Context: an optimization exercise on an open-source flow, tuned for a short achievable clock period. The choices shown serve that exercise and are no tape-out recipe. RTL that was checked went through simulation tests only; none was proved equivalent to the original. Some runs may be left out. An edit can pass the tests and still lose a function that they never use. No functional check of the RTL was part of runs 2 to 10. In run 10 the design's own scripts or RTL, not TritonCTS, make the clock network. The clock port is modelled as an ideal driver, which makes a skipped or thinned clock tree look cheaper than it is; a real chip needs a root buffer or a tree. No activity file was given, so power comes from the tool's default toggle rates.

## flow/config.mk

```make
export PLATFORM = sky130hd
export DESIGN_NAME = systolic_array
export DESIGN_NICKNAME = systolic_array
export VERILOG_FILES = /design/flow/design.v
export SDC_FILE = /design/flow/constraint.sdc
export NUM_CORES = 4
export LEC_CHECK = 0
export CAP_MARGIN = 20
export CORE_MARGIN = 2
export CORE_UTILIZATION = 40
export SLEW_MARGIN = 20
```

## flow/design.v

```verilog
module pe
#(
    parameter DATA_BIT = 8
)(
    input clk, 
    input rst,
    input [DATA_BIT-1:0] input_north, 
    input [DATA_BIT-1:0] input_west,
    output reg [DATA_BIT-1:0] output_south, 
    output reg [DATA_BIT-1:0] output_east,
    output reg [2*DATA_BIT-1:0] result
);
    (* use_dsp = "yes" *) reg [DATA_BIT-1:0] north_reg;
    (* use_dsp = "yes" *) reg [DATA_BIT-1:0] west_reg;
    (* use_dsp = "yes" *) reg [2*DATA_BIT-1:0] mult_reg;
    always @(posedge clk or posedge rst) begin 
        if(rst) begin
            north_reg <= 0;
            west_reg <= 0;
            mult_reg <= 0;
            result <= 0;
            output_east <= 0;
            output_south <= 0;
        end
        else begin
            north_reg <= input_north;
            west_reg <= input_west;
            mult_reg <= north_reg * west_reg;
            result <= mult_reg + result;
            output_east <= input_west;
            output_south <= input_north;
        end
    end
endmodule
module systolic_array
#(
    parameter DATA_BIT = 8
)
(
    input [DATA_BIT-1:0] input_west0, 
    input [DATA_BIT-1:0] input_west4, 
    input [DATA_BIT-1:0] input_west8, 
    input [DATA_BIT-1:0] input_west12,
    input [DATA_BIT-1:0] input_north0, 
    input [DATA_BIT-1:0] input_north1, 
    input [DATA_BIT-1:0] input_north2, 
    input [DATA_BIT-1:0] input_north3,
    input clk, 
    input rst, 
    output reg done,
    output [2*DATA_BIT-1:0] result0, result1, result2, result3, 
                            result4, result5, result6, result7, 
                            result8, result9, result10, result11, 
                            result12, result13, result14, result15
);
    reg [3:0] count;
    wire [DATA_BIT-1:0] output_south0, output_south1, output_south2, output_south3, 
                         output_south4, output_south5, output_south6, output_south7, 
                         output_south8, output_south9, output_south10, output_south11, 
                         output_south12, output_south13, output_south14, output_south15;
    wire [DATA_BIT-1:0] output_east0, output_east1, output_east2, output_east3, 
                         output_east4, output_east5, output_east6, output_east7, 
                         output_east8, output_east9, output_east10, output_east11, 
                         output_east12, output_east13, output_east14, output_east15;
    pe #(.DATA_BIT(DATA_BIT)) P0 (clk, rst, input_north0, input_west0, output_south0, output_east0, result0);
    pe #(.DATA_BIT(DATA_BIT)) P1 (clk, rst, input_north1, output_east0, output_south1, output_east1, result1);
    pe #(.DATA_BIT(DATA_BIT)) P2 (clk, rst, input_north2, output_east1, output_south2, output_east2, result2);
    pe #(.DATA_BIT(DATA_BIT)) P3 (clk, rst, input_north3, output_east2, output_south3, output_east3, result3);
    pe #(.DATA_BIT(DATA_BIT)) P4 (clk, rst, output_south0, input_west4, output_south4, output_east4, result4);
    pe #(.DATA_BIT(DATA_BIT)) P8 (clk, rst, output_south4, input_west8, output_south8, output_east8, result8);
    pe #(.DATA_BIT(DATA_BIT)) P12 (clk, rst, output_south8, input_west12, output_south12, output_east12, result12);
    pe #(.DATA_BIT(DATA_BIT)) P5 (clk, rst, output_south1, output_east4, output_south5, output_east5, result5);
    pe #(.DATA_BIT(DATA_BIT)) P6 (clk, rst, output_south2, output_east5, output_south6, output_east6, result6);
    pe #(.DATA_BIT(DATA_BIT)) P7 (clk, rst, output_south3, output_east6, output_south7, output_east7, result7);
    pe #(.DATA_BIT(DATA_BIT)) P9 (clk, rst, output_south5, output_east8, output_south9, output_east9, result9);
    pe #(.DATA_BIT(DATA_BIT)) P10 (clk, rst, output_south6, output_east9, output_south10, output_east10, result10);
    pe #(.DATA_BIT(DATA_BIT)) P11 (clk, rst, output_south7, output_east10, output_south11, output_east11, result11);
    pe #(.DATA_BIT(DATA_BIT)) P13 (clk, rst, output_south9, output_east12, output_south13, output_east13, result13);
    pe #(.DATA_BIT(DATA_BIT)) P14 (clk, rst, output_south10, output_east13, output_south14, output_east14, result14);
    pe #(.DATA_BIT(DATA_BIT)) P15 (clk, rst, output_south11, output_east14, output_south15, output_east15, result15);
    always @(posedge clk or posedge rst) begin
        if(rst) begin
            done <= 0;
            count <= 0;
        end
        else begin
            if(count == 9) begin
                done <= 1;
                count <= 0;
            end
            else begin
                done <= 0;
                count <= count + 1;
            end
        end 
    end 
endmodule
```

## flow/run.sh

```bash
#!/bin/bash
# synth_recipe.tcl (not shown) runs the flow's synth.tcl, then flattens the netlist and writes it again
# the make line also repeats each setting of config.mk as NAME=value (left out here)
make -C /OpenROAD-flow-scripts/flow DESIGN_CONFIG=/design/flow/config.mk WORK_HOME=/design/flow/orfs CLKGATE_MAP_FILE= SYNTH_SCRIPT=/design/flow/synth_recipe.tcl finish
```

## flow/constraint.sdc

```tcl
create_clock -name core_clock -period 5.0 [get_ports {clk}]
set_input_delay 1.0000 -clock core_clock [delete_from_list [all_inputs] [get_ports {clk}]]
set_output_delay 1.0000 -clock core_clock [all_outputs]
set_load 0.01 [all_outputs]
```

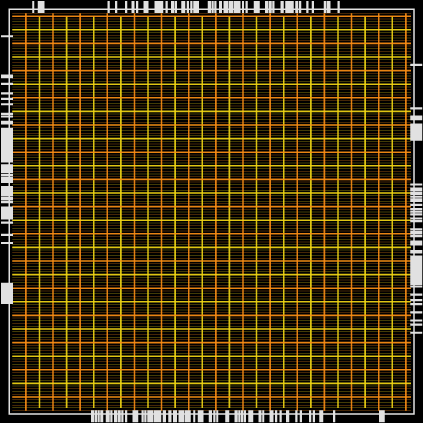
**Above:** run 1 (supply network).
Scale: 1 px per um. Pins as bars on the die edge.
Key: orange = VSS; yellow = VDD
147 met1 rails follow the rows. The core has 146 rows. 29 straps on met4. 323 signal pins sit on the boundary.
core box area: 158000 um2
Peak VDD IR: 0.000467 V
Die Ht: 403 um
Die X: 403 um

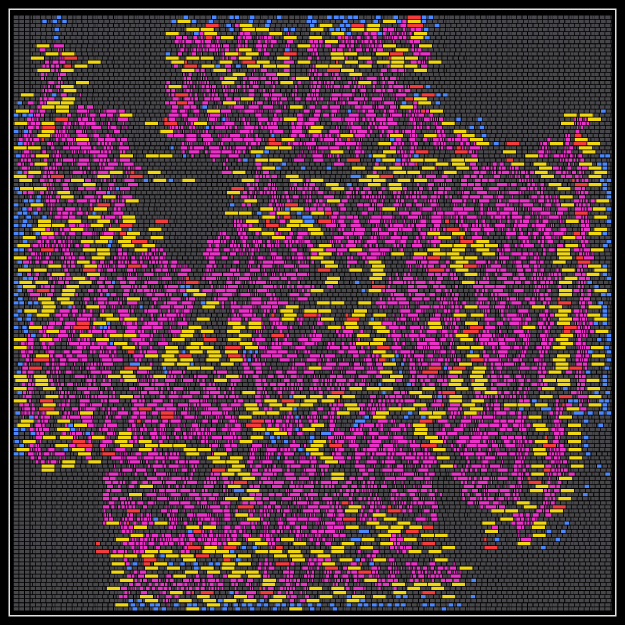
**Above:** run 1 (placed cells, one color a class).
Scale: 1.5 px per um. Fill, decap, tap and diode cells in gray.
Key: yellow = flops [cells 773, share of their area 27%]; red = clock drivers and dummy loads [cells 176, share of their area 4.8%]; magenta = all other logic [cells 5400, share of their area 63%]; blue = other buffers and delay cells [cells 380, share of their area 5.4%]
sequential cell area share: 0.263
final instance area: 73500 um2
num rows: 146
Final Util: 0.464

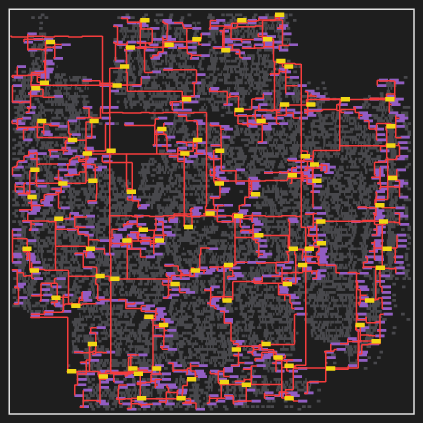
**Above:** run 1 (clock wires, drivers and flops).
Scale: 1 px per um.
Key: yellow = cells driving clock nets [count 96]; purple = flip-flops [count 773]; red = clock wires [length 12500 um]
Position of the flops: spread over the die.
clk_skew: 0.0275 ns
Skew-Pair Late Insertion Delay: 0.73 ns
clk pwr: 7.46 mW

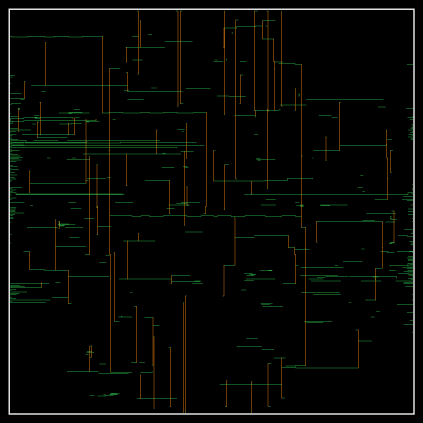
**Above:** run 1 (metal layers overlaid).
Scale: 1 px per um. Only two layers are drawn.
Key: green = met3 [wire length 5890 um]; orange = met4 [wire length 3980 um]
Routed WL: 148000 um
gr usage total: 0.186
via count: 44.2k
WL per Instance: 16.8 um

==> run_results.csv, run 1 <==
group,metric,value,unit
synthesis,synth_compound_area_frac,0.0945,
global_route,antenna_found_initial,9,
synthesis,syn_inst,6194,
finish,drive_gt1_frac,0.0401,
drt,drt-initial-drc-count,1811,
synthesis,synth_area_leaders,"dfrtp_1 30%, fa_1 19%, ha_1 16%",
drt,met1_length,63400,um
global_route,met3_usage,0.0286,
outcome,status,"finished clean",
synthesis,synthTopCellsByCount,"951 x inv_1, 845 x and2_1, 816 x ha_1",
timing,rsz0062_at_grt,"false",
critical_path,crit_buf_inv,2,
place,gp_congestion,0.886,
timing,setup_viol,0,
critical_path,cp_top_family,"adder cells",
drt,top_layer_used,"met5",
power,powerDensity,589,nW/um2
drt,ant_nets,0,
drt,drc,0,
critical_path,cp_slowest_cell,"dfrtp_1",
die,dieArea,163000,um2
timing,hold_viol,0,
synthesis,syn_area,63800,um2
global_route,grt_overflow,0,
cts,clk_path_buf_depth,3,
timing,hold_ws,0.408,ns
critical_path,crit_top_cell,"fa_1",
finish,final_common_cell,"inv_1",
finish,nClkBuffers,125,
timing,fmax,213,MHz
drt,route.met2.wl,74800,um
run,maxCapViolCount,0,
critical_path,cpPeakStageDelay,0.50,ns
synthesis,muxShareOfSynthArea,0.000647,
finish,nets,8125,
synthesis,synth_top_flop_cell,"dfrtp_1",
cts,ctsResizeCount,0,
synthesis,ys_seq_elements,773,
synthesis,synth_top_family_by_area,"adder cells",
timing,relSlewSlack,0.449,
synthesis,synth-xor-area-share,0.0467,
critical_path,end_kind,"register",
cts,numCtsBuffers,96,
timing,tightestPinTransition,0.825,ns
-- run 1: path summary, 6_finish.rpt --
path / startpoint / endpoint / slack (ns) / cells after the start
max in group asynchronous: rst / P3.output_south[6] / 3.05 / 4
worst min register to register: P1.west_reg[5] / P2.west_reg[5] / 0.41 / 0
worst max-delay path: P1.west_reg[2] / P1.mult_reg[15] / 0.31 / 15
min in group asynchronous: rst / P10.west_reg[6] / 0.79 / 2
worst min-delay path: P1.west_reg[5] / P2.west_reg[5] / 0.41 / 0
worst max register to register: P1.west_reg[2] / P1.mult_reg[15] / 0.31 / 15
-- run 1: where the power goes --
| part | switching (mW) | total [mW] | internal, mW |
|---|---|---|---|
| sequential | 1.53 | 10.2 | 8.68 |
| clock | 2.95 | 7.46 | 4.51 |
| combinational | 13.4 | 25.6 | 12.2 |
| total | 17.9 | 43.3 | 25.4 |
-- run 1: worst register-to-register path: stages (launching register included) --
cell	delay [ns]
dfrtp_1	0.50
and2_1	0.25
fa_1	0.44
fa_1	0.50
inv_1	0.06
fa_1	0.50
fa_1	0.50
inv_1	0.04
ha_1	0.32
o21a_1	0.20
o31a_1	0.12
o211ai_1	0.23
a21oi_1	0.13
a2111oi_2	0.48
a21oi_1	0.14
xnor2_1	0.15
**Run 1: clock wiring as the flow saved it**

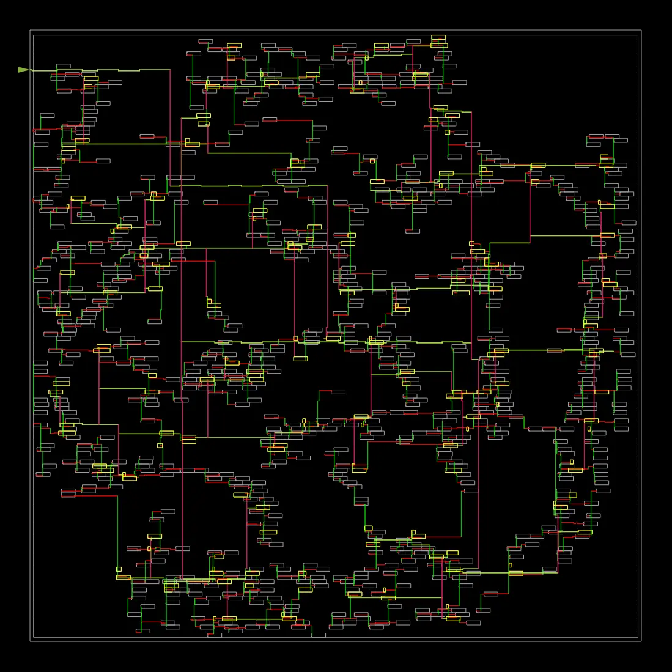

==> run 2: a larger rewrite; changed files in full <==
==> flow/design.v <==
module pe (
    input clk,
    input rst,
    input [7:0] a,
    input [7:0] b,
    output reg [15:0] result
);
    reg [48:0] s1;
    reg [28:0] s2;
    wire pp0_0 = a[0] & b[0];
    wire pp0_1 = a[0] & b[1];
    wire pp0_2 = a[0] & b[2];
    wire pp0_3 = a[0] & b[3];
    wire pp0_4 = a[0] & b[4];
    wire pp0_5 = a[0] & b[5];
    wire pp0_6 = a[0] & b[6];
    wire pp0_7 = a[0] & b[7];
    wire pp1_0 = a[1] & b[0];
    wire pp1_1 = a[1] & b[1];
    wire pp1_2 = a[1] & b[2];
    wire pp1_3 = a[1] & b[3];
    wire pp1_4 = a[1] & b[4];
    wire pp1_5 = a[1] & b[5];
    wire pp1_6 = a[1] & b[6];
    wire pp1_7 = a[1] & b[7];
    wire pp2_0 = a[2] & b[0];
    wire pp2_1 = a[2] & b[1];
    wire pp2_2 = a[2] & b[2];
    wire pp2_3 = a[2] & b[3];
    wire pp2_4 = a[2] & b[4];
    wire pp2_5 = a[2] & b[5];
    wire pp2_6 = a[2] & b[6];
    wire pp2_7 = a[2] & b[7];
    wire pp3_0 = a[3] & b[0];
    wire pp3_1 = a[3] & b[1];
    wire pp3_2 = a[3] & b[2];
    wire pp3_3 = a[3] & b[3];
    wire pp3_4 = a[3] & b[4];
    wire pp3_5 = a[3] & b[5];
    wire pp3_6 = a[3] & b[6];
    wire pp3_7 = a[3] & b[7];
    wire pp4_0 = a[4] & b[0];
    wire pp4_1 = a[4] & b[1];
    wire pp4_2 = a[4] & b[2];
    wire pp4_3 = a[4] & b[3];
    wire pp4_4 = a[4] & b[4];
    wire pp4_5 = a[4] & b[5];
    wire pp4_6 = a[4] & b[6];
    wire pp4_7 = a[4] & b[7];
    wire pp5_0 = a[5] & b[0];
    wire pp5_1 = a[5] & b[1];
    wire pp5_2 = a[5] & b[2];
    wire pp5_3 = a[5] & b[3];
    wire pp5_4 = a[5] & b[4];
    wire pp5_5 = a[5] & b[5];
    wire pp5_6 = a[5] & b[6];
    wire pp5_7 = a[5] & b[7];
    wire pp6_0 = a[6] & b[0];
    wire pp6_1 = a[6] & b[1];
    wire pp6_2 = a[6] & b[2];
    wire pp6_3 = a[6] & b[3];
    wire pp6_4 = a[6] & b[4];
    wire pp6_5 = a[6] & b[5];
    wire pp6_6 = a[6] & b[6];
    wire pp6_7 = a[6] & b[7];
    wire pp7_0 = a[7] & b[0];
    wire pp7_1 = a[7] & b[1];
    wire pp7_2 = a[7] & b[2];
    wire pp7_3 = a[7] & b[3];
    wire pp7_4 = a[7] & b[4];
    wire pp7_5 = a[7] & b[5];
    wire pp7_6 = a[7] & b[6];
    wire pp7_7 = a[7] & b[7];
    wire xs1;
    wire xc2;
    assign xs1 = pp0_6 ^ pp1_5;
    assign xc2 = pp0_6 & pp1_5;
    wire xs3;
    wire xc4;
    assign xs3 = pp0_7 ^ pp1_6 ^ pp2_5;
    assign xc4 = (pp0_7 & pp1_6) | (pp2_5 & (pp0_7 ^ pp1_6));
    wire xs5;
    wire xc6;
    assign xs5 = pp3_4 ^ pp4_3;
    assign xc6 = pp3_4 & pp4_3;
    wire xs7;
    wire xc8;
    assign xs7 = pp1_7 ^ pp2_6 ^ pp3_5;
    assign xc8 = (pp1_7 & pp2_6) | (pp3_5 & (pp1_7 ^ pp2_6));
    wire xs9;
    wire xc10;
    assign xs9 = pp4_4 ^ pp5_3;
    assign xc10 = pp4_4 & pp5_3;
    wire xs11;
    wire xc12;
    assign xs11 = pp2_7 ^ pp3_6 ^ pp4_5;
    assign xc12 = (pp2_7 & pp3_6) | (pp4_5 & (pp2_7 ^ pp3_6));
    wire xs13;
    wire xc14;
    assign xs13 = pp0_4 ^ pp1_3;
    assign xc14 = pp0_4 & pp1_3;
    wire xs15;
    wire xc16;
    assign xs15 = pp0_5 ^ pp1_4 ^ pp2_3;
    assign xc16 = (pp0_5 & pp1_4) | (pp2_3 & (pp0_5 ^ pp1_4));
    wire xs17;
    wire xc18;
    assign xs17 = pp3_2 ^ pp4_1;
    assign xc18 = pp3_2 & pp4_1;
    wire xs19;
    wire xc20;
    assign xs19 = pp2_4 ^ pp3_3 ^ pp4_2;
    assign xc20 = (pp2_4 & pp3_3) | (pp4_2 & (pp2_4 ^ pp3_3));
    wire xs21;
    wire xc22;
    assign xs21 = pp5_1 ^ pp6_0 ^ xs1;
    assign xc22 = (pp5_1 & pp6_0) | (xs1 & (pp5_1 ^ pp6_0));
    wire xs23;
    wire xc24;
    assign xs23 = pp5_2 ^ pp6_1 ^ pp7_0;
    assign xc24 = (pp5_2 & pp6_1) | (pp7_0 & (pp5_2 ^ pp6_1));
    wire xs25;
    wire xc26;
    assign xs25 = xs3 ^ xs5 ^ xc2;
    assign xc26 = (xs3 & xs5) | (xc2 & (xs3 ^ xs5));
    wire xs27;
    wire xc28;
    assign xs27 = pp6_2 ^ pp7_1 ^ xs7;
    assign xc28 = (pp6_2 & pp7_1) | (xs7 & (pp6_2 ^ pp7_1));
    wire xs29;
    wire xc30;
    assign xs29 = xs9 ^ xc4 ^ xc6;
    assign xc30 = (xs9 & xc4) | (xc6 & (xs9 ^ xc4));
    wire xs31;
    wire xc32;
    assign xs31 = pp5_4 ^ pp6_3 ^ pp7_2;
    assign xc32 = (pp5_4 & pp6_3) | (pp7_2 & (pp5_4 ^ pp6_3));
    wire xs33;
    wire xc34;
    assign xs33 = xs11 ^ xc8 ^ xc10;
    assign xc34 = (xs11 & xc8) | (xc10 & (xs11 ^ xc8));
    wire xs35;
    wire xc36;
    assign xs35 = pp3_7 ^ pp4_6 ^ pp5_5;
    assign xc36 = (pp3_7 & pp4_6) | (pp5_5 & (pp3_7 ^ pp4_6));
    wire xs37;
    wire xc38;
    assign xs37 = pp6_4 ^ pp7_3 ^ xc12;
    assign xc38 = (pp6_4 & pp7_3) | (xc12 & (pp6_4 ^ pp7_3));
    wire xs39;
    wire xc40;
    assign xs39 = pp4_7 ^ pp5_6 ^ pp6_5;
    assign xc40 = (pp4_7 & pp5_6) | (pp6_5 & (pp4_7 ^ pp5_6));
    wire xs41;
    wire xc42;
    assign xs41 = s1[6] ^ s1[7];
    assign xc42 = s1[6] & s1[7];
    wire xs43;
    wire xc44;
    assign xs43 = s1[10] ^ s1[11] ^ s1[12];
    assign xc44 = (s1[10] & s1[11]) | (s1[12] & (s1[10] ^ s1[11]));
    wire xs45;
    wire xc46;
    assign xs45 = s1[14] ^ s1[15] ^ s1[16];
    assign xc46 = (s1[14] & s1[15]) | (s1[16] & (s1[14] ^ s1[15]));
    wire xs47;
    wire xc48;
    assign xs47 = s1[18] ^ s1[19] ^ s1[20];
    assign xc48 = (s1[18] & s1[19]) | (s1[20] & (s1[18] ^ s1[19]));
    wire xs49;
    wire xc50;
    assign xs49 = s1[22] ^ s1[23] ^ s1[24];
    assign xc50 = (s1[22] & s1[23]) | (s1[24] & (s1[22] ^ s1[23]));
    wire xs51;
    wire xc52;
    assign xs51 = s1[26] ^ s1[27] ^ s1[28];
    assign xc52 = (s1[26] & s1[27]) | (s1[28] & (s1[26] ^ s1[27]));
    wire xs53;
    wire xc54;
    assign xs53 = s1[30] ^ s1[31] ^ s1[32];
    assign xc54 = (s1[30] & s1[31]) | (s1[32] & (s1[30] ^ s1[31]));
    wire xs55;
    wire xc56;
    assign xs55 = s1[34] ^ s1[35] ^ s1[36];
    assign xc56 = (s1[34] & s1[35]) | (s1[36] & (s1[34] ^ s1[35]));
    wire xs57;
    wire xc58;
    assign xs57 = s1[38] ^ s1[39] ^ s1[40];
    assign xc58 = (s1[38] & s1[39]) | (s1[40] & (s1[38] ^ s1[39]));
    wire xs59;
    wire xc60;
    assign xs59 = s1[42] ^ s1[43] ^ s1[44];
    assign xc60 = (s1[42] & s1[43]) | (s1[44] & (s1[42] ^ s1[43]));
    wire xs61;
    wire xc62;
    assign xs61 = s1[3] ^ s1[4];
    assign xc62 = s1[3] & s1[4];
    wire xs63;
    wire xc64;
    assign xs63 = s1[8] ^ s1[9] ^ xs41;
    assign xc64 = (s1[8] & s1[9]) | (xs41 & (s1[8] ^ s1[9]));
    wire xs65;
    wire xc66;
    assign xs65 = s1[13] ^ xs43 ^ xc42;
    assign xc66 = (s1[13] & xs43) | (xc42 & (s1[13] ^ xs43));
    wire xs67;
    wire xc68;
    assign xs67 = s1[17] ^ xs45 ^ xc44;
    assign xc68 = (s1[17] & xs45) | (xc44 & (s1[17] ^ xs45));
    wire xs69;
    wire xc70;
    assign xs69 = s1[21] ^ xs47 ^ xc46;
    assign xc70 = (s1[21] & xs47) | (xc46 & (s1[21] ^ xs47));
    wire xs71;
    wire xc72;
    assign xs71 = s1[25] ^ xs49 ^ xc48;
    assign xc72 = (s1[25] & xs49) | (xc48 & (s1[25] ^ xs49));
    wire xs73;
    wire xc74;
    assign xs73 = s1[29] ^ xs51 ^ xc50;
    assign xc74 = (s1[29] & xs51) | (xc50 & (s1[29] ^ xs51));
    wire xs75;
    wire xc76;
    assign xs75 = s1[33] ^ xs53 ^ xc52;
    assign xc76 = (s1[33] & xs53) | (xc52 & (s1[33] ^ xs53));
    wire xs77;
    wire xc78;
    assign xs77 = s1[37] ^ xs55 ^ xc54;
    assign xc78 = (s1[37] & xs55) | (xc54 & (s1[37] ^ xs55));
    wire xs79;
    wire xc80;
    assign xs79 = s1[41] ^ xs57 ^ xc56;
    assign xc80 = (s1[41] & xs57) | (xc56 & (s1[41] ^ xs57));
    wire xs81;
    wire xc82;
    assign xs81 = s1[45] ^ xs59 ^ xc58;
    assign xc82 = (s1[45] & xs59) | (xc58 & (s1[45] ^ xs59));
    wire xs83;
    wire xc84;
    assign xs83 = s1[46] ^ s1[47] ^ xc60;
    assign xc84 = (s1[46] & s1[47]) | (xc60 & (s1[46] ^ s1[47]));
    wire xs85;
    wire xc86;
    assign xs85 = result[1] ^ s2[1];
    assign xc86 = result[1] & s2[1];
    wire xs87;
    wire xc88;
    assign xs87 = result[2] ^ s2[3] ^ s2[4];
    assign xc88 = (result[2] & s2[3]) | (s2[4] & (result[2] ^ s2[3]));
    wire xs89;
    wire xc90;
    assign xs89 = result[3] ^ s2[5] ^ s2[6];
    assign xc90 = (result[3] & s2[5]) | (s2[6] & (result[3] ^ s2[5]));
    wire xs91;
    wire xc92;
    assign xs91 = result[4] ^ s2[7] ^ s2[8];
    assign xc92 = (result[4] & s2[7]) | (s2[8] & (result[4] ^ s2[7]));
    wire xs93;
    wire xc94;
    assign xs93 = result[5] ^ s2[9] ^ s2[10];
    assign xc94 = (result[5] & s2[9]) | (s2[10] & (result[5] ^ s2[9]));
    wire xs95;
    wire xc96;
    assign xs95 = result[6] ^ s2[11] ^ s2[12];
    assign xc96 = (result[6] & s2[11]) | (s2[12] & (result[6] ^ s2[11]));
    wire xs97;
    wire xc98;
    assign xs97 = result[7] ^ s2[13] ^ s2[14];
    assign xc98 = (result[7] & s2[13]) | (s2[14] & (result[7] ^ s2[13]));
    wire xs99;
    wire xc100;
    assign xs99 = result[8] ^ s2[15] ^ s2[16];
    assign xc100 = (result[8] & s2[15]) | (s2[16] & (result[8] ^ s2[15]));
    wire xs101;
    wire xc102;
    assign xs101 = result[9] ^ s2[17] ^ s2[18];
    assign xc102 = (result[9] & s2[17]) | (s2[18] & (result[9] ^ s2[17]));
    wire xs103;
    wire xc104;
    assign xs103 = result[10] ^ s2[19] ^ s2[20];
    assign xc104 = (result[10] & s2[19]) | (s2[20] & (result[10] ^ s2[19]));
    wire xs105;
    wire xc106;
    assign xs105 = result[11] ^ s2[21] ^ s2[22];
    assign xc106 = (result[11] & s2[21]) | (s2[22] & (result[11] ^ s2[21]));
    wire xs107;
    wire xc108;
    assign xs107 = result[12] ^ s2[23] ^ s2[24];
    assign xc108 = (result[12] & s2[23]) | (s2[24] & (result[12] ^ s2[23]));
    wire xs109;
    wire xc110;
    assign xs109 = result[13] ^ s2[25] ^ s2[26];
    assign xc110 = (result[13] & s2[25]) | (s2[26] & (result[13] ^ s2[25]));
    wire xs111;
    wire xc112;
    assign xs111 = result[14] ^ s2[27] ^ s2[28];
    assign xc112 = (result[14] & s2[27]) | (s2[28] & (result[14] ^ s2[27]));
    wire [48:0] s1_d;
    assign s1_d[0] = pp0_0;
    assign s1_d[1] = pp0_1;
    assign s1_d[2] = pp1_0;
    assign s1_d[3] = pp0_2;
    assign s1_d[4] = pp1_1;
    assign s1_d[5] = pp2_0;
    assign s1_d[6] = pp0_3;
    assign s1_d[7] = pp1_2;
    assign s1_d[8] = pp2_1;
    assign s1_d[9] = pp3_0;
    assign s1_d[10] = pp2_2;
    assign s1_d[11] = pp3_1;
    assign s1_d[12] = pp4_0;
    assign s1_d[13] = xs13;
    assign s1_d[14] = pp5_0;
    assign s1_d[15] = xs15;
    assign s1_d[16] = xs17;
    assign s1_d[17] = xc14;
    assign s1_d[18] = xs19;
    assign s1_d[19] = xs21;
    assign s1_d[20] = xc16;
    assign s1_d[21] = xc18;
    assign s1_d[22] = xs23;
    assign s1_d[23] = xs25;
    assign s1_d[24] = xc20;
    assign s1_d[25] = xc22;
    assign s1_d[26] = xs27;
    assign s1_d[27] = xs29;
    assign s1_d[28] = xc24;
    assign s1_d[29] = xc26;
    assign s1_d[30] = xs31;
    assign s1_d[31] = xs33;
    assign s1_d[32] = xc28;
    assign s1_d[33] = xc30;
    assign s1_d[34] = xs35;
    assign s1_d[35] = xs37;
    assign s1_d[36] = xc32;
    assign s1_d[37] = xc34;
    assign s1_d[38] = pp7_4;
    assign s1_d[39] = xs39;
    assign s1_d[40] = xc36;
    assign s1_d[41] = xc38;
    assign s1_d[42] = pp5_7;
    assign s1_d[43] = pp6_6;
    assign s1_d[44] = pp7_5;
    assign s1_d[45] = xc40;
    assign s1_d[46] = pp6_7;
    assign s1_d[47] = pp7_6;
    assign s1_d[48] = pp7_7;
    wire [28:0] s2_d;
    assign s2_d[0] = s1[0];
    assign s2_d[1] = s1[1];
    assign s2_d[2] = s1[2];
    assign s2_d[3] = s1[5];
    assign s2_d[4] = xs61;
    assign s2_d[5] = xs63;
    assign s2_d[6] = xc62;
    assign s2_d[7] = xs65;
    assign s2_d[8] = xc64;
    assign s2_d[9] = xs67;
    assign s2_d[10] = xc66;
    assign s2_d[11] = xs69;
    assign s2_d[12] = xc68;
    assign s2_d[13] = xs71;
    assign s2_d[14] = xc70;
    assign s2_d[15] = xs73;
    assign s2_d[16] = xc72;
    assign s2_d[17] = xs75;
    assign s2_d[18] = xc74;
    assign s2_d[19] = xs77;
    assign s2_d[20] = xc76;
    assign s2_d[21] = xs79;
    assign s2_d[22] = xc78;
    assign s2_d[23] = xs81;
    assign s2_d[24] = xc80;
    assign s2_d[25] = xs83;
    assign s2_d[26] = xc82;
    assign s2_d[27] = s1[48];
    assign s2_d[28] = xc84;
    wire [15:0] acc_x = {result[15], xs111, xs109, xs107, xs105, xs103, xs101, xs99, xs97, xs95, xs93, xs91, xs89, xs87, s2[2], result[0]};
    wire [15:0] acc_y = {xc112, xc110, xc108, xc106, xc104, xc102, xc100, xc98, xc96, xc94, xc92, xc90, xc88, xc86, xs85, s2[0]};
    always @(posedge clk or posedge rst) begin
        if (rst) begin
            s1 <= 0;
            s2 <= 0;
            result <= 0;
        end else begin
            s1 <= s1_d;
            s2 <= s2_d;
            result <= acc_x + acc_y;
        end
    end
endmodule
module systolic_array
#(
    parameter DATA_BIT = 8
)
(
    input [DATA_BIT-1:0] input_west0,
    input [DATA_BIT-1:0] input_west4,
    input [DATA_BIT-1:0] input_west8,
    input [DATA_BIT-1:0] input_west12,
    input [DATA_BIT-1:0] input_north0,
    input [DATA_BIT-1:0] input_north1,
    input [DATA_BIT-1:0] input_north2,
    input [DATA_BIT-1:0] input_north3,
    input clk,
    input rst,
    output reg done,
    output [2*DATA_BIT-1:0] result0, result1, result2, result3,
                            result4, result5, result6, result7,
                            result8, result9, result10, result11,
                            result12, result13, result14, result15
);
    reg [3:0] count;
    reg [7:0] wd0_0, wd0_1, wd0_2, wd1_0, wd1_1, wd1_2, wd2_0, wd2_1, wd2_2, wd3_0, wd3_1, wd3_2;
    reg [7:0] nd0_0, nd0_1, nd0_2, nd1_0, nd1_1, nd1_2, nd2_0, nd2_1, nd2_2, nd3_0, nd3_1, nd3_2;
    always @(posedge clk or posedge rst) begin
        if (rst) begin
            wd0_0 <= 0; wd0_1 <= 0; wd0_2 <= 0;
            wd1_0 <= 0; wd1_1 <= 0; wd1_2 <= 0;
            wd2_0 <= 0; wd2_1 <= 0; wd2_2 <= 0;
            wd3_0 <= 0; wd3_1 <= 0; wd3_2 <= 0;
            nd0_0 <= 0; nd0_1 <= 0; nd0_2 <= 0;
            nd1_0 <= 0; nd1_1 <= 0; nd1_2 <= 0;
            nd2_0 <= 0; nd2_1 <= 0; nd2_2 <= 0;
            nd3_0 <= 0; nd3_1 <= 0; nd3_2 <= 0;
        end else begin
            wd0_0 <= input_west0;  wd0_1 <= wd0_0; wd0_2 <= wd0_1;
            wd1_0 <= input_west4;  wd1_1 <= wd1_0; wd1_2 <= wd1_1;
            wd2_0 <= input_west8;  wd2_1 <= wd2_0; wd2_2 <= wd2_1;
            wd3_0 <= input_west12; wd3_1 <= wd3_0; wd3_2 <= wd3_1;
            nd0_0 <= input_north0; nd0_1 <= nd0_0; nd0_2 <= nd0_1;
            nd1_0 <= input_north1; nd1_1 <= nd1_0; nd1_2 <= nd1_1;
            nd2_0 <= input_north2; nd2_1 <= nd2_0; nd2_2 <= nd2_1;
            nd3_0 <= input_north3; nd3_1 <= nd3_0; nd3_2 <= nd3_1;
        end
    end
    pe P0 (.clk(clk), .rst(rst), .a(input_north0), .b(input_west0), .result(result0));
    pe P1 (.clk(clk), .rst(rst), .a(input_north1), .b(wd0_0), .result(result1));
    pe P2 (.clk(clk), .rst(rst), .a(input_north2), .b(wd0_1), .result(result2));
    pe P3 (.clk(clk), .rst(rst), .a(input_north3), .b(wd0_2), .result(result3));
    pe P4 (.clk(clk), .rst(rst), .a(nd0_0), .b(input_west4), .result(result4));
    pe P5 (.clk(clk), .rst(rst), .a(nd1_0), .b(wd1_0), .result(result5));
    pe P6 (.clk(clk), .rst(rst), .a(nd2_0), .b(wd1_1), .result(result6));
    pe P7 (.clk(clk), .rst(rst), .a(nd3_0), .b(wd1_2), .result(result7));
    pe P8 (.clk(clk), .rst(rst), .a(nd0_1), .b(input_west8), .result(result8));
    pe P9 (.clk(clk), .rst(rst), .a(nd1_1), .b(wd2_0), .result(result9));
    pe P10 (.clk(clk), .rst(rst), .a(nd2_1), .b(wd2_1), .result(result10));
    pe P11 (.clk(clk), .rst(rst), .a(nd3_1), .b(wd2_2), .result(result11));
    pe P12 (.clk(clk), .rst(rst), .a(nd0_2), .b(input_west12), .result(result12));
    pe P13 (.clk(clk), .rst(rst), .a(nd1_2), .b(wd3_0), .result(result13));
    pe P14 (.clk(clk), .rst(rst), .a(nd2_2), .b(wd3_1), .result(result14));
    pe P15 (.clk(clk), .rst(rst), .a(nd3_2), .b(wd3_2), .result(result15));
    always @(posedge clk or posedge rst) begin
        if (rst) begin
            done <= 0;
            count <= 0;
        end else begin
            if (count == 9) begin
                done <= 1;
                count <= 0;
            end else begin
                done <= 0;
                count <= count + 1;
            end
        end
    end
endmodule
==> flow/config.mk <==
export PLATFORM = sky130hd
export DESIGN_NAME = systolic_array
export DESIGN_NICKNAME = systolic_array
export VERILOG_FILES = /design/flow/design.v
export SDC_FILE = /design/flow/constraint.sdc
export NUM_CORES = 4
export LEC_CHECK = 0
export CAP_MARGIN = 20
export CORE_MARGIN = 2
export CORE_UTILIZATION = 40
export SETUP_SLACK_MARGIN = 3.2
export SLEW_MARGIN = 20
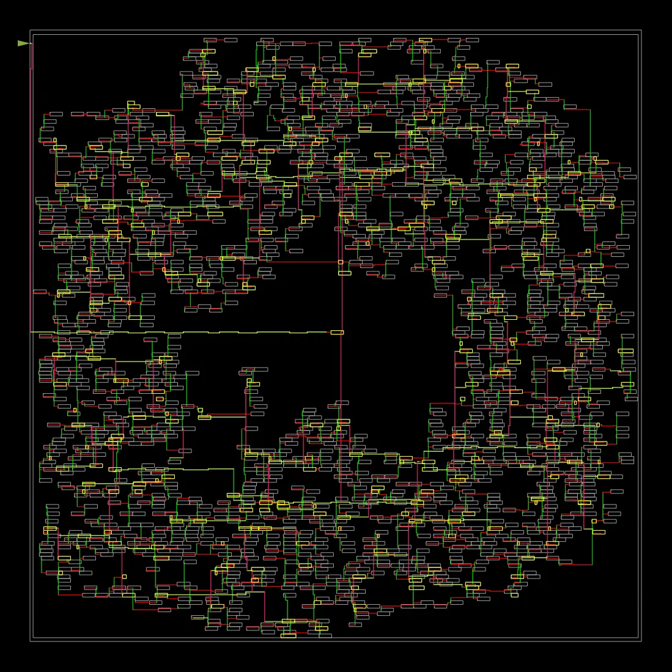
**Above:** run 2 (clock wiring as the flow saved it).
clk pwr: 14.2 mW
Num CTS Buffers: 183
CLK BUF: 248
Skew-Pair Late Insertion Delay: 0.82 ns

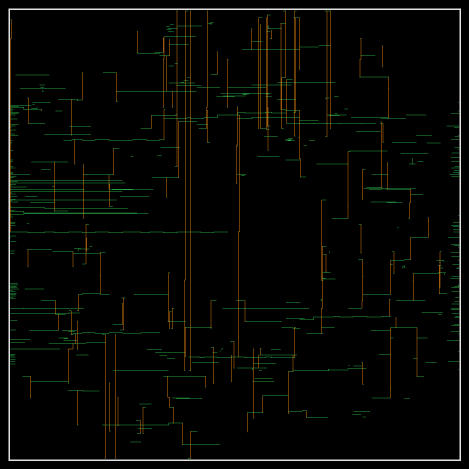
**Above:** run 2 (metal layers overlaid).
Scale: 1 px per um. Only two layers are drawn.
Key: green = met3 [wire length 6750 um]; orange = met4 [wire length 5860 um]
WL per Instance: 19.1 um
via count: 45.7k
Routed WL: 183000 um

==> run_results.csv, run 2 <==
group,metric,value,unit
drt,met1_length,76200,um
finish,sh_seq_area,0.421,
synthesis,synth_area_leaders,"dfrtp_1 54%, fa_1 20%, and2_1 6.6%",
min_path,min_path_cells,0,
global_route,antenna_found_initial,7,
finish,nets,8015,
critical_path,end_kind,"register",
global_route,grt_overflow,0,
drt,ant_nets,0,
outcome,status,"finished clean",
timing,rsz0062_at_grt,"true",
critical_path,worst-path-stages,8,
die,dieArea,202000,um2
drt,top_layer_used,"met5",
critical_path,cp_top_family,"simple AND/OR/NAND/NOR gates",
critical_path,crit_start,"P4.result[8]",
critical_path,crit_buf_inv,0,
die,fp-row-count,163,
power,internal-power,47.2,mW
power,power_frac_clock,0.188,
synthesis,ys_seq_elements,1701,
timing,hold_ws,0.343,ns
critical_path,reg2regPathDepth,8,
timing,fmax,373,MHz
power,switching_power,28.3,mW
timing,relSlewSlack,0.541,
place,gp_congestion,0.834,
timing,tightestPinTransition,0.688,ns
cts,ctsResizeCount,2183,
power,comb-power,42.2,mW
timing,final.setup_skew,0.0262,ns
synthesis,synthTopCellsByCount,"1701 x dfrtp_1, 838 x and2_1, 784 x fa_1",
timing,setup_viol,0,
power,combPwrFrac,0.558,
power,swShare,0.375,
synthesis,syn_inst,5766,
global_route,met3_usage,0.0316,
finish,drive_gt1_frac,0.286,
min_path,holdCritStartpoint,"P8.s1[1]",
power,powerDensity,743,nW/um2
power,seq_power_share,0.254,
min_path,worstHoldEndpoint,"P8.s2[1]",
synthesis,synth_top_flop_cell,"dfrtp_1",
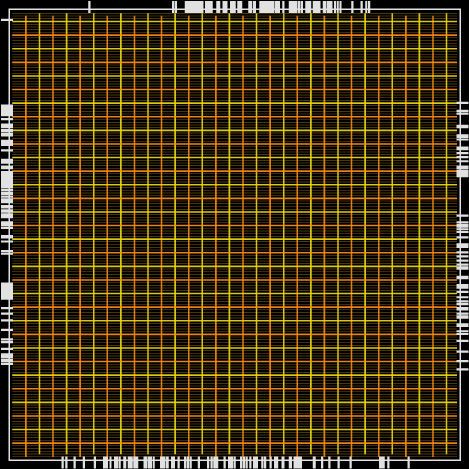
**Above:** run 2 (supply network).
Scale: 1 px per um. Pins as bars on the die edge.
Key: yellow = VDD; orange = VSS
32 straps on met4. The core has 163 rows. 164 met1 rails follow the rows. 323 signal pins sit on the boundary.
Die Ht: 449 um
core box area: 197000 um2
Peak VDD IR: 0.000515 V
Die X: 449 um

## run 2: changes by cell type after synthesis, moves of 32 or more
cell,previous run,this run
a21oi_1,273,179
buf_4,0,32
dfrtp_1,773,1701
fa_1,592,784
ha_1,816,368
inv_1,951,649
nand2_1,322,255
nand3_1,60,27
nor2_1,214,116
nor2b_1,64,28
nor3_1,82,19
o21a_1,79,31
o21ai_0,161,105
xnor2_1,266,150
## run 2: worst reg2reg max path, cell delays in order, from the launching register on
cell     delay (ns)
dfrtp_1        0.41
fa_1           0.55
ha_2           0.31
and4_2         0.26
and2_1         0.19
nor4_2         0.21
a21oi_2        0.12
or4b_1         0.48
nand3_1        0.09
## run 2: cells by family after synthesis
group / count (synthesis) / share of synthesized area
AO/OA/AOI/OAI: 631 / 0.0535
XOR/XNOR: 213 / 0.0235
adder cells (fa/ha/maj): 1152 / 0.256
buffers and inverters: 693 / 0.0343
flip-flops: 1701 / 0.536
multiplexers: 2 / 0.000252
AND/OR/NAND/NOR: 1374 / 0.0964
## run 2: per-stage QoR
step           instance area, um2  utilization
2_1_floorplan               79400            -
3_3_place_gp                86200        0.437
3_5_place_dp                86200        0.437
4_1_cts                     99000        0.502
5_1_grt                    102000        0.516
6_report                   102000        0.516
**Run 2: clock wires, drivers and flops**

Scale: 1 px per um.
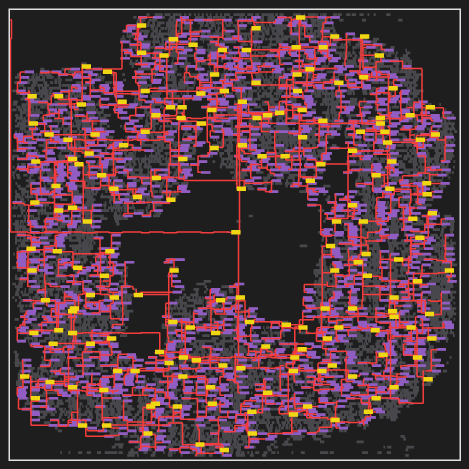

==> run 3, diff against run 2 <==
--- a/flow/config.mk
+++ b/flow/config.mk
@@ -10,3 +10,2 @@
 export CORE_UTILIZATION = 40
-export SETUP_SLACK_MARGIN = 3.2
 export SLEW_MARGIN = 20
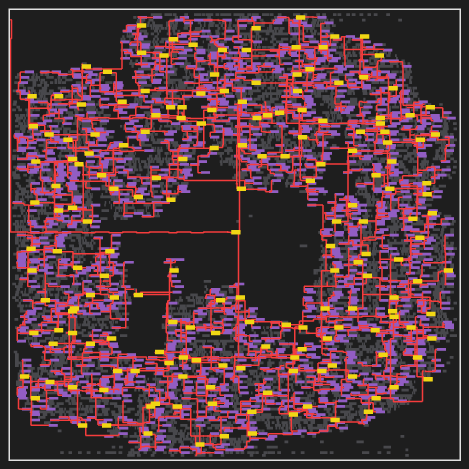
**Above:** run 3 (clock wires, drivers and flops).
Scale: 1 px per um.
Key: purple = flip-flops [count 1701]; yellow = cells driving clock nets [count 183]; red = clock wires [length 21.9 mm]
There are 184 routed clock nets. Position of the flops: spread over the die.
clk_skew: 0.0265 ns
Skew-Pair Late Insertion Delay: 0.81 ns
Clk pwr share: 0.233

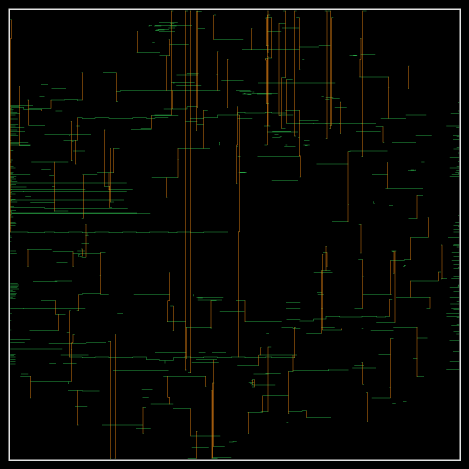
**Above:** run 3 (metal layers overlaid).
Scale: 1 px per um. Only two layers are drawn.
via count: 42.8k
WL per Instance: 18.6 um
Routed WL: 169000 um

==> run_results.csv, run 3 <==
group,metric,value,unit
outcome,status,"finished clean",
synthesis,ys_seq_elements,1701,
power,swShare,0.374,
synthesis,synthAdderAreaFrac,0.256,
synthesis,syn_inst,5766,
global_route,antenna_found_initial,10,
timing,relSlewSlack,0.433,
critical_path,reg2regPathDepth,8,
die,die_x,449,um
finish,sh_seq_area,0.460,
synthesis,synth_area_leaders,"dfrtp_1 54%, fa_1 20%, and2_1 6.6%",
drt,drc,0,
synthesis,synth-xor-area-share,0.0235,
power,powerDensity,658,nW/um2
power,combPwrFrac,0.450,
critical_path,ff2ff_setup_slack,2.08,ns
timing,fmax,317,MHz
critical_path,end_kind,"primary output",
min_path,worstHoldEndpoint,"P8.s2[1]",
finish,post-route-util,0.469,
finish,nets,7489,
power,powerSeq,19.3,mW
synthesis,synthTopCellsByCount,"1701 x dfrtp_1, 838 x and2_1, 784 x fa_1",
critical_path,worst-path-stages,1,
power,powerClk,14.2,mW
die,dieArea,202000,um2
die,die_h,449,um
synthesis,synth-simple-area-share,0.0964,
timing,hold_viol,0,
finish,drive_gt1_frac,0.0600,
drt,ant_nets,0,
die,fp-row-count,163,
synthesis,synth_top_flop_cell,"dfrtp_1",
drt,drt-initial-drc-count,1976,
global_route,grt_overflow,0,
power,internal-power,38.2,mW
die,core_area,197000,um2
timing,setup_viol,0,
critical_path,crit_start,"P13.result[12]",
power,switching_power,22.8,mW
critical_path,crit_buf_inv,1,
synthesis,synth_compound_area_frac,0.0535,
cts,ctsResizeCount,0,
critical_path,r2r-start,"P3.result[2]",
global_route,grt_use_total,0.173,
finish,final_common_cell,"dfrtp_1",
min_path,min_path_cells,0,
power,maxPowerGroup,"combinational logic",
min_path,holdCritStartpoint,"P8.s1[1]",
critical_path,cpPeakStageDelay,0.78,ns
timing,tightestPinTransition,0.850,ns
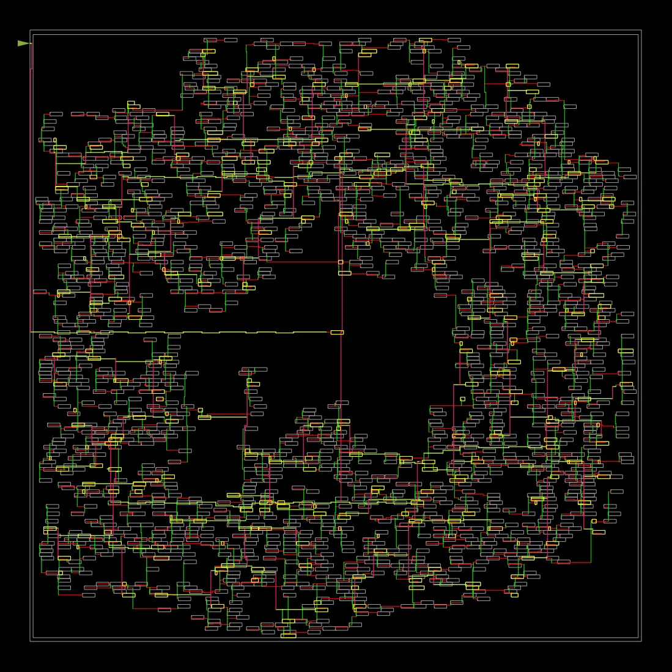
**Above:** run 3 (clock wiring as the flow saved it).
clk sinks: 1701
FFs & Latches: 1701

## run 3: cell types whose count changed in the layout (fill, tap and decap cells not counted), sizes merged
cell           change
buf              -794
clkdlybuf4s50    +307
clkdlybuf4s15     -15
dlygate4sd2       -13
clkbuf             -6
dlymetal6s2s       -5
diode              +1
## run 3: routing by layer
metal,up-vias,share of wire,GRT usage
li1,19300,-,-
met5,-,0.00020,0
met4,4,0.035,0.0615
met3,285,0.038,0.0309
met2,695,0.50,0.289
met1,22500,0.43,0.228
## run 3: metrics by stage
| stage | area, um2 | total power, mW | setup WS (ns) | hold WS, ns | instances |
|---|---|---|---|---|---|
| 5_1_grt | 92600 | 65.9 | 1.75 | 0.350 | 9063 |
| 4_1_cts | 92600 | 61.7 | 1.65 | 0.344 | 9062 |
| 3_5_place_dp | 86200 | 47.1 | 1.83 | 0.335 | 8726 |
| 2_1_floorplan | 79400 | 39.0 | -19.58 | 0.331 | 5766 |
| 3_3_place_gp | 86200 | 46.7 | 1.85 | 0.332 | 8726 |
| 6_report | 92600 | 61.0 | 1.85 | 0.343 | 9067 |
**Run 3: placed cells, one color a class**

Scale: 1 px per um. Fill, decap, tap and diode cells in gray.
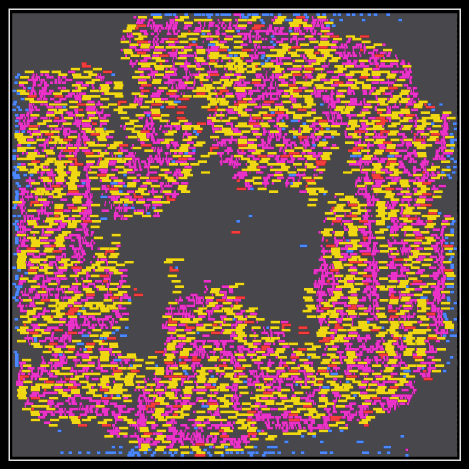

==> run 4, diff against run 3 <==
--- a/flow/design.v
+++ b/flow/design.v
@@ -241,58 +241,58 @@
     assign xc84 = (s1[46] & s1[47]) | (xc60 & (s1[46] ^ s1[47]));
-    wire xs85;
-    wire xc86;
-    assign xs85 = result[1] ^ s2[1];
-    assign xc86 = result[1] & s2[1];
-    wire xs87;
-    wire xc88;
-    assign xs87 = result[2] ^ s2[3] ^ s2[4];
-    assign xc88 = (result[2] & s2[3]) | (s2[4] & (result[2] ^ s2[3]));
-    wire xs89;
-    wire xc90;
-    assign xs89 = result[3] ^ s2[5] ^ s2[6];
-    assign xc90 = (result[3] & s2[5]) | (s2[6] & (result[3] ^ s2[5]));
-    wire xs91;
-    wire xc92;
-    assign xs91 = result[4] ^ s2[7] ^ s2[8];
-    assign xc92 = (result[4] & s2[7]) | (s2[8] & (result[4] ^ s2[7]));
-    wire xs93;
-    wire xc94;
-    assign xs93 = result[5] ^ s2[9] ^ s2[10];
-    assign xc94 = (result[5] & s2[9]) | (s2[10] & (result[5] ^ s2[9]));
-    wire xs95;
-    wire xc96;
-    assign xs95 = result[6] ^ s2[11] ^ s2[12];
-    assign xc96 = (result[6] & s2[11]) | (s2[12] & (result[6] ^ s2[11]));
-    wire xs97;
-    wire xc98;
-    assign xs97 = result[7] ^ s2[13] ^ s2[14];
-    assign xc98 = (result[7] & s2[13]) | (s2[14] & (result[7] ^ s2[13]));
-    wire xs99;
-    wire xc100;
-    assign xs99 = result[8] ^ s2[15] ^ s2[16];
-    assign xc100 = (result[8] & s2[15]) | (s2[16] & (result[8] ^ s2[15]));
-    wire xs101;
-    wire xc102;
-    assign xs101 = result[9] ^ s2[17] ^ s2[18];
-    assign xc102 = (result[9] & s2[17]) | (s2[18] & (result[9] ^ s2[17]));
-    wire xs103;
-    wire xc104;
-    assign xs103 = result[10] ^ s2[19] ^ s2[20];
-    assign xc104 = (result[10] & s2[19]) | (s2[20] & (result[10] ^ s2[19]));
-    wire xs105;
-    wire xc106;
-    assign xs105 = result[11] ^ s2[21] ^ s2[22];
-    assign xc106 = (result[11] & s2[21]) | (s2[22] & (result[11] ^ s2[21]));
-    wire xs107;
-    wire xc108;
-    assign xs107 = result[12] ^ s2[23] ^ s2[24];
-    assign xc108 = (result[12] & s2[23]) | (s2[24] & (result[12] ^ s2[23]));
-    wire xs109;
-    wire xc110;
-    assign xs109 = result[13] ^ s2[25] ^ s2[26];
-    assign xc110 = (result[13] & s2[25]) | (s2[26] & (result[13] ^ s2[25]));
-    wire xs111;
-    wire xc112;
-    assign xs111 = result[14] ^ s2[27] ^ s2[28];
-    assign xc112 = (result[14] & s2[27]) | (s2[28] & (result[14] ^ s2[27]));
+    wire h85;
+    wire g86;
+    assign h85 = s1[1] ^ s1[2];
+    assign g86 = s1[1] & s1[2];
+    wire h87;
+    wire g88;
+    assign h87 = s1[5] ^ xs61;
+    assign g88 = s1[5] & xs61;
+    wire h89;
+    wire g90;
+    assign h89 = xs63 ^ xc62;
+    assign g90 = xs63 & xc62;
+    wire h91;
+    wire g92;
+    assign h91 = xs65 ^ xc64;
+    assign g92 = xs65 & xc64;
+    wire h93;
+    wire g94;
+    assign h93 = xs67 ^ xc66;
+    assign g94 = xs67 & xc66;
+    wire h95;
+    wire g96;
+    assign h95 = xs69 ^ xc68;
+    assign g96 = xs69 & xc68;
+    wire h97;
+    wire g98;
+    assign h97 = xs71 ^ xc70;
+    assign g98 = xs71 & xc70;
+    wire h99;
+    wire g100;
+    assign h99 = xs73 ^ xc72;
+    assign g100 = xs73 & xc72;
+    wire h101;
+    wire g102;
+    assign h101 = xs75 ^ xc74;
+    assign g102 = xs75 & xc74;
+    wire h103;
+    wire g104;
+    assign h103 = xs77 ^ xc76;
+    assign g104 = xs77 & xc76;
+    wire h105;
+    wire g106;
+    assign h105 = xs79 ^ xc78;
+    assign g106 = xs79 & xc78;
+    wire h107;
+    wire g108;
+    assign h107 = xs81 ^ xc80;
+    assign g108 = xs81 & xc80;
+    wire h109;
+    wire g110;
+    assign h109 = xs83 ^ xc82;
+    assign g110 = xs83 & xc82;
+    wire h111;
+    wire g112;
+    assign h111 = s1[48] ^ xc84;
+    assign g112 = s1[48] & xc84;
     wire [48:0] s1_d;
@@ -349,32 +349,286 @@
     assign s2_d[0] = s1[0];
-    assign s2_d[1] = s1[1];
-    assign s2_d[2] = s1[2];
-    assign s2_d[3] = s1[5];
-    assign s2_d[4] = xs61;
-    assign s2_d[5] = xs63;
-    assign s2_d[6] = xc62;
-    assign s2_d[7] = xs65;
-    assign s2_d[8] = xc64;
-    assign s2_d[9] = xs67;
-    assign s2_d[10] = xc66;
-    assign s2_d[11] = xs69;
-    assign s2_d[12] = xc68;
-    assign s2_d[13] = xs71;
-    assign s2_d[14] = xc70;
-    assign s2_d[15] = xs73;
-    assign s2_d[16] = xc72;
-    assign s2_d[17] = xs75;
-    assign s2_d[18] = xc74;
-    assign s2_d[19] = xs77;
-    assign s2_d[20] = xc76;
-    assign s2_d[21] = xs79;
-    assign s2_d[22] = xc78;
-    assign s2_d[23] = xs81;
-    assign s2_d[24] = xc80;
-    assign s2_d[25] = xs83;
-    assign s2_d[26] = xc82;
-    assign s2_d[27] = s1[48];
-    assign s2_d[28] = xc84;
-    wire [15:0] acc_x = {result[15], xs111, xs109, xs107, xs105, xs103, xs101, xs99, xs97, xs95, xs93, xs91, xs89, xs87, s2[2], result[0]};
-    wire [15:0] acc_y = {xc112, xc110, xc108, xc106, xc104, xc102, xc100, xc98, xc96, xc94, xc92, xc90, xc88, xc86, xs85, s2[0]};
+    assign s2_d[1] = h85;
+    assign s2_d[2] = g86;
+    assign s2_d[3] = h87;
+    assign s2_d[4] = g88;
+    assign s2_d[5] = h89;
+    assign s2_d[6] = g90;
+    assign s2_d[7] = h91;
+    assign s2_d[8] = g92;
+    assign s2_d[9] = h93;
+    assign s2_d[10] = g94;
+    assign s2_d[11] = h95;
+    assign s2_d[12] = g96;
+    assign s2_d[13] = h97;
+    assign s2_d[14] = g98;
+    assign s2_d[15] = h99;
+    assign s2_d[16] = g100;
+    assign s2_d[17] = h101;
+    assign s2_d[18] = g102;
+    assign s2_d[19] = h103;
+    assign s2_d[20] = g104;
+    assign s2_d[21] = h105;
+    assign s2_d[22] = g106;
+    assign s2_d[23] = h107;
+    assign s2_d[24] = g108;
+    assign s2_d[25] = h109;
+    assign s2_d[26] = g110;
+    assign s2_d[27] = h111;
+    assign s2_d[28] = g112;
+    wire pg113;
+    wire pp114;
+    wire px115;
+    assign pg113 = (result[0] ^ s2[0]) & 1'b0;
+    assign pp114 = (result[0] ^ s2[0]) | 1'b0;
+    assign px115 = (result[0] ^ s2[0]) ^ 1'b0;
+    wire pg116;
+    wire pp117;
+    wire px118;
+    assign pg116 = (result[1] ^ s2[1]) & (result[0] & s2[0]);
+    assign pp117 = (result[1] ^ s2[1]) | (result[0] & s2[0]);
+    assign px118 = (result[1] ^ s2[1]) ^ (result[0] & s2[0]);
+    wire pg119;
+    wire pp120;
+    wire px121;
+    assign pg119 = (result[2] ^ s2[3]) & ((result[1] & s2[1]) | s2[2]);
+    assign pp120 = (result[2] ^ s2[3]) | ((result[1] & s2[1]) | s2[2]);
+    assign px121 = (result[2] ^ s2[3]) ^ ((result[1] & s2[1]) | s2[2]);
+    wire pg122;
+    wire pp123;
+    wire px124;
+    assign pg122 = (result[3] ^ s2[5]) & ((result[2] & s2[3]) | s2[4]);
+    assign pp123 = (result[3] ^ s2[5]) | ((result[2] & s2[3]) | s2[4]);
+    assign px124 = (result[3] ^ s2[5]) ^ ((result[2] & s2[3]) | s2[4]);
+    wire pg125;
+    wire pp126;
+    wire px127;
+    assign pg125 = (result[4] ^ s2[7]) & ((result[3] & s2[5]) | s2[6]);
+    assign pp126 = (result[4] ^ s2[7]) | ((result[3] & s2[5]) | s2[6]);
+    assign px127 = (result[4] ^ s2[7]) ^ ((result[3] & s2[5]) | s2[6]);
+    wire pg128;
+    wire pp129;
+    wire px130;
+    assign pg128 = (result[5] ^ s2[9]) & ((result[4] & s2[7]) | s2[8]);
+    assign pp129 = (result[5] ^ s2[9]) | ((result[4] & s2[7]) | s2[8]);
+    assign px130 = (result[5] ^ s2[9]) ^ ((result[4] & s2[7]) | s2[8]);
+    wire pg131;
+    wire pp132;
+    wire px133;
+    assign pg131 = (result[6] ^ s2[11]) & ((result[5] & s2[9]) | s2[10]);
+    assign pp132 = (result[6] ^ s2[11]) | ((result[5] & s2[9]) | s2[10]);
+    assign px133 = (result[6] ^ s2[11]) ^ ((result[5] & s2[9]) | s2[10]);
+    wire pg134;
+    wire pp135;
+    wire px136;
+    assign pg134 = (result[7] ^ s2[13]) & ((result[6] & s2[11]) | s2[12]);
+    assign pp135 = (result[7] ^ s2[13]) | ((result[6] & s2[11]) | s2[12]);
+    assign px136 = (result[7] ^ s2[13]) ^ ((result[6] & s2[11]) | s2[12]);
+    wire pg137;
+    wire pp138;
+    wire px139;
+    assign pg137 = (result[8] ^ s2[15]) & ((result[7] & s2[13]) | s2[14]);
+    assign pp138 = (result[8] ^ s2[15]) | ((result[7] & s2[13]) | s2[14]);
+    assign px139 = (result[8] ^ s2[15]) ^ ((result[7] & s2[13]) | s2[14]);
+    wire pg140;
+    wire pp141;
+    wire px142;
+    assign pg140 = (result[9] ^ s2[17]) & ((result[8] & s2[15]) | s2[16]);
+    assign pp141 = (result[9] ^ s2[17]) | ((result[8] & s2[15]) | s2[16]);
+    assign px142 = (result[9] ^ s2[17]) ^ ((result[8] & s2[15]) | s2[16]);
+    wire pg143;
+    wire pp144;
+    wire px145;
+    assign pg143 = (result[10] ^ s2[19]) & ((result[9] & s2[17]) | s2[18]);
+    assign pp144 = (result[10] ^ s2[19]) | ((result[9] & s2[17]) | s2[18]);
+    assign px145 = (result[10] ^ s2[19]) ^ ((result[9] & s2[17]) | s2[18]);
+    wire pg146;
+    wire pp147;
+    wire px148;
+    assign pg146 = (result[11] ^ s2[21]) & ((result[10] & s2[19]) | s2[20]);
+    assign pp147 = (result[11] ^ s2[21]) | ((result[10] & s2[19]) | s2[20]);
+    assign px148 = (result[11] ^ s2[21]) ^ ((result[10] & s2[19]) | s2[20]);
+    wire pg149;
+    wire pp150;
+    wire px151;
+    assign pg149 = (result[12] ^ s2[23]) & ((result[11] & s2[21]) | s2[22]);
+    assign pp150 = (result[12] ^ s2[23]) | ((result[11] & s2[21]) | s2[22]);
+    assign px151 = (result[12] ^ s2[23]) ^ ((result[11] & s2[21]) | s2[22]);
+    wire pg152;
+    wire pp153;
+    wire px154;
+    assign pg152 = (result[13] ^ s2[25]) & ((result[12] & s2[23]) | s2[24]);
+    assign pp153 = (result[13] ^ s2[25]) | ((result[12] & s2[23]) | s2[24]);
+    assign px154 = (result[13] ^ s2[25]) ^ ((result[12] & s2[23]) | s2[24]);
+    wire pg155;
+    wire pp156;
+    wire px157;
+    assign pg155 = (result[14] ^ s2[27]) & ((result[13] & s2[25]) | s2[26]);
+    assign pp156 = (result[14] ^ s2[27]) | ((result[13] & s2[25]) | s2[26]);
+    assign px157 = (result[14] ^ s2[27]) ^ ((result[13] & s2[25]) | s2[26]);
+    wire pg158;
+    wire pp159;
+    wire px160;
+    assign pg158 = result[15] & ((result[14] & s2[27]) | s2[28]);
+    assign pp159 = result[15] | ((result[14] & s2[27]) | s2[28]);
+    assign px160 = result[15] ^ ((result[14] & s2[27]) | s2[28]);
+    wire pG161;
+    wire pP162;
+    assign pG161 = pg116 | (pp117 & pg113);
+    assign pP162 = pp117 & pp114;
+    wire pG163;
+    wire pP164;
+    assign pG163 = pg122 | (pp123 & pg119);
+    assign pP164 = pp123 & pp120;
+    wire pG165;
+    wire pP166;
+    assign pG165 = pg128 | (pp129 & pg125);
+    assign pP166 = pp129 & pp126;
+    wire pG167;
+    wire pP168;
+    assign pG167 = pg134 | (pp135 & pg131);
+    assign pP168 = pp135 & pp132;
+    wire pG169;
+    wire pP170;
+    assign pG169 = pg140 | (pp141 & pg137);
+    assign pP170 = pp141 & pp138;
+    wire pG171;
+    wire pP172;
+    assign pG171 = pg146 | (pp147 & pg143);
+    assign pP172 = pp147 & pp144;
+    wire pG173;
+    wire pP174;
+    assign pG173 = pg152 | (pp153 & pg149);
+    assign pP174 = pp153 & pp150;
+    wire pG175;
+    wire pP176;
+    assign pG175 = pg158 | (pp159 & pg155);
+    assign pP176 = pp159 & pp156;
+    wire pG177;
+    wire pP178;
+    assign pG177 = pg119 | (pp120 & pG161);
+    assign pP178 = pp120 & pP162;
+    wire pG179;
+    wire pP180;
+    assign pG179 = pG163 | (pP164 & pG161);
+    assign pP180 = pP164 & pP162;
+    wire pG181;
+    wire pP182;
+    assign pG181 = pg131 | (pp132 & pG165);
+    assign pP182 = pp132 & pP166;
+    wire pG183;
+    wire pP184;
+    assign pG183 = pG167 | (pP168 & pG165);
+    assign pP184 = pP168 & pP166;
+    wire pG185;
+    wire pP186;
+    assign pG185 = pg143 | (pp144 & pG169);
+    assign pP186 = pp144 & pP170;
+    wire pG187;
+    wire pP188;
+    assign pG187 = pG171 | (pP172 & pG169);
+    assign pP188 = pP172 & pP170;
+    wire pG189;
+    wire pP190;
+    assign pG189 = pg155 | (pp156 & pG173);
+    assign pP190 = pp156 & pP174;
+    wire pG191;
+    wire pP192;
+    assign pG191 = pG175 | (pP176 & pG173);
+    assign pP192 = pP176 & pP174;
+    wire pG193;
+    wire pP194;
+    assign pG193 = pg125 | (pp126 & pG179);
+    assign pP194 = pp126 & pP180;
+    wire pG195;
+    wire pP196;
+    assign pG195 = pG165 | (pP166 & pG179);
+    assign pP196 = pP166 & pP180;
+    wire pG197;
+    wire pP198;
+    assign pG197 = pG181 | (pP182 & pG179);
+    assign pP198 = pP182 & pP180;
+    wire pG199;
+    wire pP200;
+    assign pG199 = pG183 | (pP184 & pG179);
+    assign pP200 = pP184 & pP180;
+    wire pG201;
+    wire pP202;
+    assign pG201 = pg149 | (pp150 & pG187);
+    assign pP202 = pp150 & pP188;
+    wire pG203;
+    wire pP204;
+    assign pG203 = pG173 | (pP174 & pG187);
+    assign pP204 = pP174 & pP188;
+    wire pG205;
+    wire pP206;
+    assign pG205 = pG189 | (pP190 & pG187);
+    assign pP206 = pP190 & pP188;
+    wire pG207;
+    wire pP208;
+    assign pG207 = pG191 | (pP192 & pG187);
+    assign pP208 = pP192 & pP188;
+    wire pG209;
+    wire pP210;
+    assign pG209 = pg137 | (pp138 & pG199);
+    assign pP210 = pp138 & pP200;
+    wire pG211;
+    wire pP212;
+    assign pG211 = pG169 | (pP170 & pG199);
+    assign pP212 = pP170 & pP200;
+    wire pG213;
+    wire pP214;
+    assign pG213 = pG185 | (pP186 & pG199);
+    assign pP214 = pP186 & pP200;
+    wire pG215;
+    wire pP216;
+    assign pG215 = pG187 | (pP188 & pG199);
+    assign pP216 = pP188 & pP200;
+    wire pG217;
+    wire pP218;
+    assign pG217 = pG201 | (pP202 & pG199);
+    assign pP218 = pP202 & pP200;
+    wire pG219;
+    wire pP220;
+    assign pG219 = pG203 | (pP204 & pG199);
+    assign pP220 = pP204 & pP200;
+    wire pG221;
+    wire pP222;
+    assign pG221 = pG205 | (pP206 & pG199);
+    assign pP222 = pP206 & pP200;
+    wire pG223;
+    wire pP224;
+    assign pG223 = pG207 | (pP208 & pG199);
+    assign pP224 = pP208 & pP200;
+    wire ps225;
+    assign ps225 = px118 ^ pg113;
+    wire ps226;
+    assign ps226 = px121 ^ pG161;
+    wire ps227;
+    assign ps227 = px124 ^ pG177;
+    wire ps228;
+    assign ps228 = px127 ^ pG179;
+    wire ps229;
+    assign ps229 = px130 ^ pG193;
+    wire ps230;
+    assign ps230 = px133 ^ pG195;
+    wire ps231;
+    assign ps231 = px136 ^ pG197;
+    wire ps232;
+    assign ps232 = px139 ^ pG199;
+    wire ps233;
+    assign ps233 = px142 ^ pG209;
+    wire ps234;
+    assign ps234 = px145 ^ pG211;
+    wire ps235;
+    assign ps235 = px148 ^ pG213;
+    wire ps236;
+    assign ps236 = px151 ^ pG215;
+    wire ps237;
+    assign ps237 = px154 ^ pG217;
+    wire ps238;
+    assign ps238 = px157 ^ pG219;
+    wire ps239;
+    assign ps239 = px160 ^ pG221;
+    wire [15:0] acc_x = {ps239, ps238, ps237, ps236, ps235, ps234, ps233, ps232, ps231, ps230, ps229, ps228, ps227, ps226, ps225, px115};
+    wire [15:0] acc_y = {1'b0, 1'b0, 1'b0, 1'b0, 1'b0, 1'b0, 1'b0, 1'b0, 1'b0, 1'b0, 1'b0, 1'b0, 1'b0, 1'b0, 1'b0, 1'b0};
     always @(posedge clk or posedge rst) begin
@@ -387,3 +641,3 @@
             s2 <= s2_d;
-            result <= acc_x + acc_y;
+            result <= acc_x;
         end
--- a/flow/config.mk
+++ b/flow/config.mk
@@ -10,2 +10,3 @@
 export CORE_UTILIZATION = 40
+export SETUP_SLACK_MARGIN = 3.2
 export SLEW_MARGIN = 20
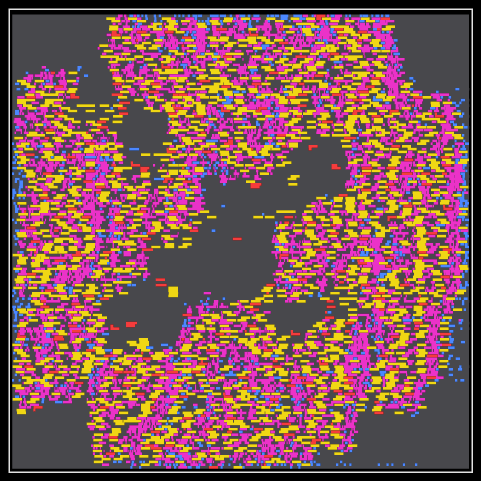
**Above:** run 4 (placed cells, one color a class).
Scale: 1 px per um. Fill, decap, tap and diode cells in gray.
Key: yellow = flops [cells 1701, share of their area 41%]; red = clock drivers and dummy loads [cells 346, share of their area 6.3%]; magenta = all other logic [cells 4627, share of their area 45%]; blue = other buffers and delay cells [cells 891, share of their area 7.6%]
core box area: 207000 um2
final instance area: 107000 um2
sequential cell area share: 0.398
Final Util: 0.517
num rows: 167

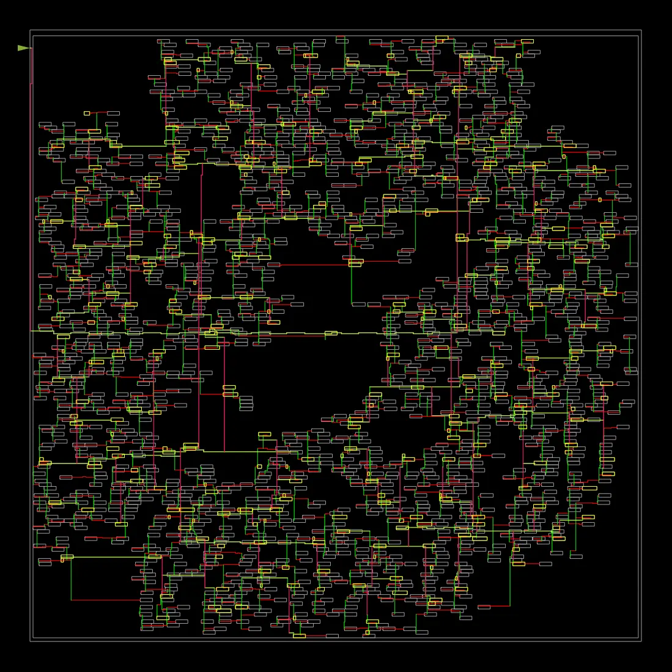
**Above:** run 4 (clock wiring as the flow saved it).
CLK BUF: 267
Skew-Pair Late Insertion Delay: 0.84 ns

==> run_results.csv, run 4 <==
group,metric,value,unit
cts,cts.sinks,1701,
power,powerClk,14.5,mW
timing,rsz0062_at_grt,"true",
place,dp_slack,1.80,ns
synthesis,synth_top_flop_cell,"dfrtp_1",
power,switching_power,24.6,mW
die,die_h,461,um
synthesis,synthAdderAreaFrac,0.296,
die,dieArea,213000,um2
power,combPwrFrac,0.504,
critical_path,ff2ff_setup_slack,2.52,ns
timing,setup_viol,0,
timing,relSlewSlack,0.596,
global_route,grt_overflow,0,
drt,drt-initial-drc-count,1820,
place,place_inst,9473,
cts,numCtsBuffers,190,
critical_path,crit_buf_inv,2,
drt,ant_nets,0,
timing,fmax,404,MHz
critical_path,reg2regPathDepth,9,
synthesis,synth_area_leaders,"dfrtp_1 51%, ha_1 15%, fa_1 15%",
critical_path,cpPeakStageDelay,0.40,ns
power,maxPowerGroup,"combinational logic",
critical_path,end_kind,"primary output",
finish,drive_gt1_frac,0.313,
run,maxCapViolCount,0,
place,gp_congestion,0.803,
die,die_x,461,um
global_route,grt_use_total,0.176,
power,powerSeq,19.1,mW
timing,tightestPinTransition,0.606,ns
cts,ctsResizeCount,2418,
synthesis,syn_inst,6328,
power,powerDensity,630,nW/um2
outcome,status,"finished clean",
critical_path,cp_slowest_cell,"dfrtp_1",
place,post_dp_cell_area,90900,um2
power,power_frac_clock,0.214,
synthesis,synth-xor-area-share,0.0187,
timing,final.setup_skew,0.0354,ns
cts,clk_path_buf_depth,3,
timing,hold_viol,0,
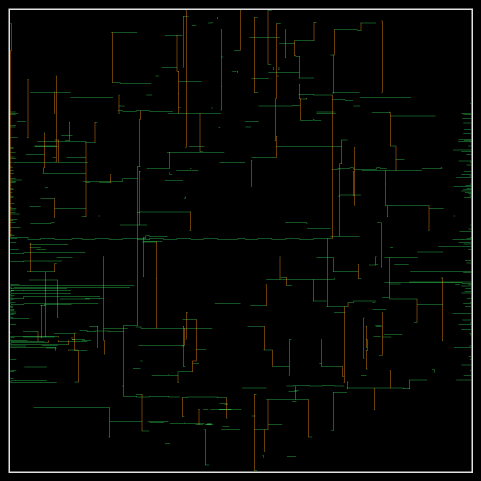
**Above:** run 4 (metal layers overlaid).
Scale: 1 px per um. Only two layers are drawn.
Key: orange = met4 [wire length 4200 um]; green = met3 [wire length 6500 um]
Routed WL: 183000 um
via count: 47.2k

==> run 4: cell types whose count changed in the layout (fill, tap and decap cells not counted), sizes merged, moves of 31 or more <==
| cell | delta |
|---|---|
| xnor2 | -68 |
| or2 | +170 |
| nor2 | +71 |
| a21o | -112 |
| inv | +332 |
| clkdlybuf4s50 | -306 |
| a21oi | -72 |
| ha | +640 |
| clkbuf | +31 |
| buf | +783 |
| fa | -176 |
| xor2 | +34 |
| o21ai | -89 |
==> run 4: path summary, 6_finish.rpt <==
path,startpoint,to
setup reg to reg,P1.result[5],P1.result[9]
hold / removal,P14.s1[0],P14.s2[0]
min in group asynchronous,rst,P14.s1[36]
setup / recovery,P0.result[3],result0[3]
max in group asynchronous,rst,P0.result[7]
hold reg to reg,P14.s1[0],P14.s2[0]
==> run 4: routing by layer <==
| layer | global-route usage | vias to the layer above | wire length, um |
|---|---|---|---|
| li1 | - | 21800 | - |
| met1 | 0.230 | 24600 | 80000 |
| met2 | 0.302 | 615 | 92200 |
| met3 | 0.0310 | 270 | 6500 |
| met4 | 0.0484 | 8 | 4200 |
| met5 | 0 | - | 50 |
**Run 4: clock wires, drivers and flops**

Scale: 1 px per um.
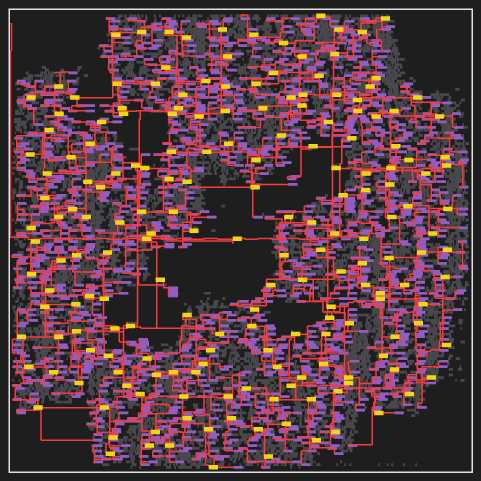

==> run 5, diff against run 4 <==
--- a/flow/config.mk
+++ b/flow/config.mk
@@ -10,2 +10,4 @@
 export CORE_UTILIZATION = 40
+export CTS_CLUSTER_DIAMETER = 80
+export CTS_CLUSTER_SIZE = 30
 export SETUP_SLACK_MARGIN = 3.2
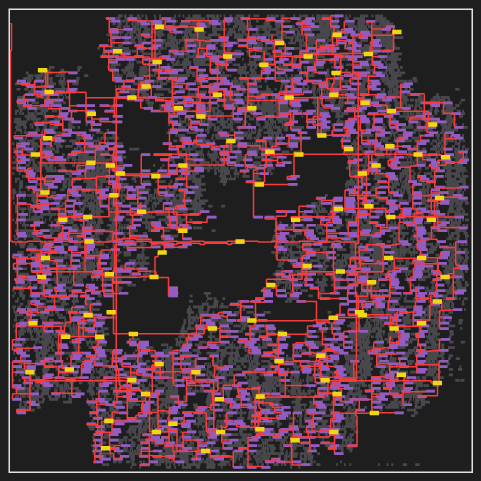
**Above:** run 5 (clock wires, drivers and flops).
Scale: 1 px per um.
Skew-Pair Late Insertion Delay: 0.80 ns
clk pwr: 10.6 mW

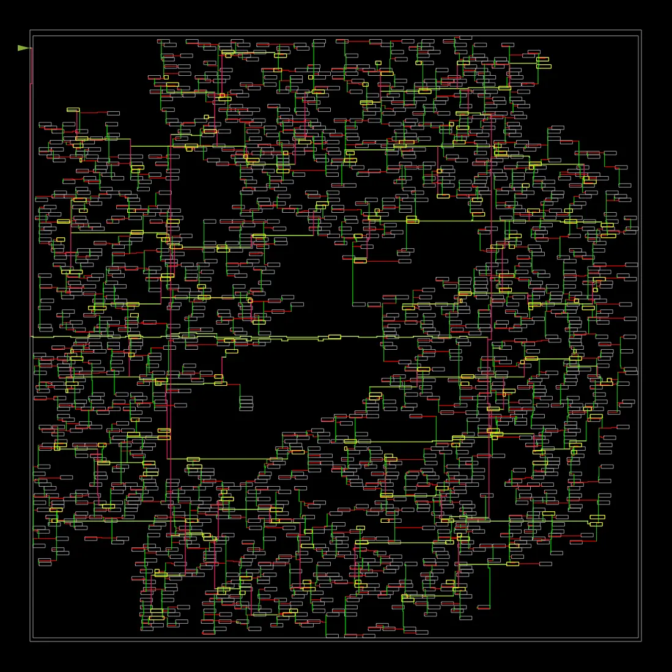
**Above:** run 5 (clock wiring as the flow saved it).
Num CTS Buffers: 109
CLK BUF: 118

==> run_results.csv, run 5 <==
group,metric,value,unit
finish,fin_cells,10200,
drt,met1_length,79200,um
synthesis,synth_top_flop_cell,"dfrtp_1",
timing,setup_viol,0,
die,dieArea,213000,um2
global_route,busiest_layer,"met2",
critical_path,ff2ff_setup_slack,2.55,ns
drt,routed-wl-met3,6540,um
power,powerDensity,608,nW/um2
global_route,use_met2,0.302,
global_route,antenna_found_initial,11,
die,core_area,207000,um2
timing,hold_viol,0,
critical_path,cp_slowest_cell,"dfrtp_2",
power,seq_power_share,0.297,
run,maxCapViolCount,0,
finish,drive_gt1_frac,0.311,
min_path,holdCritStartpoint,"P15.s1[0]",
outcome,status,"finished clean",
synthesis,synth_top_family_by_area,"adder cells",
drt,drc,0,
critical_path,r2r_end,"P9.result[12]",
drt,wl_per_cell,17.7,um
timing,relSlewSlack,0.589,
drt,ant_nets,0,
power,combPwrFrac,0.538,
global_route,met3_usage,0.0270,
power,switching_power,24.6,mW
power,comb-power,34.5,mW
cts,cts.sinks,1701,
critical_path,worstSetupEndpoint,"result9[4]",
timing,tightestPinTransition,0.616,ns
cts,clk_path_buf_depth,3,
place,dp_slack,1.80,ns
synthesis,synth_area_leaders,"dfrtp_1 51%, ha_1 15%, fa_1 15%",
place,place_inst,9473,
min_path,min_path_cells,0,
global_route,grt_use_total,0.174,
power,powerSeq,19.0,mW
synthesis,syn_inst,6328,
synthesis,muxShareOfSynthArea,0.000120,
synthesis,synth_compound_area_frac,0.0235,
drt,top_layer_used,"met5",
synthesis,syn_area,83700,um2
synthesis,synth-xor-area-share,0.0187,
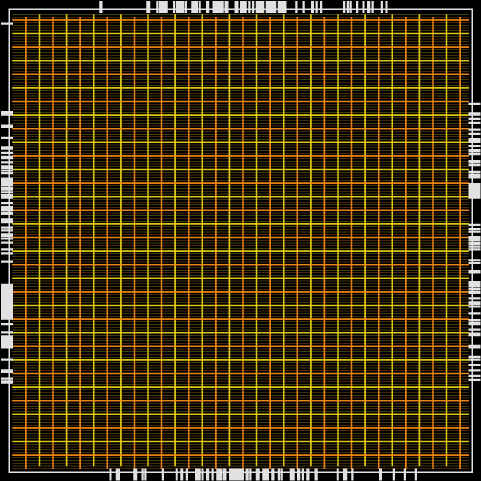
**Above:** run 5 (supply network).
Scale: 1 px per um. Pins as bars on the die edge.
Die X: 461 um
Peak VDD IR: 0.000479 V

==> run 5: cell types whose count changed in the layout (fill, tap and decap cells not counted), moves of 12 or more <==
cell / change
inv_1: -21
nor2_2: -12
ha_1: -14
bufinv_16: -12
buf_6: +26
clkinv_2: -33
inv_2: +23
clkbuf_8: -40
clkbuf_16: -80
clkbuf_1: -30
inv_8: +17
clkinv_8: +16
ha_4: +20
==> run 5: metrics by stage <==
stage / instance area, um2 / util / power (mW)
finish: 105000 / 0.508 / 64.1
CTS: 103000 / 0.495 / 61.4
detailed placement: 90900 / 0.438 / 43.5
global route: 105000 / 0.508 / 69.5
floorplan: 83700 / - / 35.8
global placement: 90900 / 0.438 / 42.6
==> run 5: critical path: cells and delay by family, from the launching register on <==
family | cells | cell delay (ns)
DFF | 1 | 0.44
buffers and inverters | 2 | 0.24
==> run 5: area by class of cell <==
type	count	area, um2
fill	17500	102000
multi-input combinational	3645	43200
sequential	1701	42800
clock buffer	118	2870
inverter	982	3720
timing repair buffer	908	8100
antenna	6	15.0
clock inverter	87	1300
tap	2788	3490
==> run 5: logic make-up after synthesis <==
kind of cell,Yosys count
compound gates,240
flops,1701
fa+ha+maj,1616
simple gates,1609
mux,1
buf+inv,982
xor+xnor,179
**Run 5: placed cells, one color a class**

Scale: 1 px per um. Fill, decap, tap and diode cells in gray.
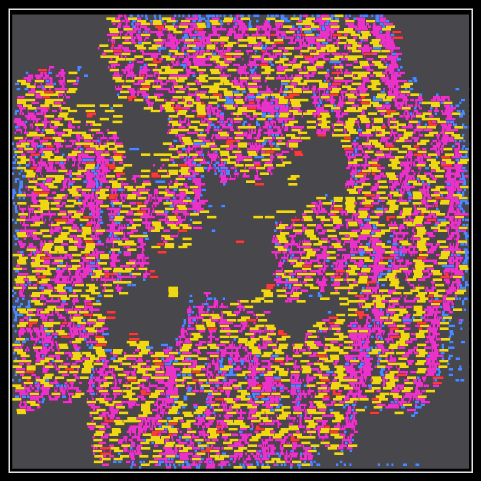

==> run 6, diff against run 5 <==
--- a/flow/design.v
+++ b/flow/design.v
@@ -3,2 +3,3 @@
     input rst,
+    input ok,
     input [7:0] a,
@@ -633,5 +634,5 @@
     wire [15:0] acc_y = {1'b0, 1'b0, 1'b0, 1'b0, 1'b0, 1'b0, 1'b0, 1'b0, 1'b0, 1'b0, 1'b0, 1'b0, 1'b0, 1'b0, 1'b0, 1'b0};
+    always @(posedge clk) s1 <= s1_d;
     always @(posedge clk or posedge rst) begin
         if (rst) begin
-            s1 <= 0;
             s2 <= 0;
@@ -639,4 +640,3 @@
         end else begin
-            s1 <= s1_d;
-            s2 <= s2_d;
+            s2 <= ok ? s2_d : 0;
             result <= acc_x;
@@ -669,13 +669,3 @@
     reg [7:0] nd0_0, nd0_1, nd0_2, nd1_0, nd1_1, nd1_2, nd2_0, nd2_1, nd2_2, nd3_0, nd3_1, nd3_2;
-    always @(posedge clk or posedge rst) begin
-        if (rst) begin
-            wd0_0 <= 0; wd0_1 <= 0; wd0_2 <= 0;
-            wd1_0 <= 0; wd1_1 <= 0; wd1_2 <= 0;
-            wd2_0 <= 0; wd2_1 <= 0; wd2_2 <= 0;
-            wd3_0 <= 0; wd3_1 <= 0; wd3_2 <= 0;
-            nd0_0 <= 0; nd0_1 <= 0; nd0_2 <= 0;
-            nd1_0 <= 0; nd1_1 <= 0; nd1_2 <= 0;
-            nd2_0 <= 0; nd2_1 <= 0; nd2_2 <= 0;
-            nd3_0 <= 0; nd3_1 <= 0; nd3_2 <= 0;
-        end else begin
+    always @(posedge clk) begin
             wd0_0 <= input_west0;  wd0_1 <= wd0_0; wd0_2 <= wd0_1;
@@ -688,20 +678,24 @@
             nd3_0 <= input_north3; nd3_1 <= nd3_0; nd3_2 <= nd3_1;
-        end
     end
-    pe P0 (.clk(clk), .rst(rst), .a(input_north0), .b(input_west0), .result(result0));
-    pe P1 (.clk(clk), .rst(rst), .a(input_north1), .b(wd0_0), .result(result1));
-    pe P2 (.clk(clk), .rst(rst), .a(input_north2), .b(wd0_1), .result(result2));
-    pe P3 (.clk(clk), .rst(rst), .a(input_north3), .b(wd0_2), .result(result3));
-    pe P4 (.clk(clk), .rst(rst), .a(nd0_0), .b(input_west4), .result(result4));
-    pe P5 (.clk(clk), .rst(rst), .a(nd1_0), .b(wd1_0), .result(result5));
-    pe P6 (.clk(clk), .rst(rst), .a(nd2_0), .b(wd1_1), .result(result6));
-    pe P7 (.clk(clk), .rst(rst), .a(nd3_0), .b(wd1_2), .result(result7));
-    pe P8 (.clk(clk), .rst(rst), .a(nd0_1), .b(input_west8), .result(result8));
-    pe P9 (.clk(clk), .rst(rst), .a(nd1_1), .b(wd2_0), .result(result9));
-    pe P10 (.clk(clk), .rst(rst), .a(nd2_1), .b(wd2_1), .result(result10));
-    pe P11 (.clk(clk), .rst(rst), .a(nd3_1), .b(wd2_2), .result(result11));
-    pe P12 (.clk(clk), .rst(rst), .a(nd0_2), .b(input_west12), .result(result12));
-    pe P13 (.clk(clk), .rst(rst), .a(nd1_2), .b(wd3_0), .result(result13));
-    pe P14 (.clk(clk), .rst(rst), .a(nd2_2), .b(wd3_1), .result(result14));
-    pe P15 (.clk(clk), .rst(rst), .a(nd3_2), .b(wd3_2), .result(result15));
+    reg [3:0] vld;
+    always @(posedge clk or posedge rst) begin
+        if (rst) vld <= 4'b0;
+        else vld <= {vld[2:0], 1'b1};
+    end
+    pe P0 (.clk(clk), .rst(rst), .ok(vld[0]), .a(input_north0), .b(input_west0), .result(result0));
+    pe P1 (.clk(clk), .rst(rst), .ok(vld[1]), .a(input_north1), .b(wd0_0), .result(result1));
+    pe P2 (.clk(clk), .rst(rst), .ok(vld[2]), .a(input_north2), .b(wd0_1), .result(result2));
+    pe P3 (.clk(clk), .rst(rst), .ok(vld[3]), .a(input_north3), .b(wd0_2), .result(result3));
+    pe P4 (.clk(clk), .rst(rst), .ok(vld[1]), .a(nd0_0), .b(input_west4), .result(result4));
+    pe P5 (.clk(clk), .rst(rst), .ok(vld[1]), .a(nd1_0), .b(wd1_0), .result(result5));
+    pe P6 (.clk(clk), .rst(rst), .ok(vld[2]), .a(nd2_0), .b(wd1_1), .result(result6));
+    pe P7 (.clk(clk), .rst(rst), .ok(vld[3]), .a(nd3_0), .b(wd1_2), .result(result7));
+    pe P8 (.clk(clk), .rst(rst), .ok(vld[2]), .a(nd0_1), .b(input_west8), .result(result8));
+    pe P9 (.clk(clk), .rst(rst), .ok(vld[2]), .a(nd1_1), .b(wd2_0), .result(result9));
+    pe P10 (.clk(clk), .rst(rst), .ok(vld[2]), .a(nd2_1), .b(wd2_1), .result(result10));
+    pe P11 (.clk(clk), .rst(rst), .ok(vld[3]), .a(nd3_1), .b(wd2_2), .result(result11));
+    pe P12 (.clk(clk), .rst(rst), .ok(vld[3]), .a(nd0_2), .b(input_west12), .result(result12));
+    pe P13 (.clk(clk), .rst(rst), .ok(vld[3]), .a(nd1_2), .b(wd3_0), .result(result13));
+    pe P14 (.clk(clk), .rst(rst), .ok(vld[3]), .a(nd2_2), .b(wd3_1), .result(result14));
+    pe P15 (.clk(clk), .rst(rst), .ok(vld[3]), .a(nd3_2), .b(wd3_2), .result(result15));
     always @(posedge clk or posedge rst) begin
--- a/flow/config.mk
+++ b/flow/config.mk
@@ -10,4 +10,2 @@
 export CORE_UTILIZATION = 40
-export CTS_CLUSTER_DIAMETER = 80
-export CTS_CLUSTER_SIZE = 30
 export SETUP_SLACK_MARGIN = 3.2
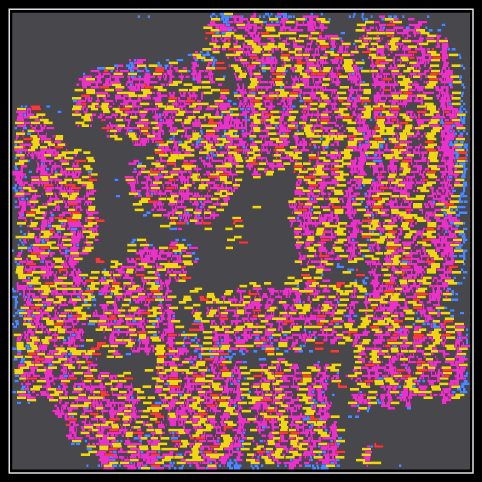
**Above:** run 6 (placed cells, one color a class).
Scale: 1 px per um. Fill, decap, tap and diode cells in gray.
Key: blue = other buffers and delay cells [cells 689, share of their area 5.8%]; yellow = flops [cells 1705, share of their area 38%]; red = clock drivers and dummy loads [cells 358, share of their area 6.6%]; magenta = all other logic [cells 5682, share of their area 50%]
num rows: 168
Final Util: 0.507
final instance area: 106000 um2
core box area: 209000 um2

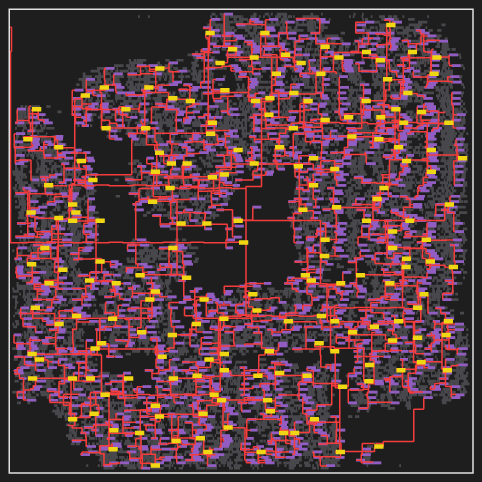
**Above:** run 6 (clock wires, drivers and flops).
Scale: 1 px per um.
Key: red = clock wires [length 23.1 mm]; yellow = cells driving clock nets [count 189]; purple = flip-flops [count 1705]
There are 190 routed clock nets.
clk pwr: 14.8 mW
Clk pwr share: 0.257
Skew-Pair Late Insertion Delay: 0.83 ns
clk_skew: 0.0326 ns

==> run_results.csv, run 6 <==
group,metric,value,unit
outcome,status,"finished clean",
drt,routed-wl-met3,7980,um
timing,setup_ws,2.43,ns
global_route,grt.met1_usage,0.210,
synthesis,synthTopCellsByCount,"1727 x inv_1, 1296 x and2_1, 1008 x ha_1",
run,maxCapViolCount,0,
cts,ctsResizeCount,2372,
power,powerDensity,542,nW/um2
global_route,grt_use_total,0.168,
drt,vias,48800,
timing,rsz0062_at_grt,"true",
critical_path,r2r-start,"P6.result[3]",
drt,wl_per_cell,15.9,um
place,place_inst,10500,
finish,final_common_cell,"inv_1",
synthesis,synth_top_flop_cell,"dfxtp_1",
die,dieArea,214000,um2
finish,fin_cells,11200,
place,dp_slack,1.89,ns
timing,hold_viol,0,
critical_path,ff2ff_setup_slack,2.43,ns
drt,ant_nets,0,
power,internal-power,37.9,mW
synthesis,synthAdderAreaFrac,0.295,
place,post_dp_cell_area,91500,um2
synthesis,synth-xor-area-share,0.0201,
critical_path,r2r_end,"P6.result[14]",
global_route,busiest_layer,"met2",
power,seq_power_share,0.317,
min_path,worstHoldEndpoint,"wd0_0[7]",
synthesis,synth_area_leaders,"dfxtp_1 23%, dfrtp_1 22%, ha_1 15%",
power,swShare,0.341,
drt,route.met2.wl,87800,um
min_path,holdCritStartpoint,"input_west0[7]",
power,combPwrFrac,0.426,
global_route,met3_usage,0.0354,
timing,fmax,389,MHz
finish,drive_gt1_frac,0.336,
critical_path,end_kind,"register",
critical_path,reg2regPathDepth,11,
drt,met1_length,77600,um
critical_path,cp_slowest_cell,"dfrtp_1",
global_route,antenna_found_initial,19,
timing,hold_ws,0.376,ns
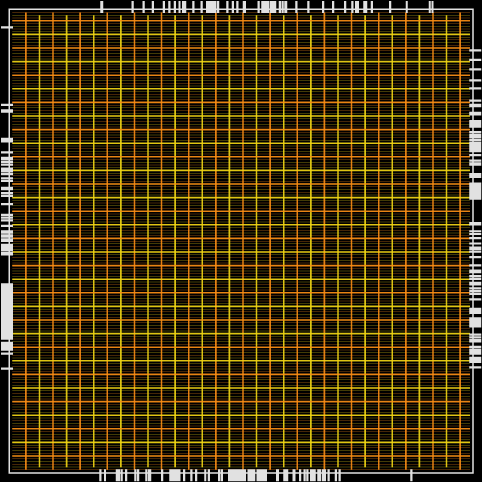
**Above:** run 6 (supply network).
Scale: 1 px per um. Pins as bars on the die edge.
Key: yellow = VDD; orange = VSS
33 straps on met4. The core has 168 rows. 33 straps on met5. 169 met1 rails follow the rows.
Peak VDD IR: 0.000349 V
Die X: 462 um

-- run 6: cell count changes after synthesis, sizes merged, moves of 33 or more --
cell    before   now
inv        982  1743
clkbuf       0    50
nand2b      56    19
and2       833  1296
dfxtp        0   976
nor2       187    85
dfrtp     1701   729
o21bai      16    49
-- run 6: worst max path at each step --
stage                   startpoint              to  depth (start not counted)
CTS                  P10.result[2]  P10.result[12]                         11
global placement    input_west8[7]       P8.s1[26]                          6
detailed placement  input_west8[7]       P8.s1[23]                          5
global route          P0.result[4]   P0.result[14]                         11
finish                P6.result[3]   P6.result[14]                         11
floorplan                      rst    P0.result[0]                          1
-- run 6: cell type report --
cell class                      count  area, um2
Fill cell                       18200     103000
Multi-Input combinational cell   3939      44800
Sequential cell                  1705      38400
Inverter                         1743       6560
Clock buffer                      292       5960
Timing Repair Buffer              689       5920
Tap cell                         2805       3510
Clock inverter                     66        787
Antenna cell                        6       15.0
-- run 6: power by group through the flow --
stage	registers, mW	clock network [mW]	logic (mW)
final	18.2	14.8	24.5
after global routing	18.5	15.7	27.8
after CTS	18.2	15.2	22.4
after detailed placement	18.3	0	19.4
after global placement	18.3	0	18.7
after floorplan	18.1	0	13.2
**Run 6: clock wiring as the flow saved it**

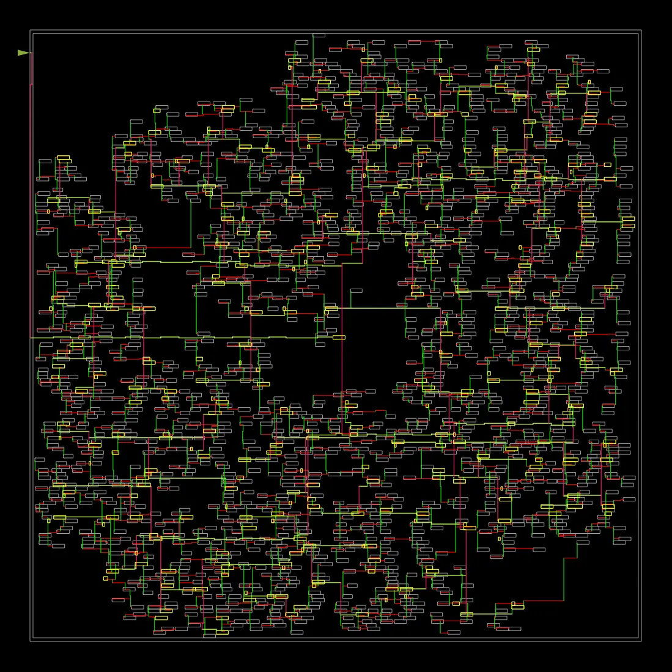

==> run 7, diff against run 6 <==
--- a/flow/design.v
+++ b/flow/design.v
@@ -393,5 +393,5 @@
     wire px121;
-    assign pg119 = (result[2] ^ s2[3]) & ((result[1] & s2[1]) | s2[2]);
-    assign pp120 = (result[2] ^ s2[3]) | ((result[1] & s2[1]) | s2[2]);
-    assign px121 = (result[2] ^ s2[3]) ^ ((result[1] & s2[1]) | s2[2]);
+    assign pg119 = (result[2] ^ s2[3]) & (result[1] ? (s2[1] | s2[2]) : s2[2]);
+    assign pp120 = (result[2] ^ s2[3]) | (result[1] ? (s2[1] | s2[2]) : s2[2]);
+    assign px121 = (result[2] ^ s2[3]) ^ (result[1] ? (s2[1] | s2[2]) : s2[2]);
     wire pg122;
@@ -399,5 +399,5 @@
     wire px124;
-    assign pg122 = (result[3] ^ s2[5]) & ((result[2] & s2[3]) | s2[4]);
-    assign pp123 = (result[3] ^ s2[5]) | ((result[2] & s2[3]) | s2[4]);
-    assign px124 = (result[3] ^ s2[5]) ^ ((result[2] & s2[3]) | s2[4]);
+    assign pg122 = (result[3] ^ s2[5]) & (result[2] ? (s2[3] | s2[4]) : s2[4]);
+    assign pp123 = (result[3] ^ s2[5]) | (result[2] ? (s2[3] | s2[4]) : s2[4]);
+    assign px124 = (result[3] ^ s2[5]) ^ (result[2] ? (s2[3] | s2[4]) : s2[4]);
     wire pg125;
@@ -405,5 +405,5 @@
     wire px127;
-    assign pg125 = (result[4] ^ s2[7]) & ((result[3] & s2[5]) | s2[6]);
-    assign pp126 = (result[4] ^ s2[7]) | ((result[3] & s2[5]) | s2[6]);
-    assign px127 = (result[4] ^ s2[7]) ^ ((result[3] & s2[5]) | s2[6]);
+    assign pg125 = (result[4] ^ s2[7]) & (result[3] ? (s2[5] | s2[6]) : s2[6]);
+    assign pp126 = (result[4] ^ s2[7]) | (result[3] ? (s2[5] | s2[6]) : s2[6]);
+    assign px127 = (result[4] ^ s2[7]) ^ (result[3] ? (s2[5] | s2[6]) : s2[6]);
     wire pg128;
@@ -411,5 +411,5 @@
     wire px130;
-    assign pg128 = (result[5] ^ s2[9]) & ((result[4] & s2[7]) | s2[8]);
-    assign pp129 = (result[5] ^ s2[9]) | ((result[4] & s2[7]) | s2[8]);
-    assign px130 = (result[5] ^ s2[9]) ^ ((result[4] & s2[7]) | s2[8]);
+    assign pg128 = (result[5] ^ s2[9]) & (result[4] ? (s2[7] | s2[8]) : s2[8]);
+    assign pp129 = (result[5] ^ s2[9]) | (result[4] ? (s2[7] | s2[8]) : s2[8]);
+    assign px130 = (result[5] ^ s2[9]) ^ (result[4] ? (s2[7] | s2[8]) : s2[8]);
     wire pg131;
@@ -417,5 +417,5 @@
     wire px133;
-    assign pg131 = (result[6] ^ s2[11]) & ((result[5] & s2[9]) | s2[10]);
-    assign pp132 = (result[6] ^ s2[11]) | ((result[5] & s2[9]) | s2[10]);
-    assign px133 = (result[6] ^ s2[11]) ^ ((result[5] & s2[9]) | s2[10]);
+    assign pg131 = (result[6] ^ s2[11]) & (result[5] ? (s2[9] | s2[10]) : s2[10]);
+    assign pp132 = (result[6] ^ s2[11]) | (result[5] ? (s2[9] | s2[10]) : s2[10]);
+    assign px133 = (result[6] ^ s2[11]) ^ (result[5] ? (s2[9] | s2[10]) : s2[10]);
     wire pg134;
@@ -423,5 +423,5 @@
     wire px136;
-    assign pg134 = (result[7] ^ s2[13]) & ((result[6] & s2[11]) | s2[12]);
-    assign pp135 = (result[7] ^ s2[13]) | ((result[6] & s2[11]) | s2[12]);
-    assign px136 = (result[7] ^ s2[13]) ^ ((result[6] & s2[11]) | s2[12]);
+    assign pg134 = (result[7] ^ s2[13]) & (result[6] ? (s2[11] | s2[12]) : s2[12]);
+    assign pp135 = (result[7] ^ s2[13]) | (result[6] ? (s2[11] | s2[12]) : s2[12]);
+    assign px136 = (result[7] ^ s2[13]) ^ (result[6] ? (s2[11] | s2[12]) : s2[12]);
     wire pg137;
@@ -429,5 +429,5 @@
     wire px139;
-    assign pg137 = (result[8] ^ s2[15]) & ((result[7] & s2[13]) | s2[14]);
-    assign pp138 = (result[8] ^ s2[15]) | ((result[7] & s2[13]) | s2[14]);
-    assign px139 = (result[8] ^ s2[15]) ^ ((result[7] & s2[13]) | s2[14]);
+    assign pg137 = (result[8] ^ s2[15]) & (result[7] ? (s2[13] | s2[14]) : s2[14]);
+    assign pp138 = (result[8] ^ s2[15]) | (result[7] ? (s2[13] | s2[14]) : s2[14]);
+    assign px139 = (result[8] ^ s2[15]) ^ (result[7] ? (s2[13] | s2[14]) : s2[14]);
     wire pg140;
@@ -435,5 +435,5 @@
     wire px142;
-    assign pg140 = (result[9] ^ s2[17]) & ((result[8] & s2[15]) | s2[16]);
-    assign pp141 = (result[9] ^ s2[17]) | ((result[8] & s2[15]) | s2[16]);
-    assign px142 = (result[9] ^ s2[17]) ^ ((result[8] & s2[15]) | s2[16]);
+    assign pg140 = (result[9] ^ s2[17]) & (result[8] ? (s2[15] | s2[16]) : s2[16]);
+    assign pp141 = (result[9] ^ s2[17]) | (result[8] ? (s2[15] | s2[16]) : s2[16]);
+    assign px142 = (result[9] ^ s2[17]) ^ (result[8] ? (s2[15] | s2[16]) : s2[16]);
     wire pg143;
@@ -441,5 +441,5 @@
     wire px145;
-    assign pg143 = (result[10] ^ s2[19]) & ((result[9] & s2[17]) | s2[18]);
-    assign pp144 = (result[10] ^ s2[19]) | ((result[9] & s2[17]) | s2[18]);
-    assign px145 = (result[10] ^ s2[19]) ^ ((result[9] & s2[17]) | s2[18]);
+    assign pg143 = (result[10] ^ s2[19]) & (result[9] ? (s2[17] | s2[18]) : s2[18]);
+    assign pp144 = (result[10] ^ s2[19]) | (result[9] ? (s2[17] | s2[18]) : s2[18]);
+    assign px145 = (result[10] ^ s2[19]) ^ (result[9] ? (s2[17] | s2[18]) : s2[18]);
     wire pg146;
@@ -447,5 +447,5 @@
     wire px148;
-    assign pg146 = (result[11] ^ s2[21]) & ((result[10] & s2[19]) | s2[20]);
-    assign pp147 = (result[11] ^ s2[21]) | ((result[10] & s2[19]) | s2[20]);
-    assign px148 = (result[11] ^ s2[21]) ^ ((result[10] & s2[19]) | s2[20]);
+    assign pg146 = (result[11] ^ s2[21]) & (result[10] ? (s2[19] | s2[20]) : s2[20]);
+    assign pp147 = (result[11] ^ s2[21]) | (result[10] ? (s2[19] | s2[20]) : s2[20]);
+    assign px148 = (result[11] ^ s2[21]) ^ (result[10] ? (s2[19] | s2[20]) : s2[20]);
     wire pg149;
@@ -453,5 +453,5 @@
     wire px151;
-    assign pg149 = (result[12] ^ s2[23]) & ((result[11] & s2[21]) | s2[22]);
-    assign pp150 = (result[12] ^ s2[23]) | ((result[11] & s2[21]) | s2[22]);
-    assign px151 = (result[12] ^ s2[23]) ^ ((result[11] & s2[21]) | s2[22]);
+    assign pg149 = (result[12] ^ s2[23]) & (result[11] ? (s2[21] | s2[22]) : s2[22]);
+    assign pp150 = (result[12] ^ s2[23]) | (result[11] ? (s2[21] | s2[22]) : s2[22]);
+    assign px151 = (result[12] ^ s2[23]) ^ (result[11] ? (s2[21] | s2[22]) : s2[22]);
     wire pg152;
@@ -459,5 +459,5 @@
     wire px154;
-    assign pg152 = (result[13] ^ s2[25]) & ((result[12] & s2[23]) | s2[24]);
-    assign pp153 = (result[13] ^ s2[25]) | ((result[12] & s2[23]) | s2[24]);
-    assign px154 = (result[13] ^ s2[25]) ^ ((result[12] & s2[23]) | s2[24]);
+    assign pg152 = (result[13] ^ s2[25]) & (result[12] ? (s2[23] | s2[24]) : s2[24]);
+    assign pp153 = (result[13] ^ s2[25]) | (result[12] ? (s2[23] | s2[24]) : s2[24]);
+    assign px154 = (result[13] ^ s2[25]) ^ (result[12] ? (s2[23] | s2[24]) : s2[24]);
     wire pg155;
@@ -465,5 +465,5 @@
     wire px157;
-    assign pg155 = (result[14] ^ s2[27]) & ((result[13] & s2[25]) | s2[26]);
-    assign pp156 = (result[14] ^ s2[27]) | ((result[13] & s2[25]) | s2[26]);
-    assign px157 = (result[14] ^ s2[27]) ^ ((result[13] & s2[25]) | s2[26]);
+    assign pg155 = (result[14] ^ s2[27]) & (result[13] ? (s2[25] | s2[26]) : s2[26]);
+    assign pp156 = (result[14] ^ s2[27]) | (result[13] ? (s2[25] | s2[26]) : s2[26]);
+    assign px157 = (result[14] ^ s2[27]) ^ (result[13] ? (s2[25] | s2[26]) : s2[26]);
     wire pg158;
@@ -471,5 +471,5 @@
     wire px160;
-    assign pg158 = result[15] & ((result[14] & s2[27]) | s2[28]);
-    assign pp159 = result[15] | ((result[14] & s2[27]) | s2[28]);
-    assign px160 = result[15] ^ ((result[14] & s2[27]) | s2[28]);
+    assign pg158 = result[15] & (result[14] ? (s2[27] | s2[28]) : s2[28]);
+    assign pp159 = result[15] | (result[14] ? (s2[27] | s2[28]) : s2[28]);
+    assign px160 = result[15] ^ (result[14] ? (s2[27] | s2[28]) : s2[28]);
     wire pG161;
--- a/flow/config.mk
+++ b/flow/config.mk
@@ -9,3 +9,6 @@
 export CORE_MARGIN = 2
-export CORE_UTILIZATION = 40
+export CORE_UTILIZATION = 65
+export CTS_CLUSTER_DIAMETER = 60
+export CTS_CLUSTER_SIZE = 30
+export PLACE_DENSITY = 0.75
 export SETUP_SLACK_MARGIN = 3.2
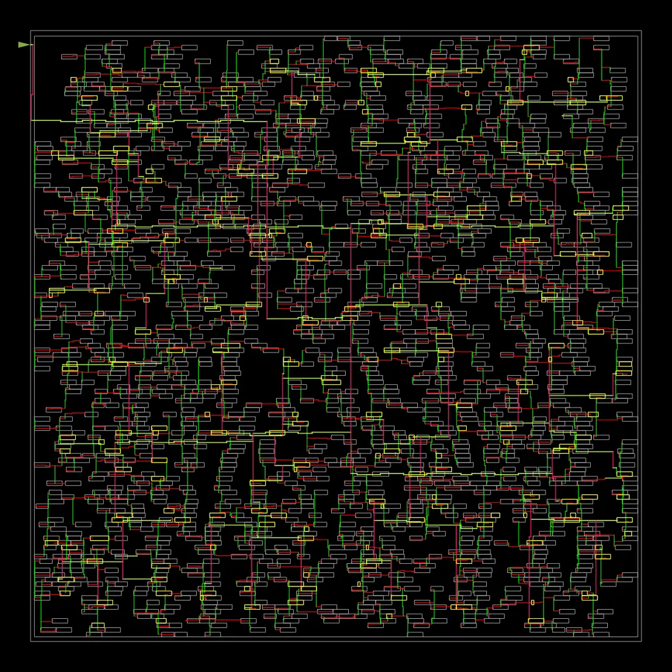
**Above:** run 7 (clock wiring as the flow saved it).
FFs & Latches: 1705
clk pwr: 11.6 mW
Skew-Pair Late Insertion Delay: 0.79 ns
CLK BUF: 162
clk_skew: 0.0396 ns

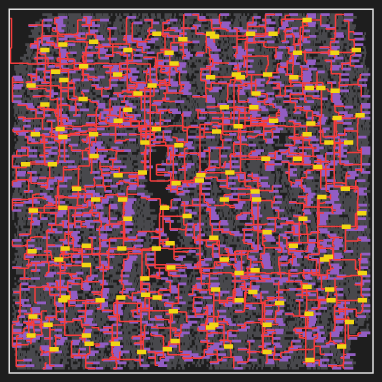
**Above:** run 7 (clock wires, drivers and flops).
Scale: 1 px per um.
Key: yellow = cells driving clock nets [count 135]; purple = flip-flops [count 1705]; red = clock wires [length 19300 um]
Position of the flops: spread over the die. There are 136 routed clock nets.
Clk pwr share: 0.208

==> run_results.csv, run 7 <==
group,metric,value,unit
outcome,status,"finished clean",
finish,comb.multi_input.count,3939,
drt,wl_per_cell,17.8,um
critical_path,cp_slowest_cell,"dfrtp_1",
global_route,busiest_layer,"met2",
global_route,grt_overflow,0,
drt,wl,179000,um
cts,clk_path_buf_depth,3,
place,dp_slack,1.77,ns
finish,non_clock_buffer_area_share,0.0635,
drt,ant_nets,0,
timing,tightestPinTransition,0.893,ns
synthesis,synthTopCellsByCount,"1727 x inv_1, 1296 x and2_1, 976 x dfxtp_1",
finish,num-nonclk-inverters,1743,
run,maxCapViolCount,0,
timing,rsz0062_at_grt,"true",
synthesis,synth_area_leaders,"dfxtp_1 23%, dfrtp_1 22%, fa_1 15%",
finish,nNonClkBuffers,780,
finish,largestClassByArea,"multi-input gates",
critical_path,cpPeakStageDelay,0.42,ns
global_route,grt_use_total,0.266,
min_path,holdCritStartpoint,"wd3_0[5]",
timing,fmax,394,MHz
finish,drive_gt1_frac,0.323,
critical_path,crit_start,"P4.result[4]",
die,dieArea,131000,um2
timing,hold_viol,0,
finish,nets,9762,
critical_path,cp_top_family,"compound AO/OA/AOI/OAI gates",
cts,cts.sinks,1705,
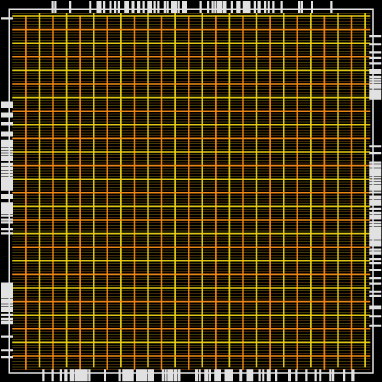
**Above:** run 7 (supply network).
Scale: 1 px per um. Pins as bars on the die edge.
Key: orange = VSS; yellow = VDD
132 met1 rails follow the rows. 323 signal pins sit on the boundary. 26 straps on met5. The core has 131 rows.
core box area: 128000 um2
Peak VDD IR: 0.000490 V
Die Ht: 362 um
Die X: 362 um

[run 7: logic make-up (layout without fill, tap and decap cells)]
kind of cell             after synthesis  count (layout)  synth area share
buffers and inverters               1793            2769            0.0806
other                                  1               7         0.0000449
adder cells (fa/ha/maj)             1392            1392             0.263
AO/OA/AOI/OAI                        495             495            0.0428
AND/OR/NAND/NOR                     1634            1634             0.117
XOR/XNOR                             417             417            0.0438
flip-flops                          1705            1705             0.453
[run 7: report_power, final]
group          internal, mW  switching, mW
clock                  6.00           5.61
sequential             16.4           1.99
combinational          13.1           12.8
total                  35.5           20.4
[run 7: per-layer routing]
metal | vias up | part of all wire
met5 | - | 0.00026
met2 | 853 | 0.51
met4 | 8 | 0.030
met1 | 25400 | 0.41
li1 | 23700 | -
met3 | 324 | 0.043
[run 7: metrics by stage]
step                      area (um2)   util  hold WS [ns]
after floorplan                83800      -         0.352
after global placement         89100  0.699         0.424
after detailed placement       89100  0.699         0.427
after CTS                      98400  0.771         0.377
after global routing          102000  0.803         0.375
final                         102000  0.803         0.409
[run 7: what timing repair did]
action / 4_1_cts / 5_1_grt
setup endpoints to repair: 974 / 985
setup buffers: 308 / 130
resized for setup: 2320 / 1056
pin swaps: 610 / 341
gates cloned: 0 / 0
**Run 7: metal layers overlaid**

Scale: 1 px per um. Only two layers are drawn.
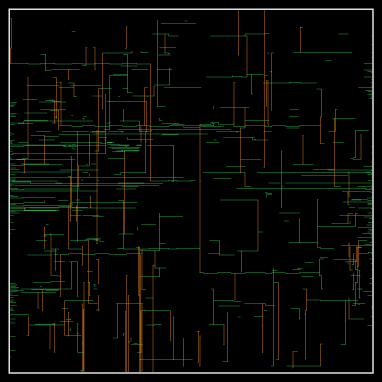

==> run 8, diff against run 7 <==
--- a/flow/config.mk
+++ b/flow/config.mk
@@ -9,6 +9,3 @@
 export CORE_MARGIN = 2
-export CORE_UTILIZATION = 65
-export CTS_CLUSTER_DIAMETER = 60
-export CTS_CLUSTER_SIZE = 30
-export PLACE_DENSITY = 0.75
+export CORE_UTILIZATION = 40
 export SETUP_SLACK_MARGIN = 3.2
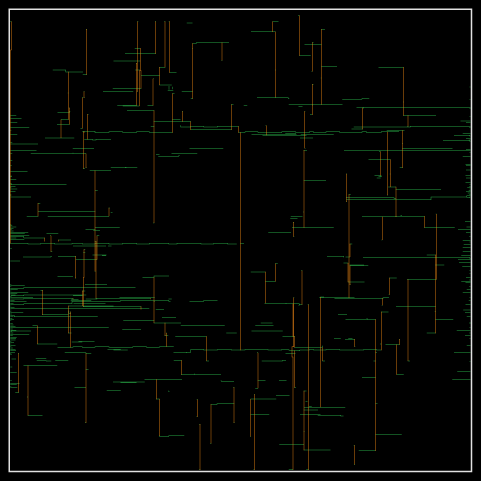
**Above:** run 8 (metal layers overlaid).
Scale: 1 px per um. Only two layers are drawn.
Key: orange = met4 [wire length 4390 um]; green = met3 [wire length 7070 um]
via count: 49.5k
Routed WL: 183000 um
WL per Instance: 16.2 um
gr usage total: 0.174

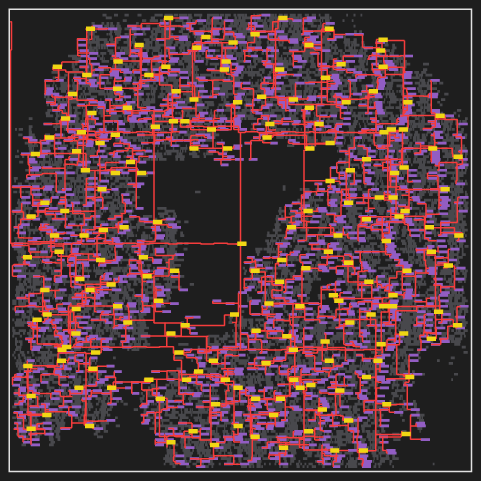
**Above:** run 8 (clock wires, drivers and flops).
Scale: 1 px per um.
Skew-Pair Late Insertion Delay: 0.83 ns
Clk pwr share: 0.248
clk_skew: 0.0305 ns

==> run_results.csv, run 8 <==
group,metric,value,unit
outcome,status,"finished clean",
timing,setup_ws,2.47,ns
finish,multi_input_area_share,0.415,
die,dieArea,212000,um2
timing,tightestPinTransition,0.881,ns
global_route,grt_overflow,0,
finish,num-fill-cells,18100,
power,swShare,0.346,
global_route,use_met2,0.300,
timing,fmax,394,MHz
finish,clkCellAreaFrac,0.0620,
critical_path,cpPeakStageDelay,0.39,ns
die,die_h,461,um
drt,met1_length,80600,um
place,post_dp_cell_area,90500,um2
die,die_x,461,um
timing,hold_ws,0.392,ns
cts,clk_path_buf_depth,3,
global_route,grt.met1_usage,0.222,
timing,setup_viol,0,
power,powerSeq,18.5,mW
finish,comb.multi_input.count,3939,
drt,ant_nets,0,
timing,rsz0062_at_grt,"true",
die,core_area,207000,um2
power,seq_power_share,0.316,
die,fp-row-count,167,
power,switching_power,20.2,mW
timing,relSlewSlack,0.412,
run,maxCapViolCount,0,
synthesis,synth_area_leaders,"dfxtp_1 23%, dfrtp_1 22%, fa_1 15%",
global_route,busiest_layer,"met2",
place,place_inst,10500,
finish,post-route-util,0.511,
critical_path,end_kind,"register",
power,power,58.5,mW
finish,largestClassByArea,"multi-input gates",
power,powerDensity,552,nW/um2
drt,top_layer_used,"met5",
finish,register_area,38400,um2
place,gp_congestion,0.806,
place,dp_slack,1.72,ns
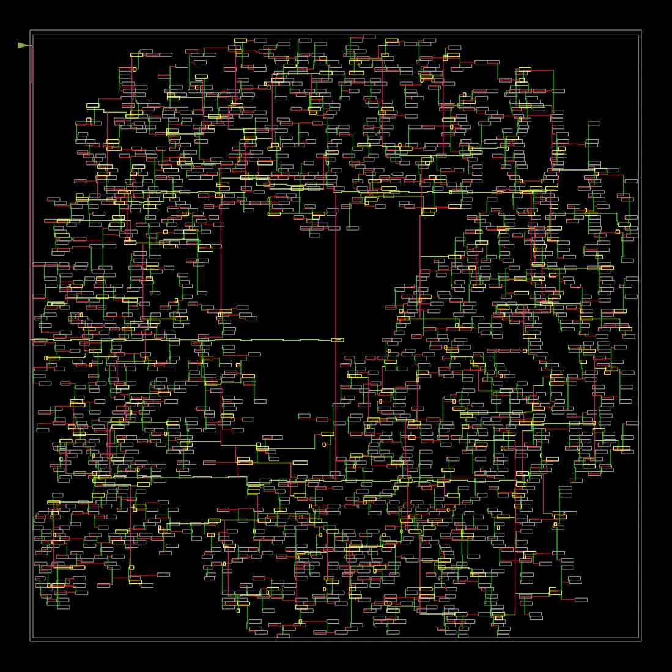
**Above:** run 8 (clock wiring as the flow saved it).
clk pwr: 14.5 mW
Num CTS Buffers: 186
CLK BUF: 278
clk sinks: 1705

[run 8: cell types whose count changed in the layout (fill, tap and decap cells not counted), sizes merged, moves of 5 or more]
cell	delta
bufinv	+11
inv	-35
dlygate4sd2	+5
clkinv	+14
clkbuf	+116
[run 8: logic make-up after synthesis]
group	after synthesis	synth area share
buf+inv	1793	0.0806
other cells	1	0.0000449
compound gates	495	0.0428
simple gates	1634	0.117
xor+xnor	417	0.0438
fa+ha+maj	1392	0.263
flops	1705	0.453
[run 8: repair_timing]
item / 4_1_cts / 5_1_grt
resized for setup: 2366 / 1014
setup buffers: 305 / 136
gates cloned: 0 / 1
pin swaps: 601 / 330
endpoints found under the setup margin: 932 / 996
[run 8: path summary, 6_finish.rpt]
kind / start / to / slack (ns) / depth (start not counted)
worst max-delay path: P13.result[3] / P13.result[12] / 2.47 / 11
worst min-delay path: input_west4[7] / wd1_0[7] / 0.39 / 1
worst max register to register: P13.result[3] / P13.result[12] / 2.47 / 11
worst min register to register: nd3_1[3] / nd3_2[3] / 0.42 / 0
max in group asynchronous: rst / P3.result[8] / 3.53 / 4
min in group asynchronous: rst / P12.result[15] / 0.62 / 3
**Run 8: placed cells, one color a class**

Scale: 1 px per um. Fill, decap, tap and diode cells in gray.
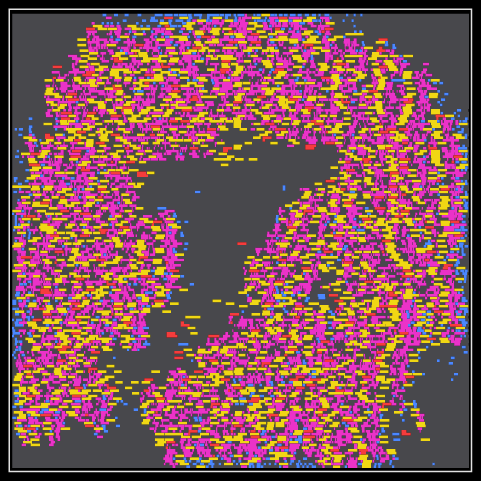

==> run 9, diff against run 8 <==
--- a/flow/config.mk
+++ b/flow/config.mk
@@ -7,2 +7,3 @@
 export LEC_CHECK = 0
+export ABC_AREA = 1
 export CAP_MARGIN = 20
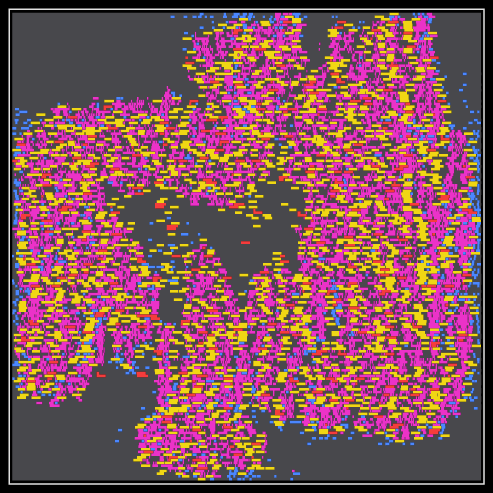
**Above:** run 9 (placed cells, one color a class).
Scale: 1 px per um. Fill, decap, tap and diode cells in gray.
Key: magenta = all other logic [cells 7951, share of their area 51%]; red = clock drivers and dummy loads [cells 360, share of their area 6.2%]; blue = other buffers and delay cells [cells 831, share of their area 6.9%]; yellow = flops [cells 1705, share of their area 36%]
num rows: 172
core box area: 219000 um2
final instance area: 111000 um2

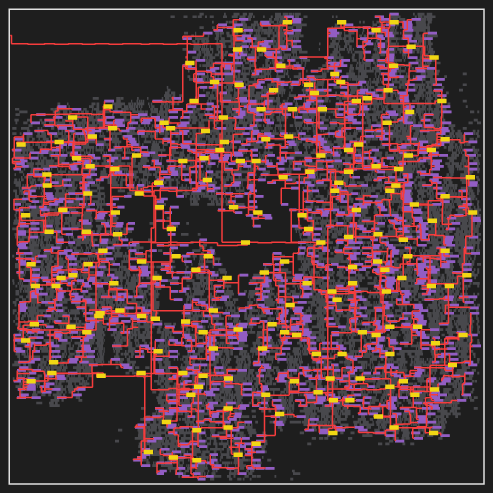
**Above:** run 9 (clock wires, drivers and flops).
Scale: 1 px per um.
Key: purple = flip-flops [count 1705]; red = clock wires [length 23.0 mm]; yellow = cells driving clock nets [count 190]
There are 191 routed clock nets. Position of the flops: spread over the die.
clk_skew: 0.0456 ns
clk pwr: 14.7 mW

==> run_results.csv, run 9 <==
group,metric,value,unit
outcome,status,"finished clean",
critical_path,reg2regPathDepth,13,
cts,cts.sinks,1705,
drt,wl_per_cell,15.8,um
timing,hold_viol,0,
power,combPwrFrac,0.459,
critical_path,ff2ff_setup_slack,2.73,ns
critical_path,crit_start,"P2.result[15]",
critical_path,worst-path-stages,1,
power,powerDensity,554,nW/um2
power,internal-power,38.0,mW
finish,nFlopsAndLatches,1705,
place,gp_congestion,0.868,
timing,fmax,403,MHz
drt,vias,59400,
finish,register_area,38400,um2
finish,nNonClkBuffers,831,
drt,drc,0,
power,seq_power_share,0.303,
min_path,worstHoldEndpoint,"nd1_0[1]",
power,powerSeq,18.6,mW
power,comb-power,28.3,mW
finish,n_antenna_cell,6,
power,irDropWorstVdd,0.000372,V
synthesis,synth_top_family_by_area,"adder cells",
timing,setup_viol,0,
die,die_h,473,um
critical_path,cp_top_family,"flip-flops",
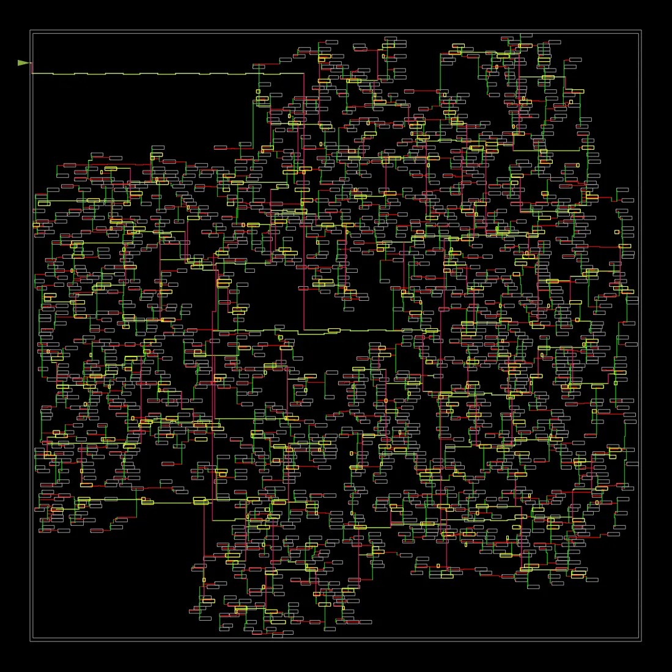
**Above:** run 9 (clock wiring as the flow saved it).
CLK BUF: 289
Num CTS Buffers: 190
Skew-Pair Late Insertion Delay: 0.84 ns

[run 9: repair_timing]
item | in CTS | in global routing
endpoints found under the hold margin | 0 | 0
endpoints found under the setup margin | 1190 | 779
setup buffers | 318 | 155
gates resized for setup | 2693 | 1073
pin swaps | 533 | 297
gates cloned | 1 | 0
[run 9: routing by layer]
layer  vias up  routed length (um)  global-route usage
li1      28900                   -                   -
met1     29100               93600               0.242
met2       998              107000               0.332
met3       327               10400              0.0373
met4        14                5580              0.0524
met5         -                  95                   0
[run 9: kinds of logic (layout without fill, tap and decap cells)]
family,count (synthesis),count (layout)
other,1,7
AO/OA/AOI/OAI,338,338
flip-flops,1705,1705
buffers and inverters,3672,4556
AND/OR/NAND/NOR,2533,2533
adder cells (fa/ha/maj),1392,1392
XOR/XNOR,322,322
[run 9: through the flow]
step | setup TNS (ns) | cells | area, um2 | setup WS [ns]
final | 0 | 13700 | 111000 | 2.52
after global routing | 0 | 13700 | 111000 | 2.46
after CTS | 0 | 13600 | 107000 | 2.44
after detailed placement | 0 | 12900 | 94500 | 1.76
after global placement | 0 | 12900 | 94500 | 1.75
after floorplan | -4364.97 | 9963 | 89100 | -5.99
**Run 9: metal layers overlaid**

Scale: 1 px per um. Only two layers are drawn.
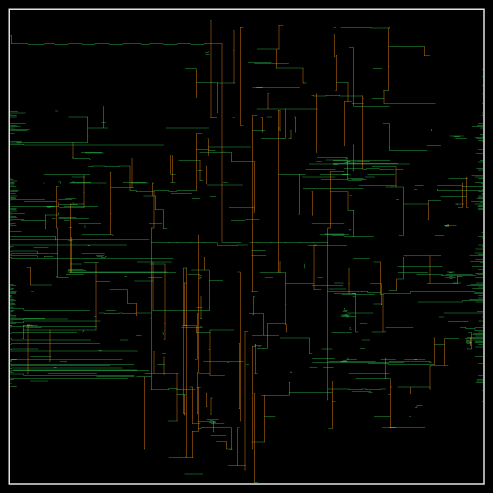

==> run 10, diff against run 9 <==
==> flow/flow/run.sh (new file) <==
#!/bin/bash
# The standard ORFS flow (standard.sh), except that the clock tree is a
# two-level tree built by flow/manual_cts.tcl (sourced as the PRE_CTS_TCL hook).
set -euo pipefail
here=$(pwd)
bash standard.sh synth > synth.log 2>&1
bash standard.sh floorplan > floorplan.log 2>&1
bash standard.sh place > place.log 2>&1
PRE_CTS_TCL=$here/flow/manual_cts.tcl bash standard.sh cts > cts.log 2>&1
grep -q "manual_cts: clock tree built" orfs/logs/sky130hd/systolic_array/base/4_1_cts.log
bash standard.sh finish > finish.log 2>&1
==> flow/flow/manual_cts.tcl (new file) <==
# Manual two-level clock tree: the clock port drives NROOT root buffers, each
# root drives the leaf buffers of one region, and each leaf buffer drives a
# cluster of about LEAF_SIZE neighbouring flip-flops.
set leaf_size [expr {[info exists ::env(MCTS_LEAF_SIZE)] ? $::env(MCTS_LEAF_SIZE) : 28}]
set nroot [expr {[info exists ::env(MCTS_NROOT)] ? $::env(MCTS_NROOT) : 4}]
set bufcell [expr {[info exists ::env(MCTS_BUF)] ? $::env(MCTS_BUF) : "sky130_fd_sc_hd__clkbuf_16"}]
set rootcell [expr {[info exists ::env(MCTS_ROOTBUF)] ? $::env(MCTS_ROOTBUF) : "sky130_fd_sc_hd__clkbuf_16"}]

set block [ord::get_db_block]
set dbu [$block getDbUnitsPerMicron]
set clk_port_name [get_full_name [lindex [get_property [lindex [all_clocks] 0] sources] 0]]
set clknet [$block findNet $clk_port_name]

# sinks: every instance pin on the clock net, with its location in um
set sinks {}
foreach it [$clknet getITerms] {
  set inst [$it getInst]
  set bb [$inst getBBox]
  set x [expr {([$bb xMin] + [$bb xMax]) / 2.0 / $dbu}]
  set y [expr {([$bb yMin] + [$bb yMax]) / 2.0 / $dbu}]
  lappend sinks [list [$inst getName]/[[$it getMTerm] getName] $x $y]
}
set n [llength $sinks]
puts "manual_cts: $n sinks on $clk_port_name"

# split a list of {name x y} into groups of near-equal size on a grid
proc grid_split {items ngroups} {
  set xs [lsort -real [lmap i $items {lindex $i 1}]]
  set ys [lsort -real [lmap i $items {lindex $i 2}]]
  set w [expr {max(1.0, [lindex $xs end] - [lindex $xs 0])}]
  set h [expr {max(1.0, [lindex $ys end] - [lindex $ys 0])}]
  set nx [expr {max(1, int(round(sqrt($ngroups * $w / $h))))}]
  if {$nx > $ngroups} { set nx $ngroups }
  set ny [expr {int(ceil(double($ngroups) / $nx))}]
  set byx [lsort -real -index 1 $items]
  set m [llength $byx]
  set groups {}
  for {set i 0} {$i < $nx} {incr i} {
    set a [expr {$i * $m / $nx}]
    set b [expr {($i + 1) * $m / $nx - 1}]
    set col [lsort -real -index 2 [lrange $byx $a $b]]
    set mc [llength $col]
    # snake order so neighbouring groups stay close
    for {set j 0} {$j < $ny} {incr j} {
      set c [expr {$j * $mc / $ny}]
      set d [expr {($j + 1) * $mc / $ny - 1}]
      if {$d >= $c} { lappend groups [lrange $col $c $d] }
    }
  }
  return $groups
}

proc centroid {g} {
  set sx 0; set sy 0
  foreach i $g { set sx [expr {$sx + [lindex $i 1]}]; set sy [expr {$sy + [lindex $i 2]}] }
  return [list [expr {$sx / [llength $g]}] [expr {$sy / [llength $g]}]]
}

set nleaf [expr {int(ceil(double($n) / $leaf_size))}]
set leaves {}
set k 0
foreach g [grid_split $sinks $nleaf] {
  lassign [centroid $g] cx cy
  set pins [lmap i $g {get_pins [lindex $i 0]}]
  set name clkleaf_$k
  insert_buffer -buffer_cell $bufcell -net $clk_port_name -load_pins $pins -location [list $cx $cy] -buffer_name $name -net_name clknet_leaf_$k
  set drv [[[$block findITerm [lindex $g 0 0]] getNet] getFirstOutput]
  lappend leaves [list [[$drv getInst] getName]/A $cx $cy]
  incr k
}
puts "manual_cts: $k leaf buffers"
set k 0
foreach g [grid_split $leaves $nroot] {
  lassign [centroid $g] cx cy
  set pins [lmap i $g {get_pins [lindex $i 0]}]
  insert_buffer -buffer_cell $rootcell -net $clk_port_name -load_pins $pins -location [list $cx $cy] -buffer_name clkroot_$k -net_name clknet_root_$k
  incr k
}
puts "manual_cts: $k root buffers"
foreach net [$block getNets] {
  if {[string match clknet_* [$net getName]] || [$net getName] eq $clk_port_name} { $net setSigType CLOCK }
}
set_propagated_clock [all_clocks]

# The tree is complete: TritonCTS, which cts.tcl calls next, has nothing left to do.
rename clock_tree_synthesis triton_clock_tree_synthesis
proc clock_tree_synthesis {args} { puts "manual_cts: clock tree built by manual_cts.tcl" }
==> flow/standard.sh (new file) <==
#!/bin/bash
# synth_recipe.tcl (not shown) runs the flow's synth.tcl, then flattens the netlist and writes it again
# the make line also repeats each setting of config.mk as NAME=value (left out here)
make -C /OpenROAD-flow-scripts/flow DESIGN_CONFIG=/design/flow/config.mk WORK_HOME=/design/flow/orfs CLKGATE_MAP_FILE= SYNTH_SCRIPT=/design/flow/synth_recipe.tcl "${@:-finish}"
--- a/flow/config.mk
+++ b/flow/config.mk
@@ -7,6 +7,6 @@
 export LEC_CHECK = 0
-export ABC_AREA = 1
 export CAP_MARGIN = 20
 export CORE_MARGIN = 2
-export CORE_UTILIZATION = 40
+export CORE_UTILIZATION = 65
+export PLACE_DENSITY = 0.75
 export SETUP_SLACK_MARGIN = 3.2
removed: flow/run.sh
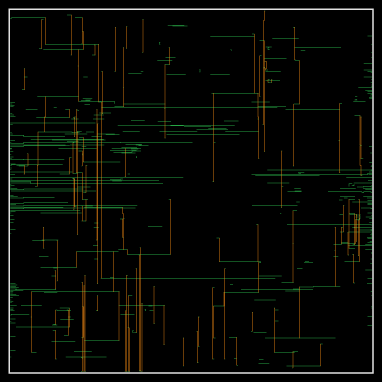
**Above:** run 10 (metal layers overlaid).
Scale: 1 px per um. Only two layers are drawn.
Key: green = met3 [wire length 6660 um]; orange = met4 [wire length 4980 um]
gr usage total: 0.254
via count: 49.3k

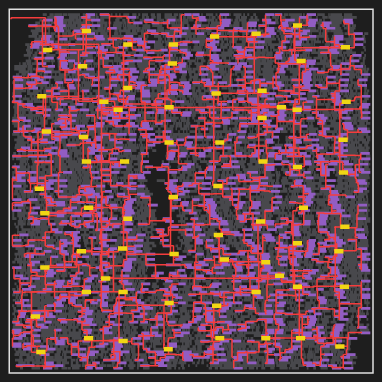
**Above:** run 10 (clock wires, drivers and flops).
Scale: 1 px per um.
Key: red = clock wires [length 16800 um]; purple = flip-flops [count 1705]; yellow = cells driving clock nets [count 68]
Position of the flops: spread over the die. There are 69 routed clock nets.
Clk pwr share: 0.127
clk pwr: 6.44 mW

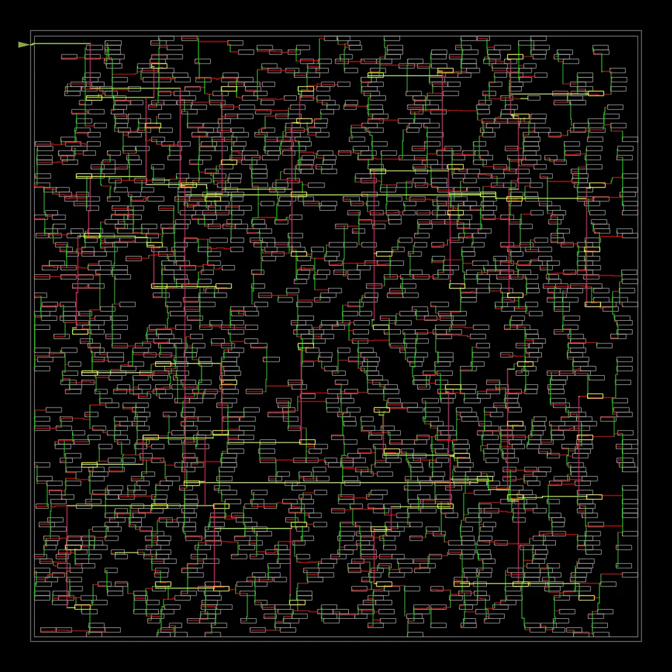
**Above:** run 10 (clock wiring as the flow saved it).
clk_skew: 0.0282 ns
Skew-Pair Late Insertion Delay: 0.53 ns

==> run_results.csv, run 10 <==
group,metric,value,unit
die,dieArea,131000,um2
critical_path,cpPeakStageDelay,0.40,ns
timing,setup_viol,0,
synthesis,synth-xor-area-share,0.0438,
outcome,status,"finished clean",
synthesis,syn_inst,7437,
synthesis,synth_top_family_by_area,"adder cells",
synthesis,ys_seq_elements,1705,
drt,drt-initial-drc-count,2199,
timing,hold_viol,0,
global_route,antenna_found_initial,7,
timing,rsz0062_at_grt,"true",
critical_path,r2r-start,"P14.result[3]",
finish,nets,9684,
timing,tns,0,ns
place,place_inst,9391,
power,power,50.7,mW
timing,tightestPinTransition,0.895,ns
synthesis,synth-simple-area-share,0.117,
synthesis,synthTopCellsByCount,"1727 x inv_1, 1296 x and2_1, 976 x dfxtp_1",
finish,final_common_cell,"inv_1",
die,die_h,362,um
synthesis,syn_area,83500,um2
finish,post-route-util,0.781,
timing,fmax,393,MHz
min_path,holdCritStartpoint,"wd3_1[7]",
==> run 10: cell count changes in the layout (fill, tap and decap cells not counted), sizes merged, moves of 157 or more <==
cell and change:
nand2 -1965, inv -1627, and2 +1280, clkbuf -222
xnor2 +193, nor2 -157
==> run 10: what timing repair did <==
action,CTS,global route
setup endpoints to repair,1518,1208
setup buffers,296,126
pin swaps,606,360
resized for setup,2460,1121
gates cloned,1,4
==> run 10: final cells by class, without the clock buffers <==
class / count / share of cell area
Antenna cell: 7 / 0.000176
Inverter: 1743 / 0.0657
Multi-Input combinational cell: 3939 / 0.442
Sequential cell: 1705 / 0.386
Tap cell: 1662 / 0.0209
Timing Repair Buffer: 769 / 0.0687
==> run 10: path summary, 6_finish.rpt <==
check	cells after the start	endpoint	slack, ns
max	11	P14.result[12]	2.46
min	0	wd3_2[7]	0.42
max reg2reg	11	P14.result[12]	2.46
min reg2reg	0	wd3_2[7]	0.42
max in group asynchronous	5	P3.result[11]	3.19
min in group asynchronous	4	P0.result[14]	1.12
==> run 10: power breakdown <==
group / internal, mW / leakage [nW] / switching, mW
logic: 13.1 / 31.1 / 12.7
registers: 16.4 / 17.5 / 2.03
clock network: 2.43 / 0.838 / 4.01

port drivers added, routing unchanged:
The results above use ideal ports. As a check the final layouts listed here were re-extracted and re-timed, cells and wires unchanged. Step 1 sets driving cells, clkbuf_16 on the clock port and buf_2 on the other inputs (assumed; they add their load-dependent delay and slew). Step 2 adds t to the input delays and takes it off the output delays; t is the mean of the earliest and latest rising clock arrival at the registers after step 1. Input paths then give back, and output paths get back, about the clock's delay inside the block. Three values: no drivers, after step 1, after step 2; two values: the first two.
| run | t (ns) | slack for setup (ns) | worst setup path at the end | worst register clock-pin slew, ns |
|---|---|---|---|---|
| run 1 | 0.794 | 0.309 / 0.309 / 0.309 | register to register | 0.06 / 0.06 |
| run 2 | 0.883 | 2.319 / 2.319 / 2.260 | input to register | 0.06 / 0.06 |
| run 3 | 0.879 | 1.849 / 1.770 / 1.807 | input to register | 0.07 / 0.07 |
| run 4 | 0.904 | 2.522 / 2.438 / 2.274 | input to register | 0.07 / 0.07 |
| run 5 | 0.861 | 2.534 / 2.450 / 2.288 | input to register | 0.11 / 0.11 |
| run 6 | 0.891 | 2.431 / 2.392 / 2.334 | input to register | 0.07 / 0.07 |
| run 7 | 0.847 | 2.463 / 2.393 / 2.388 | input to register | 0.11 / 0.11 |
| run 8 | 0.897 | 2.465 / 2.443 / 2.309 | input to register | 0.07 / 0.07 |
| run 9 | 0.911 | 2.521 / 2.434 / 2.271 | input to register | 0.07 / 0.07 |
| run 10 | 0.678 | 2.457 / 2.407 / 2.443 | input to register | 0.11 / 0.11 |
After both steps setup and hold are still met in every run listed. For run 9, which loses most, drivers alone change the setup slack by -0.087 ns; drivers and shift together by -0.250 ns.
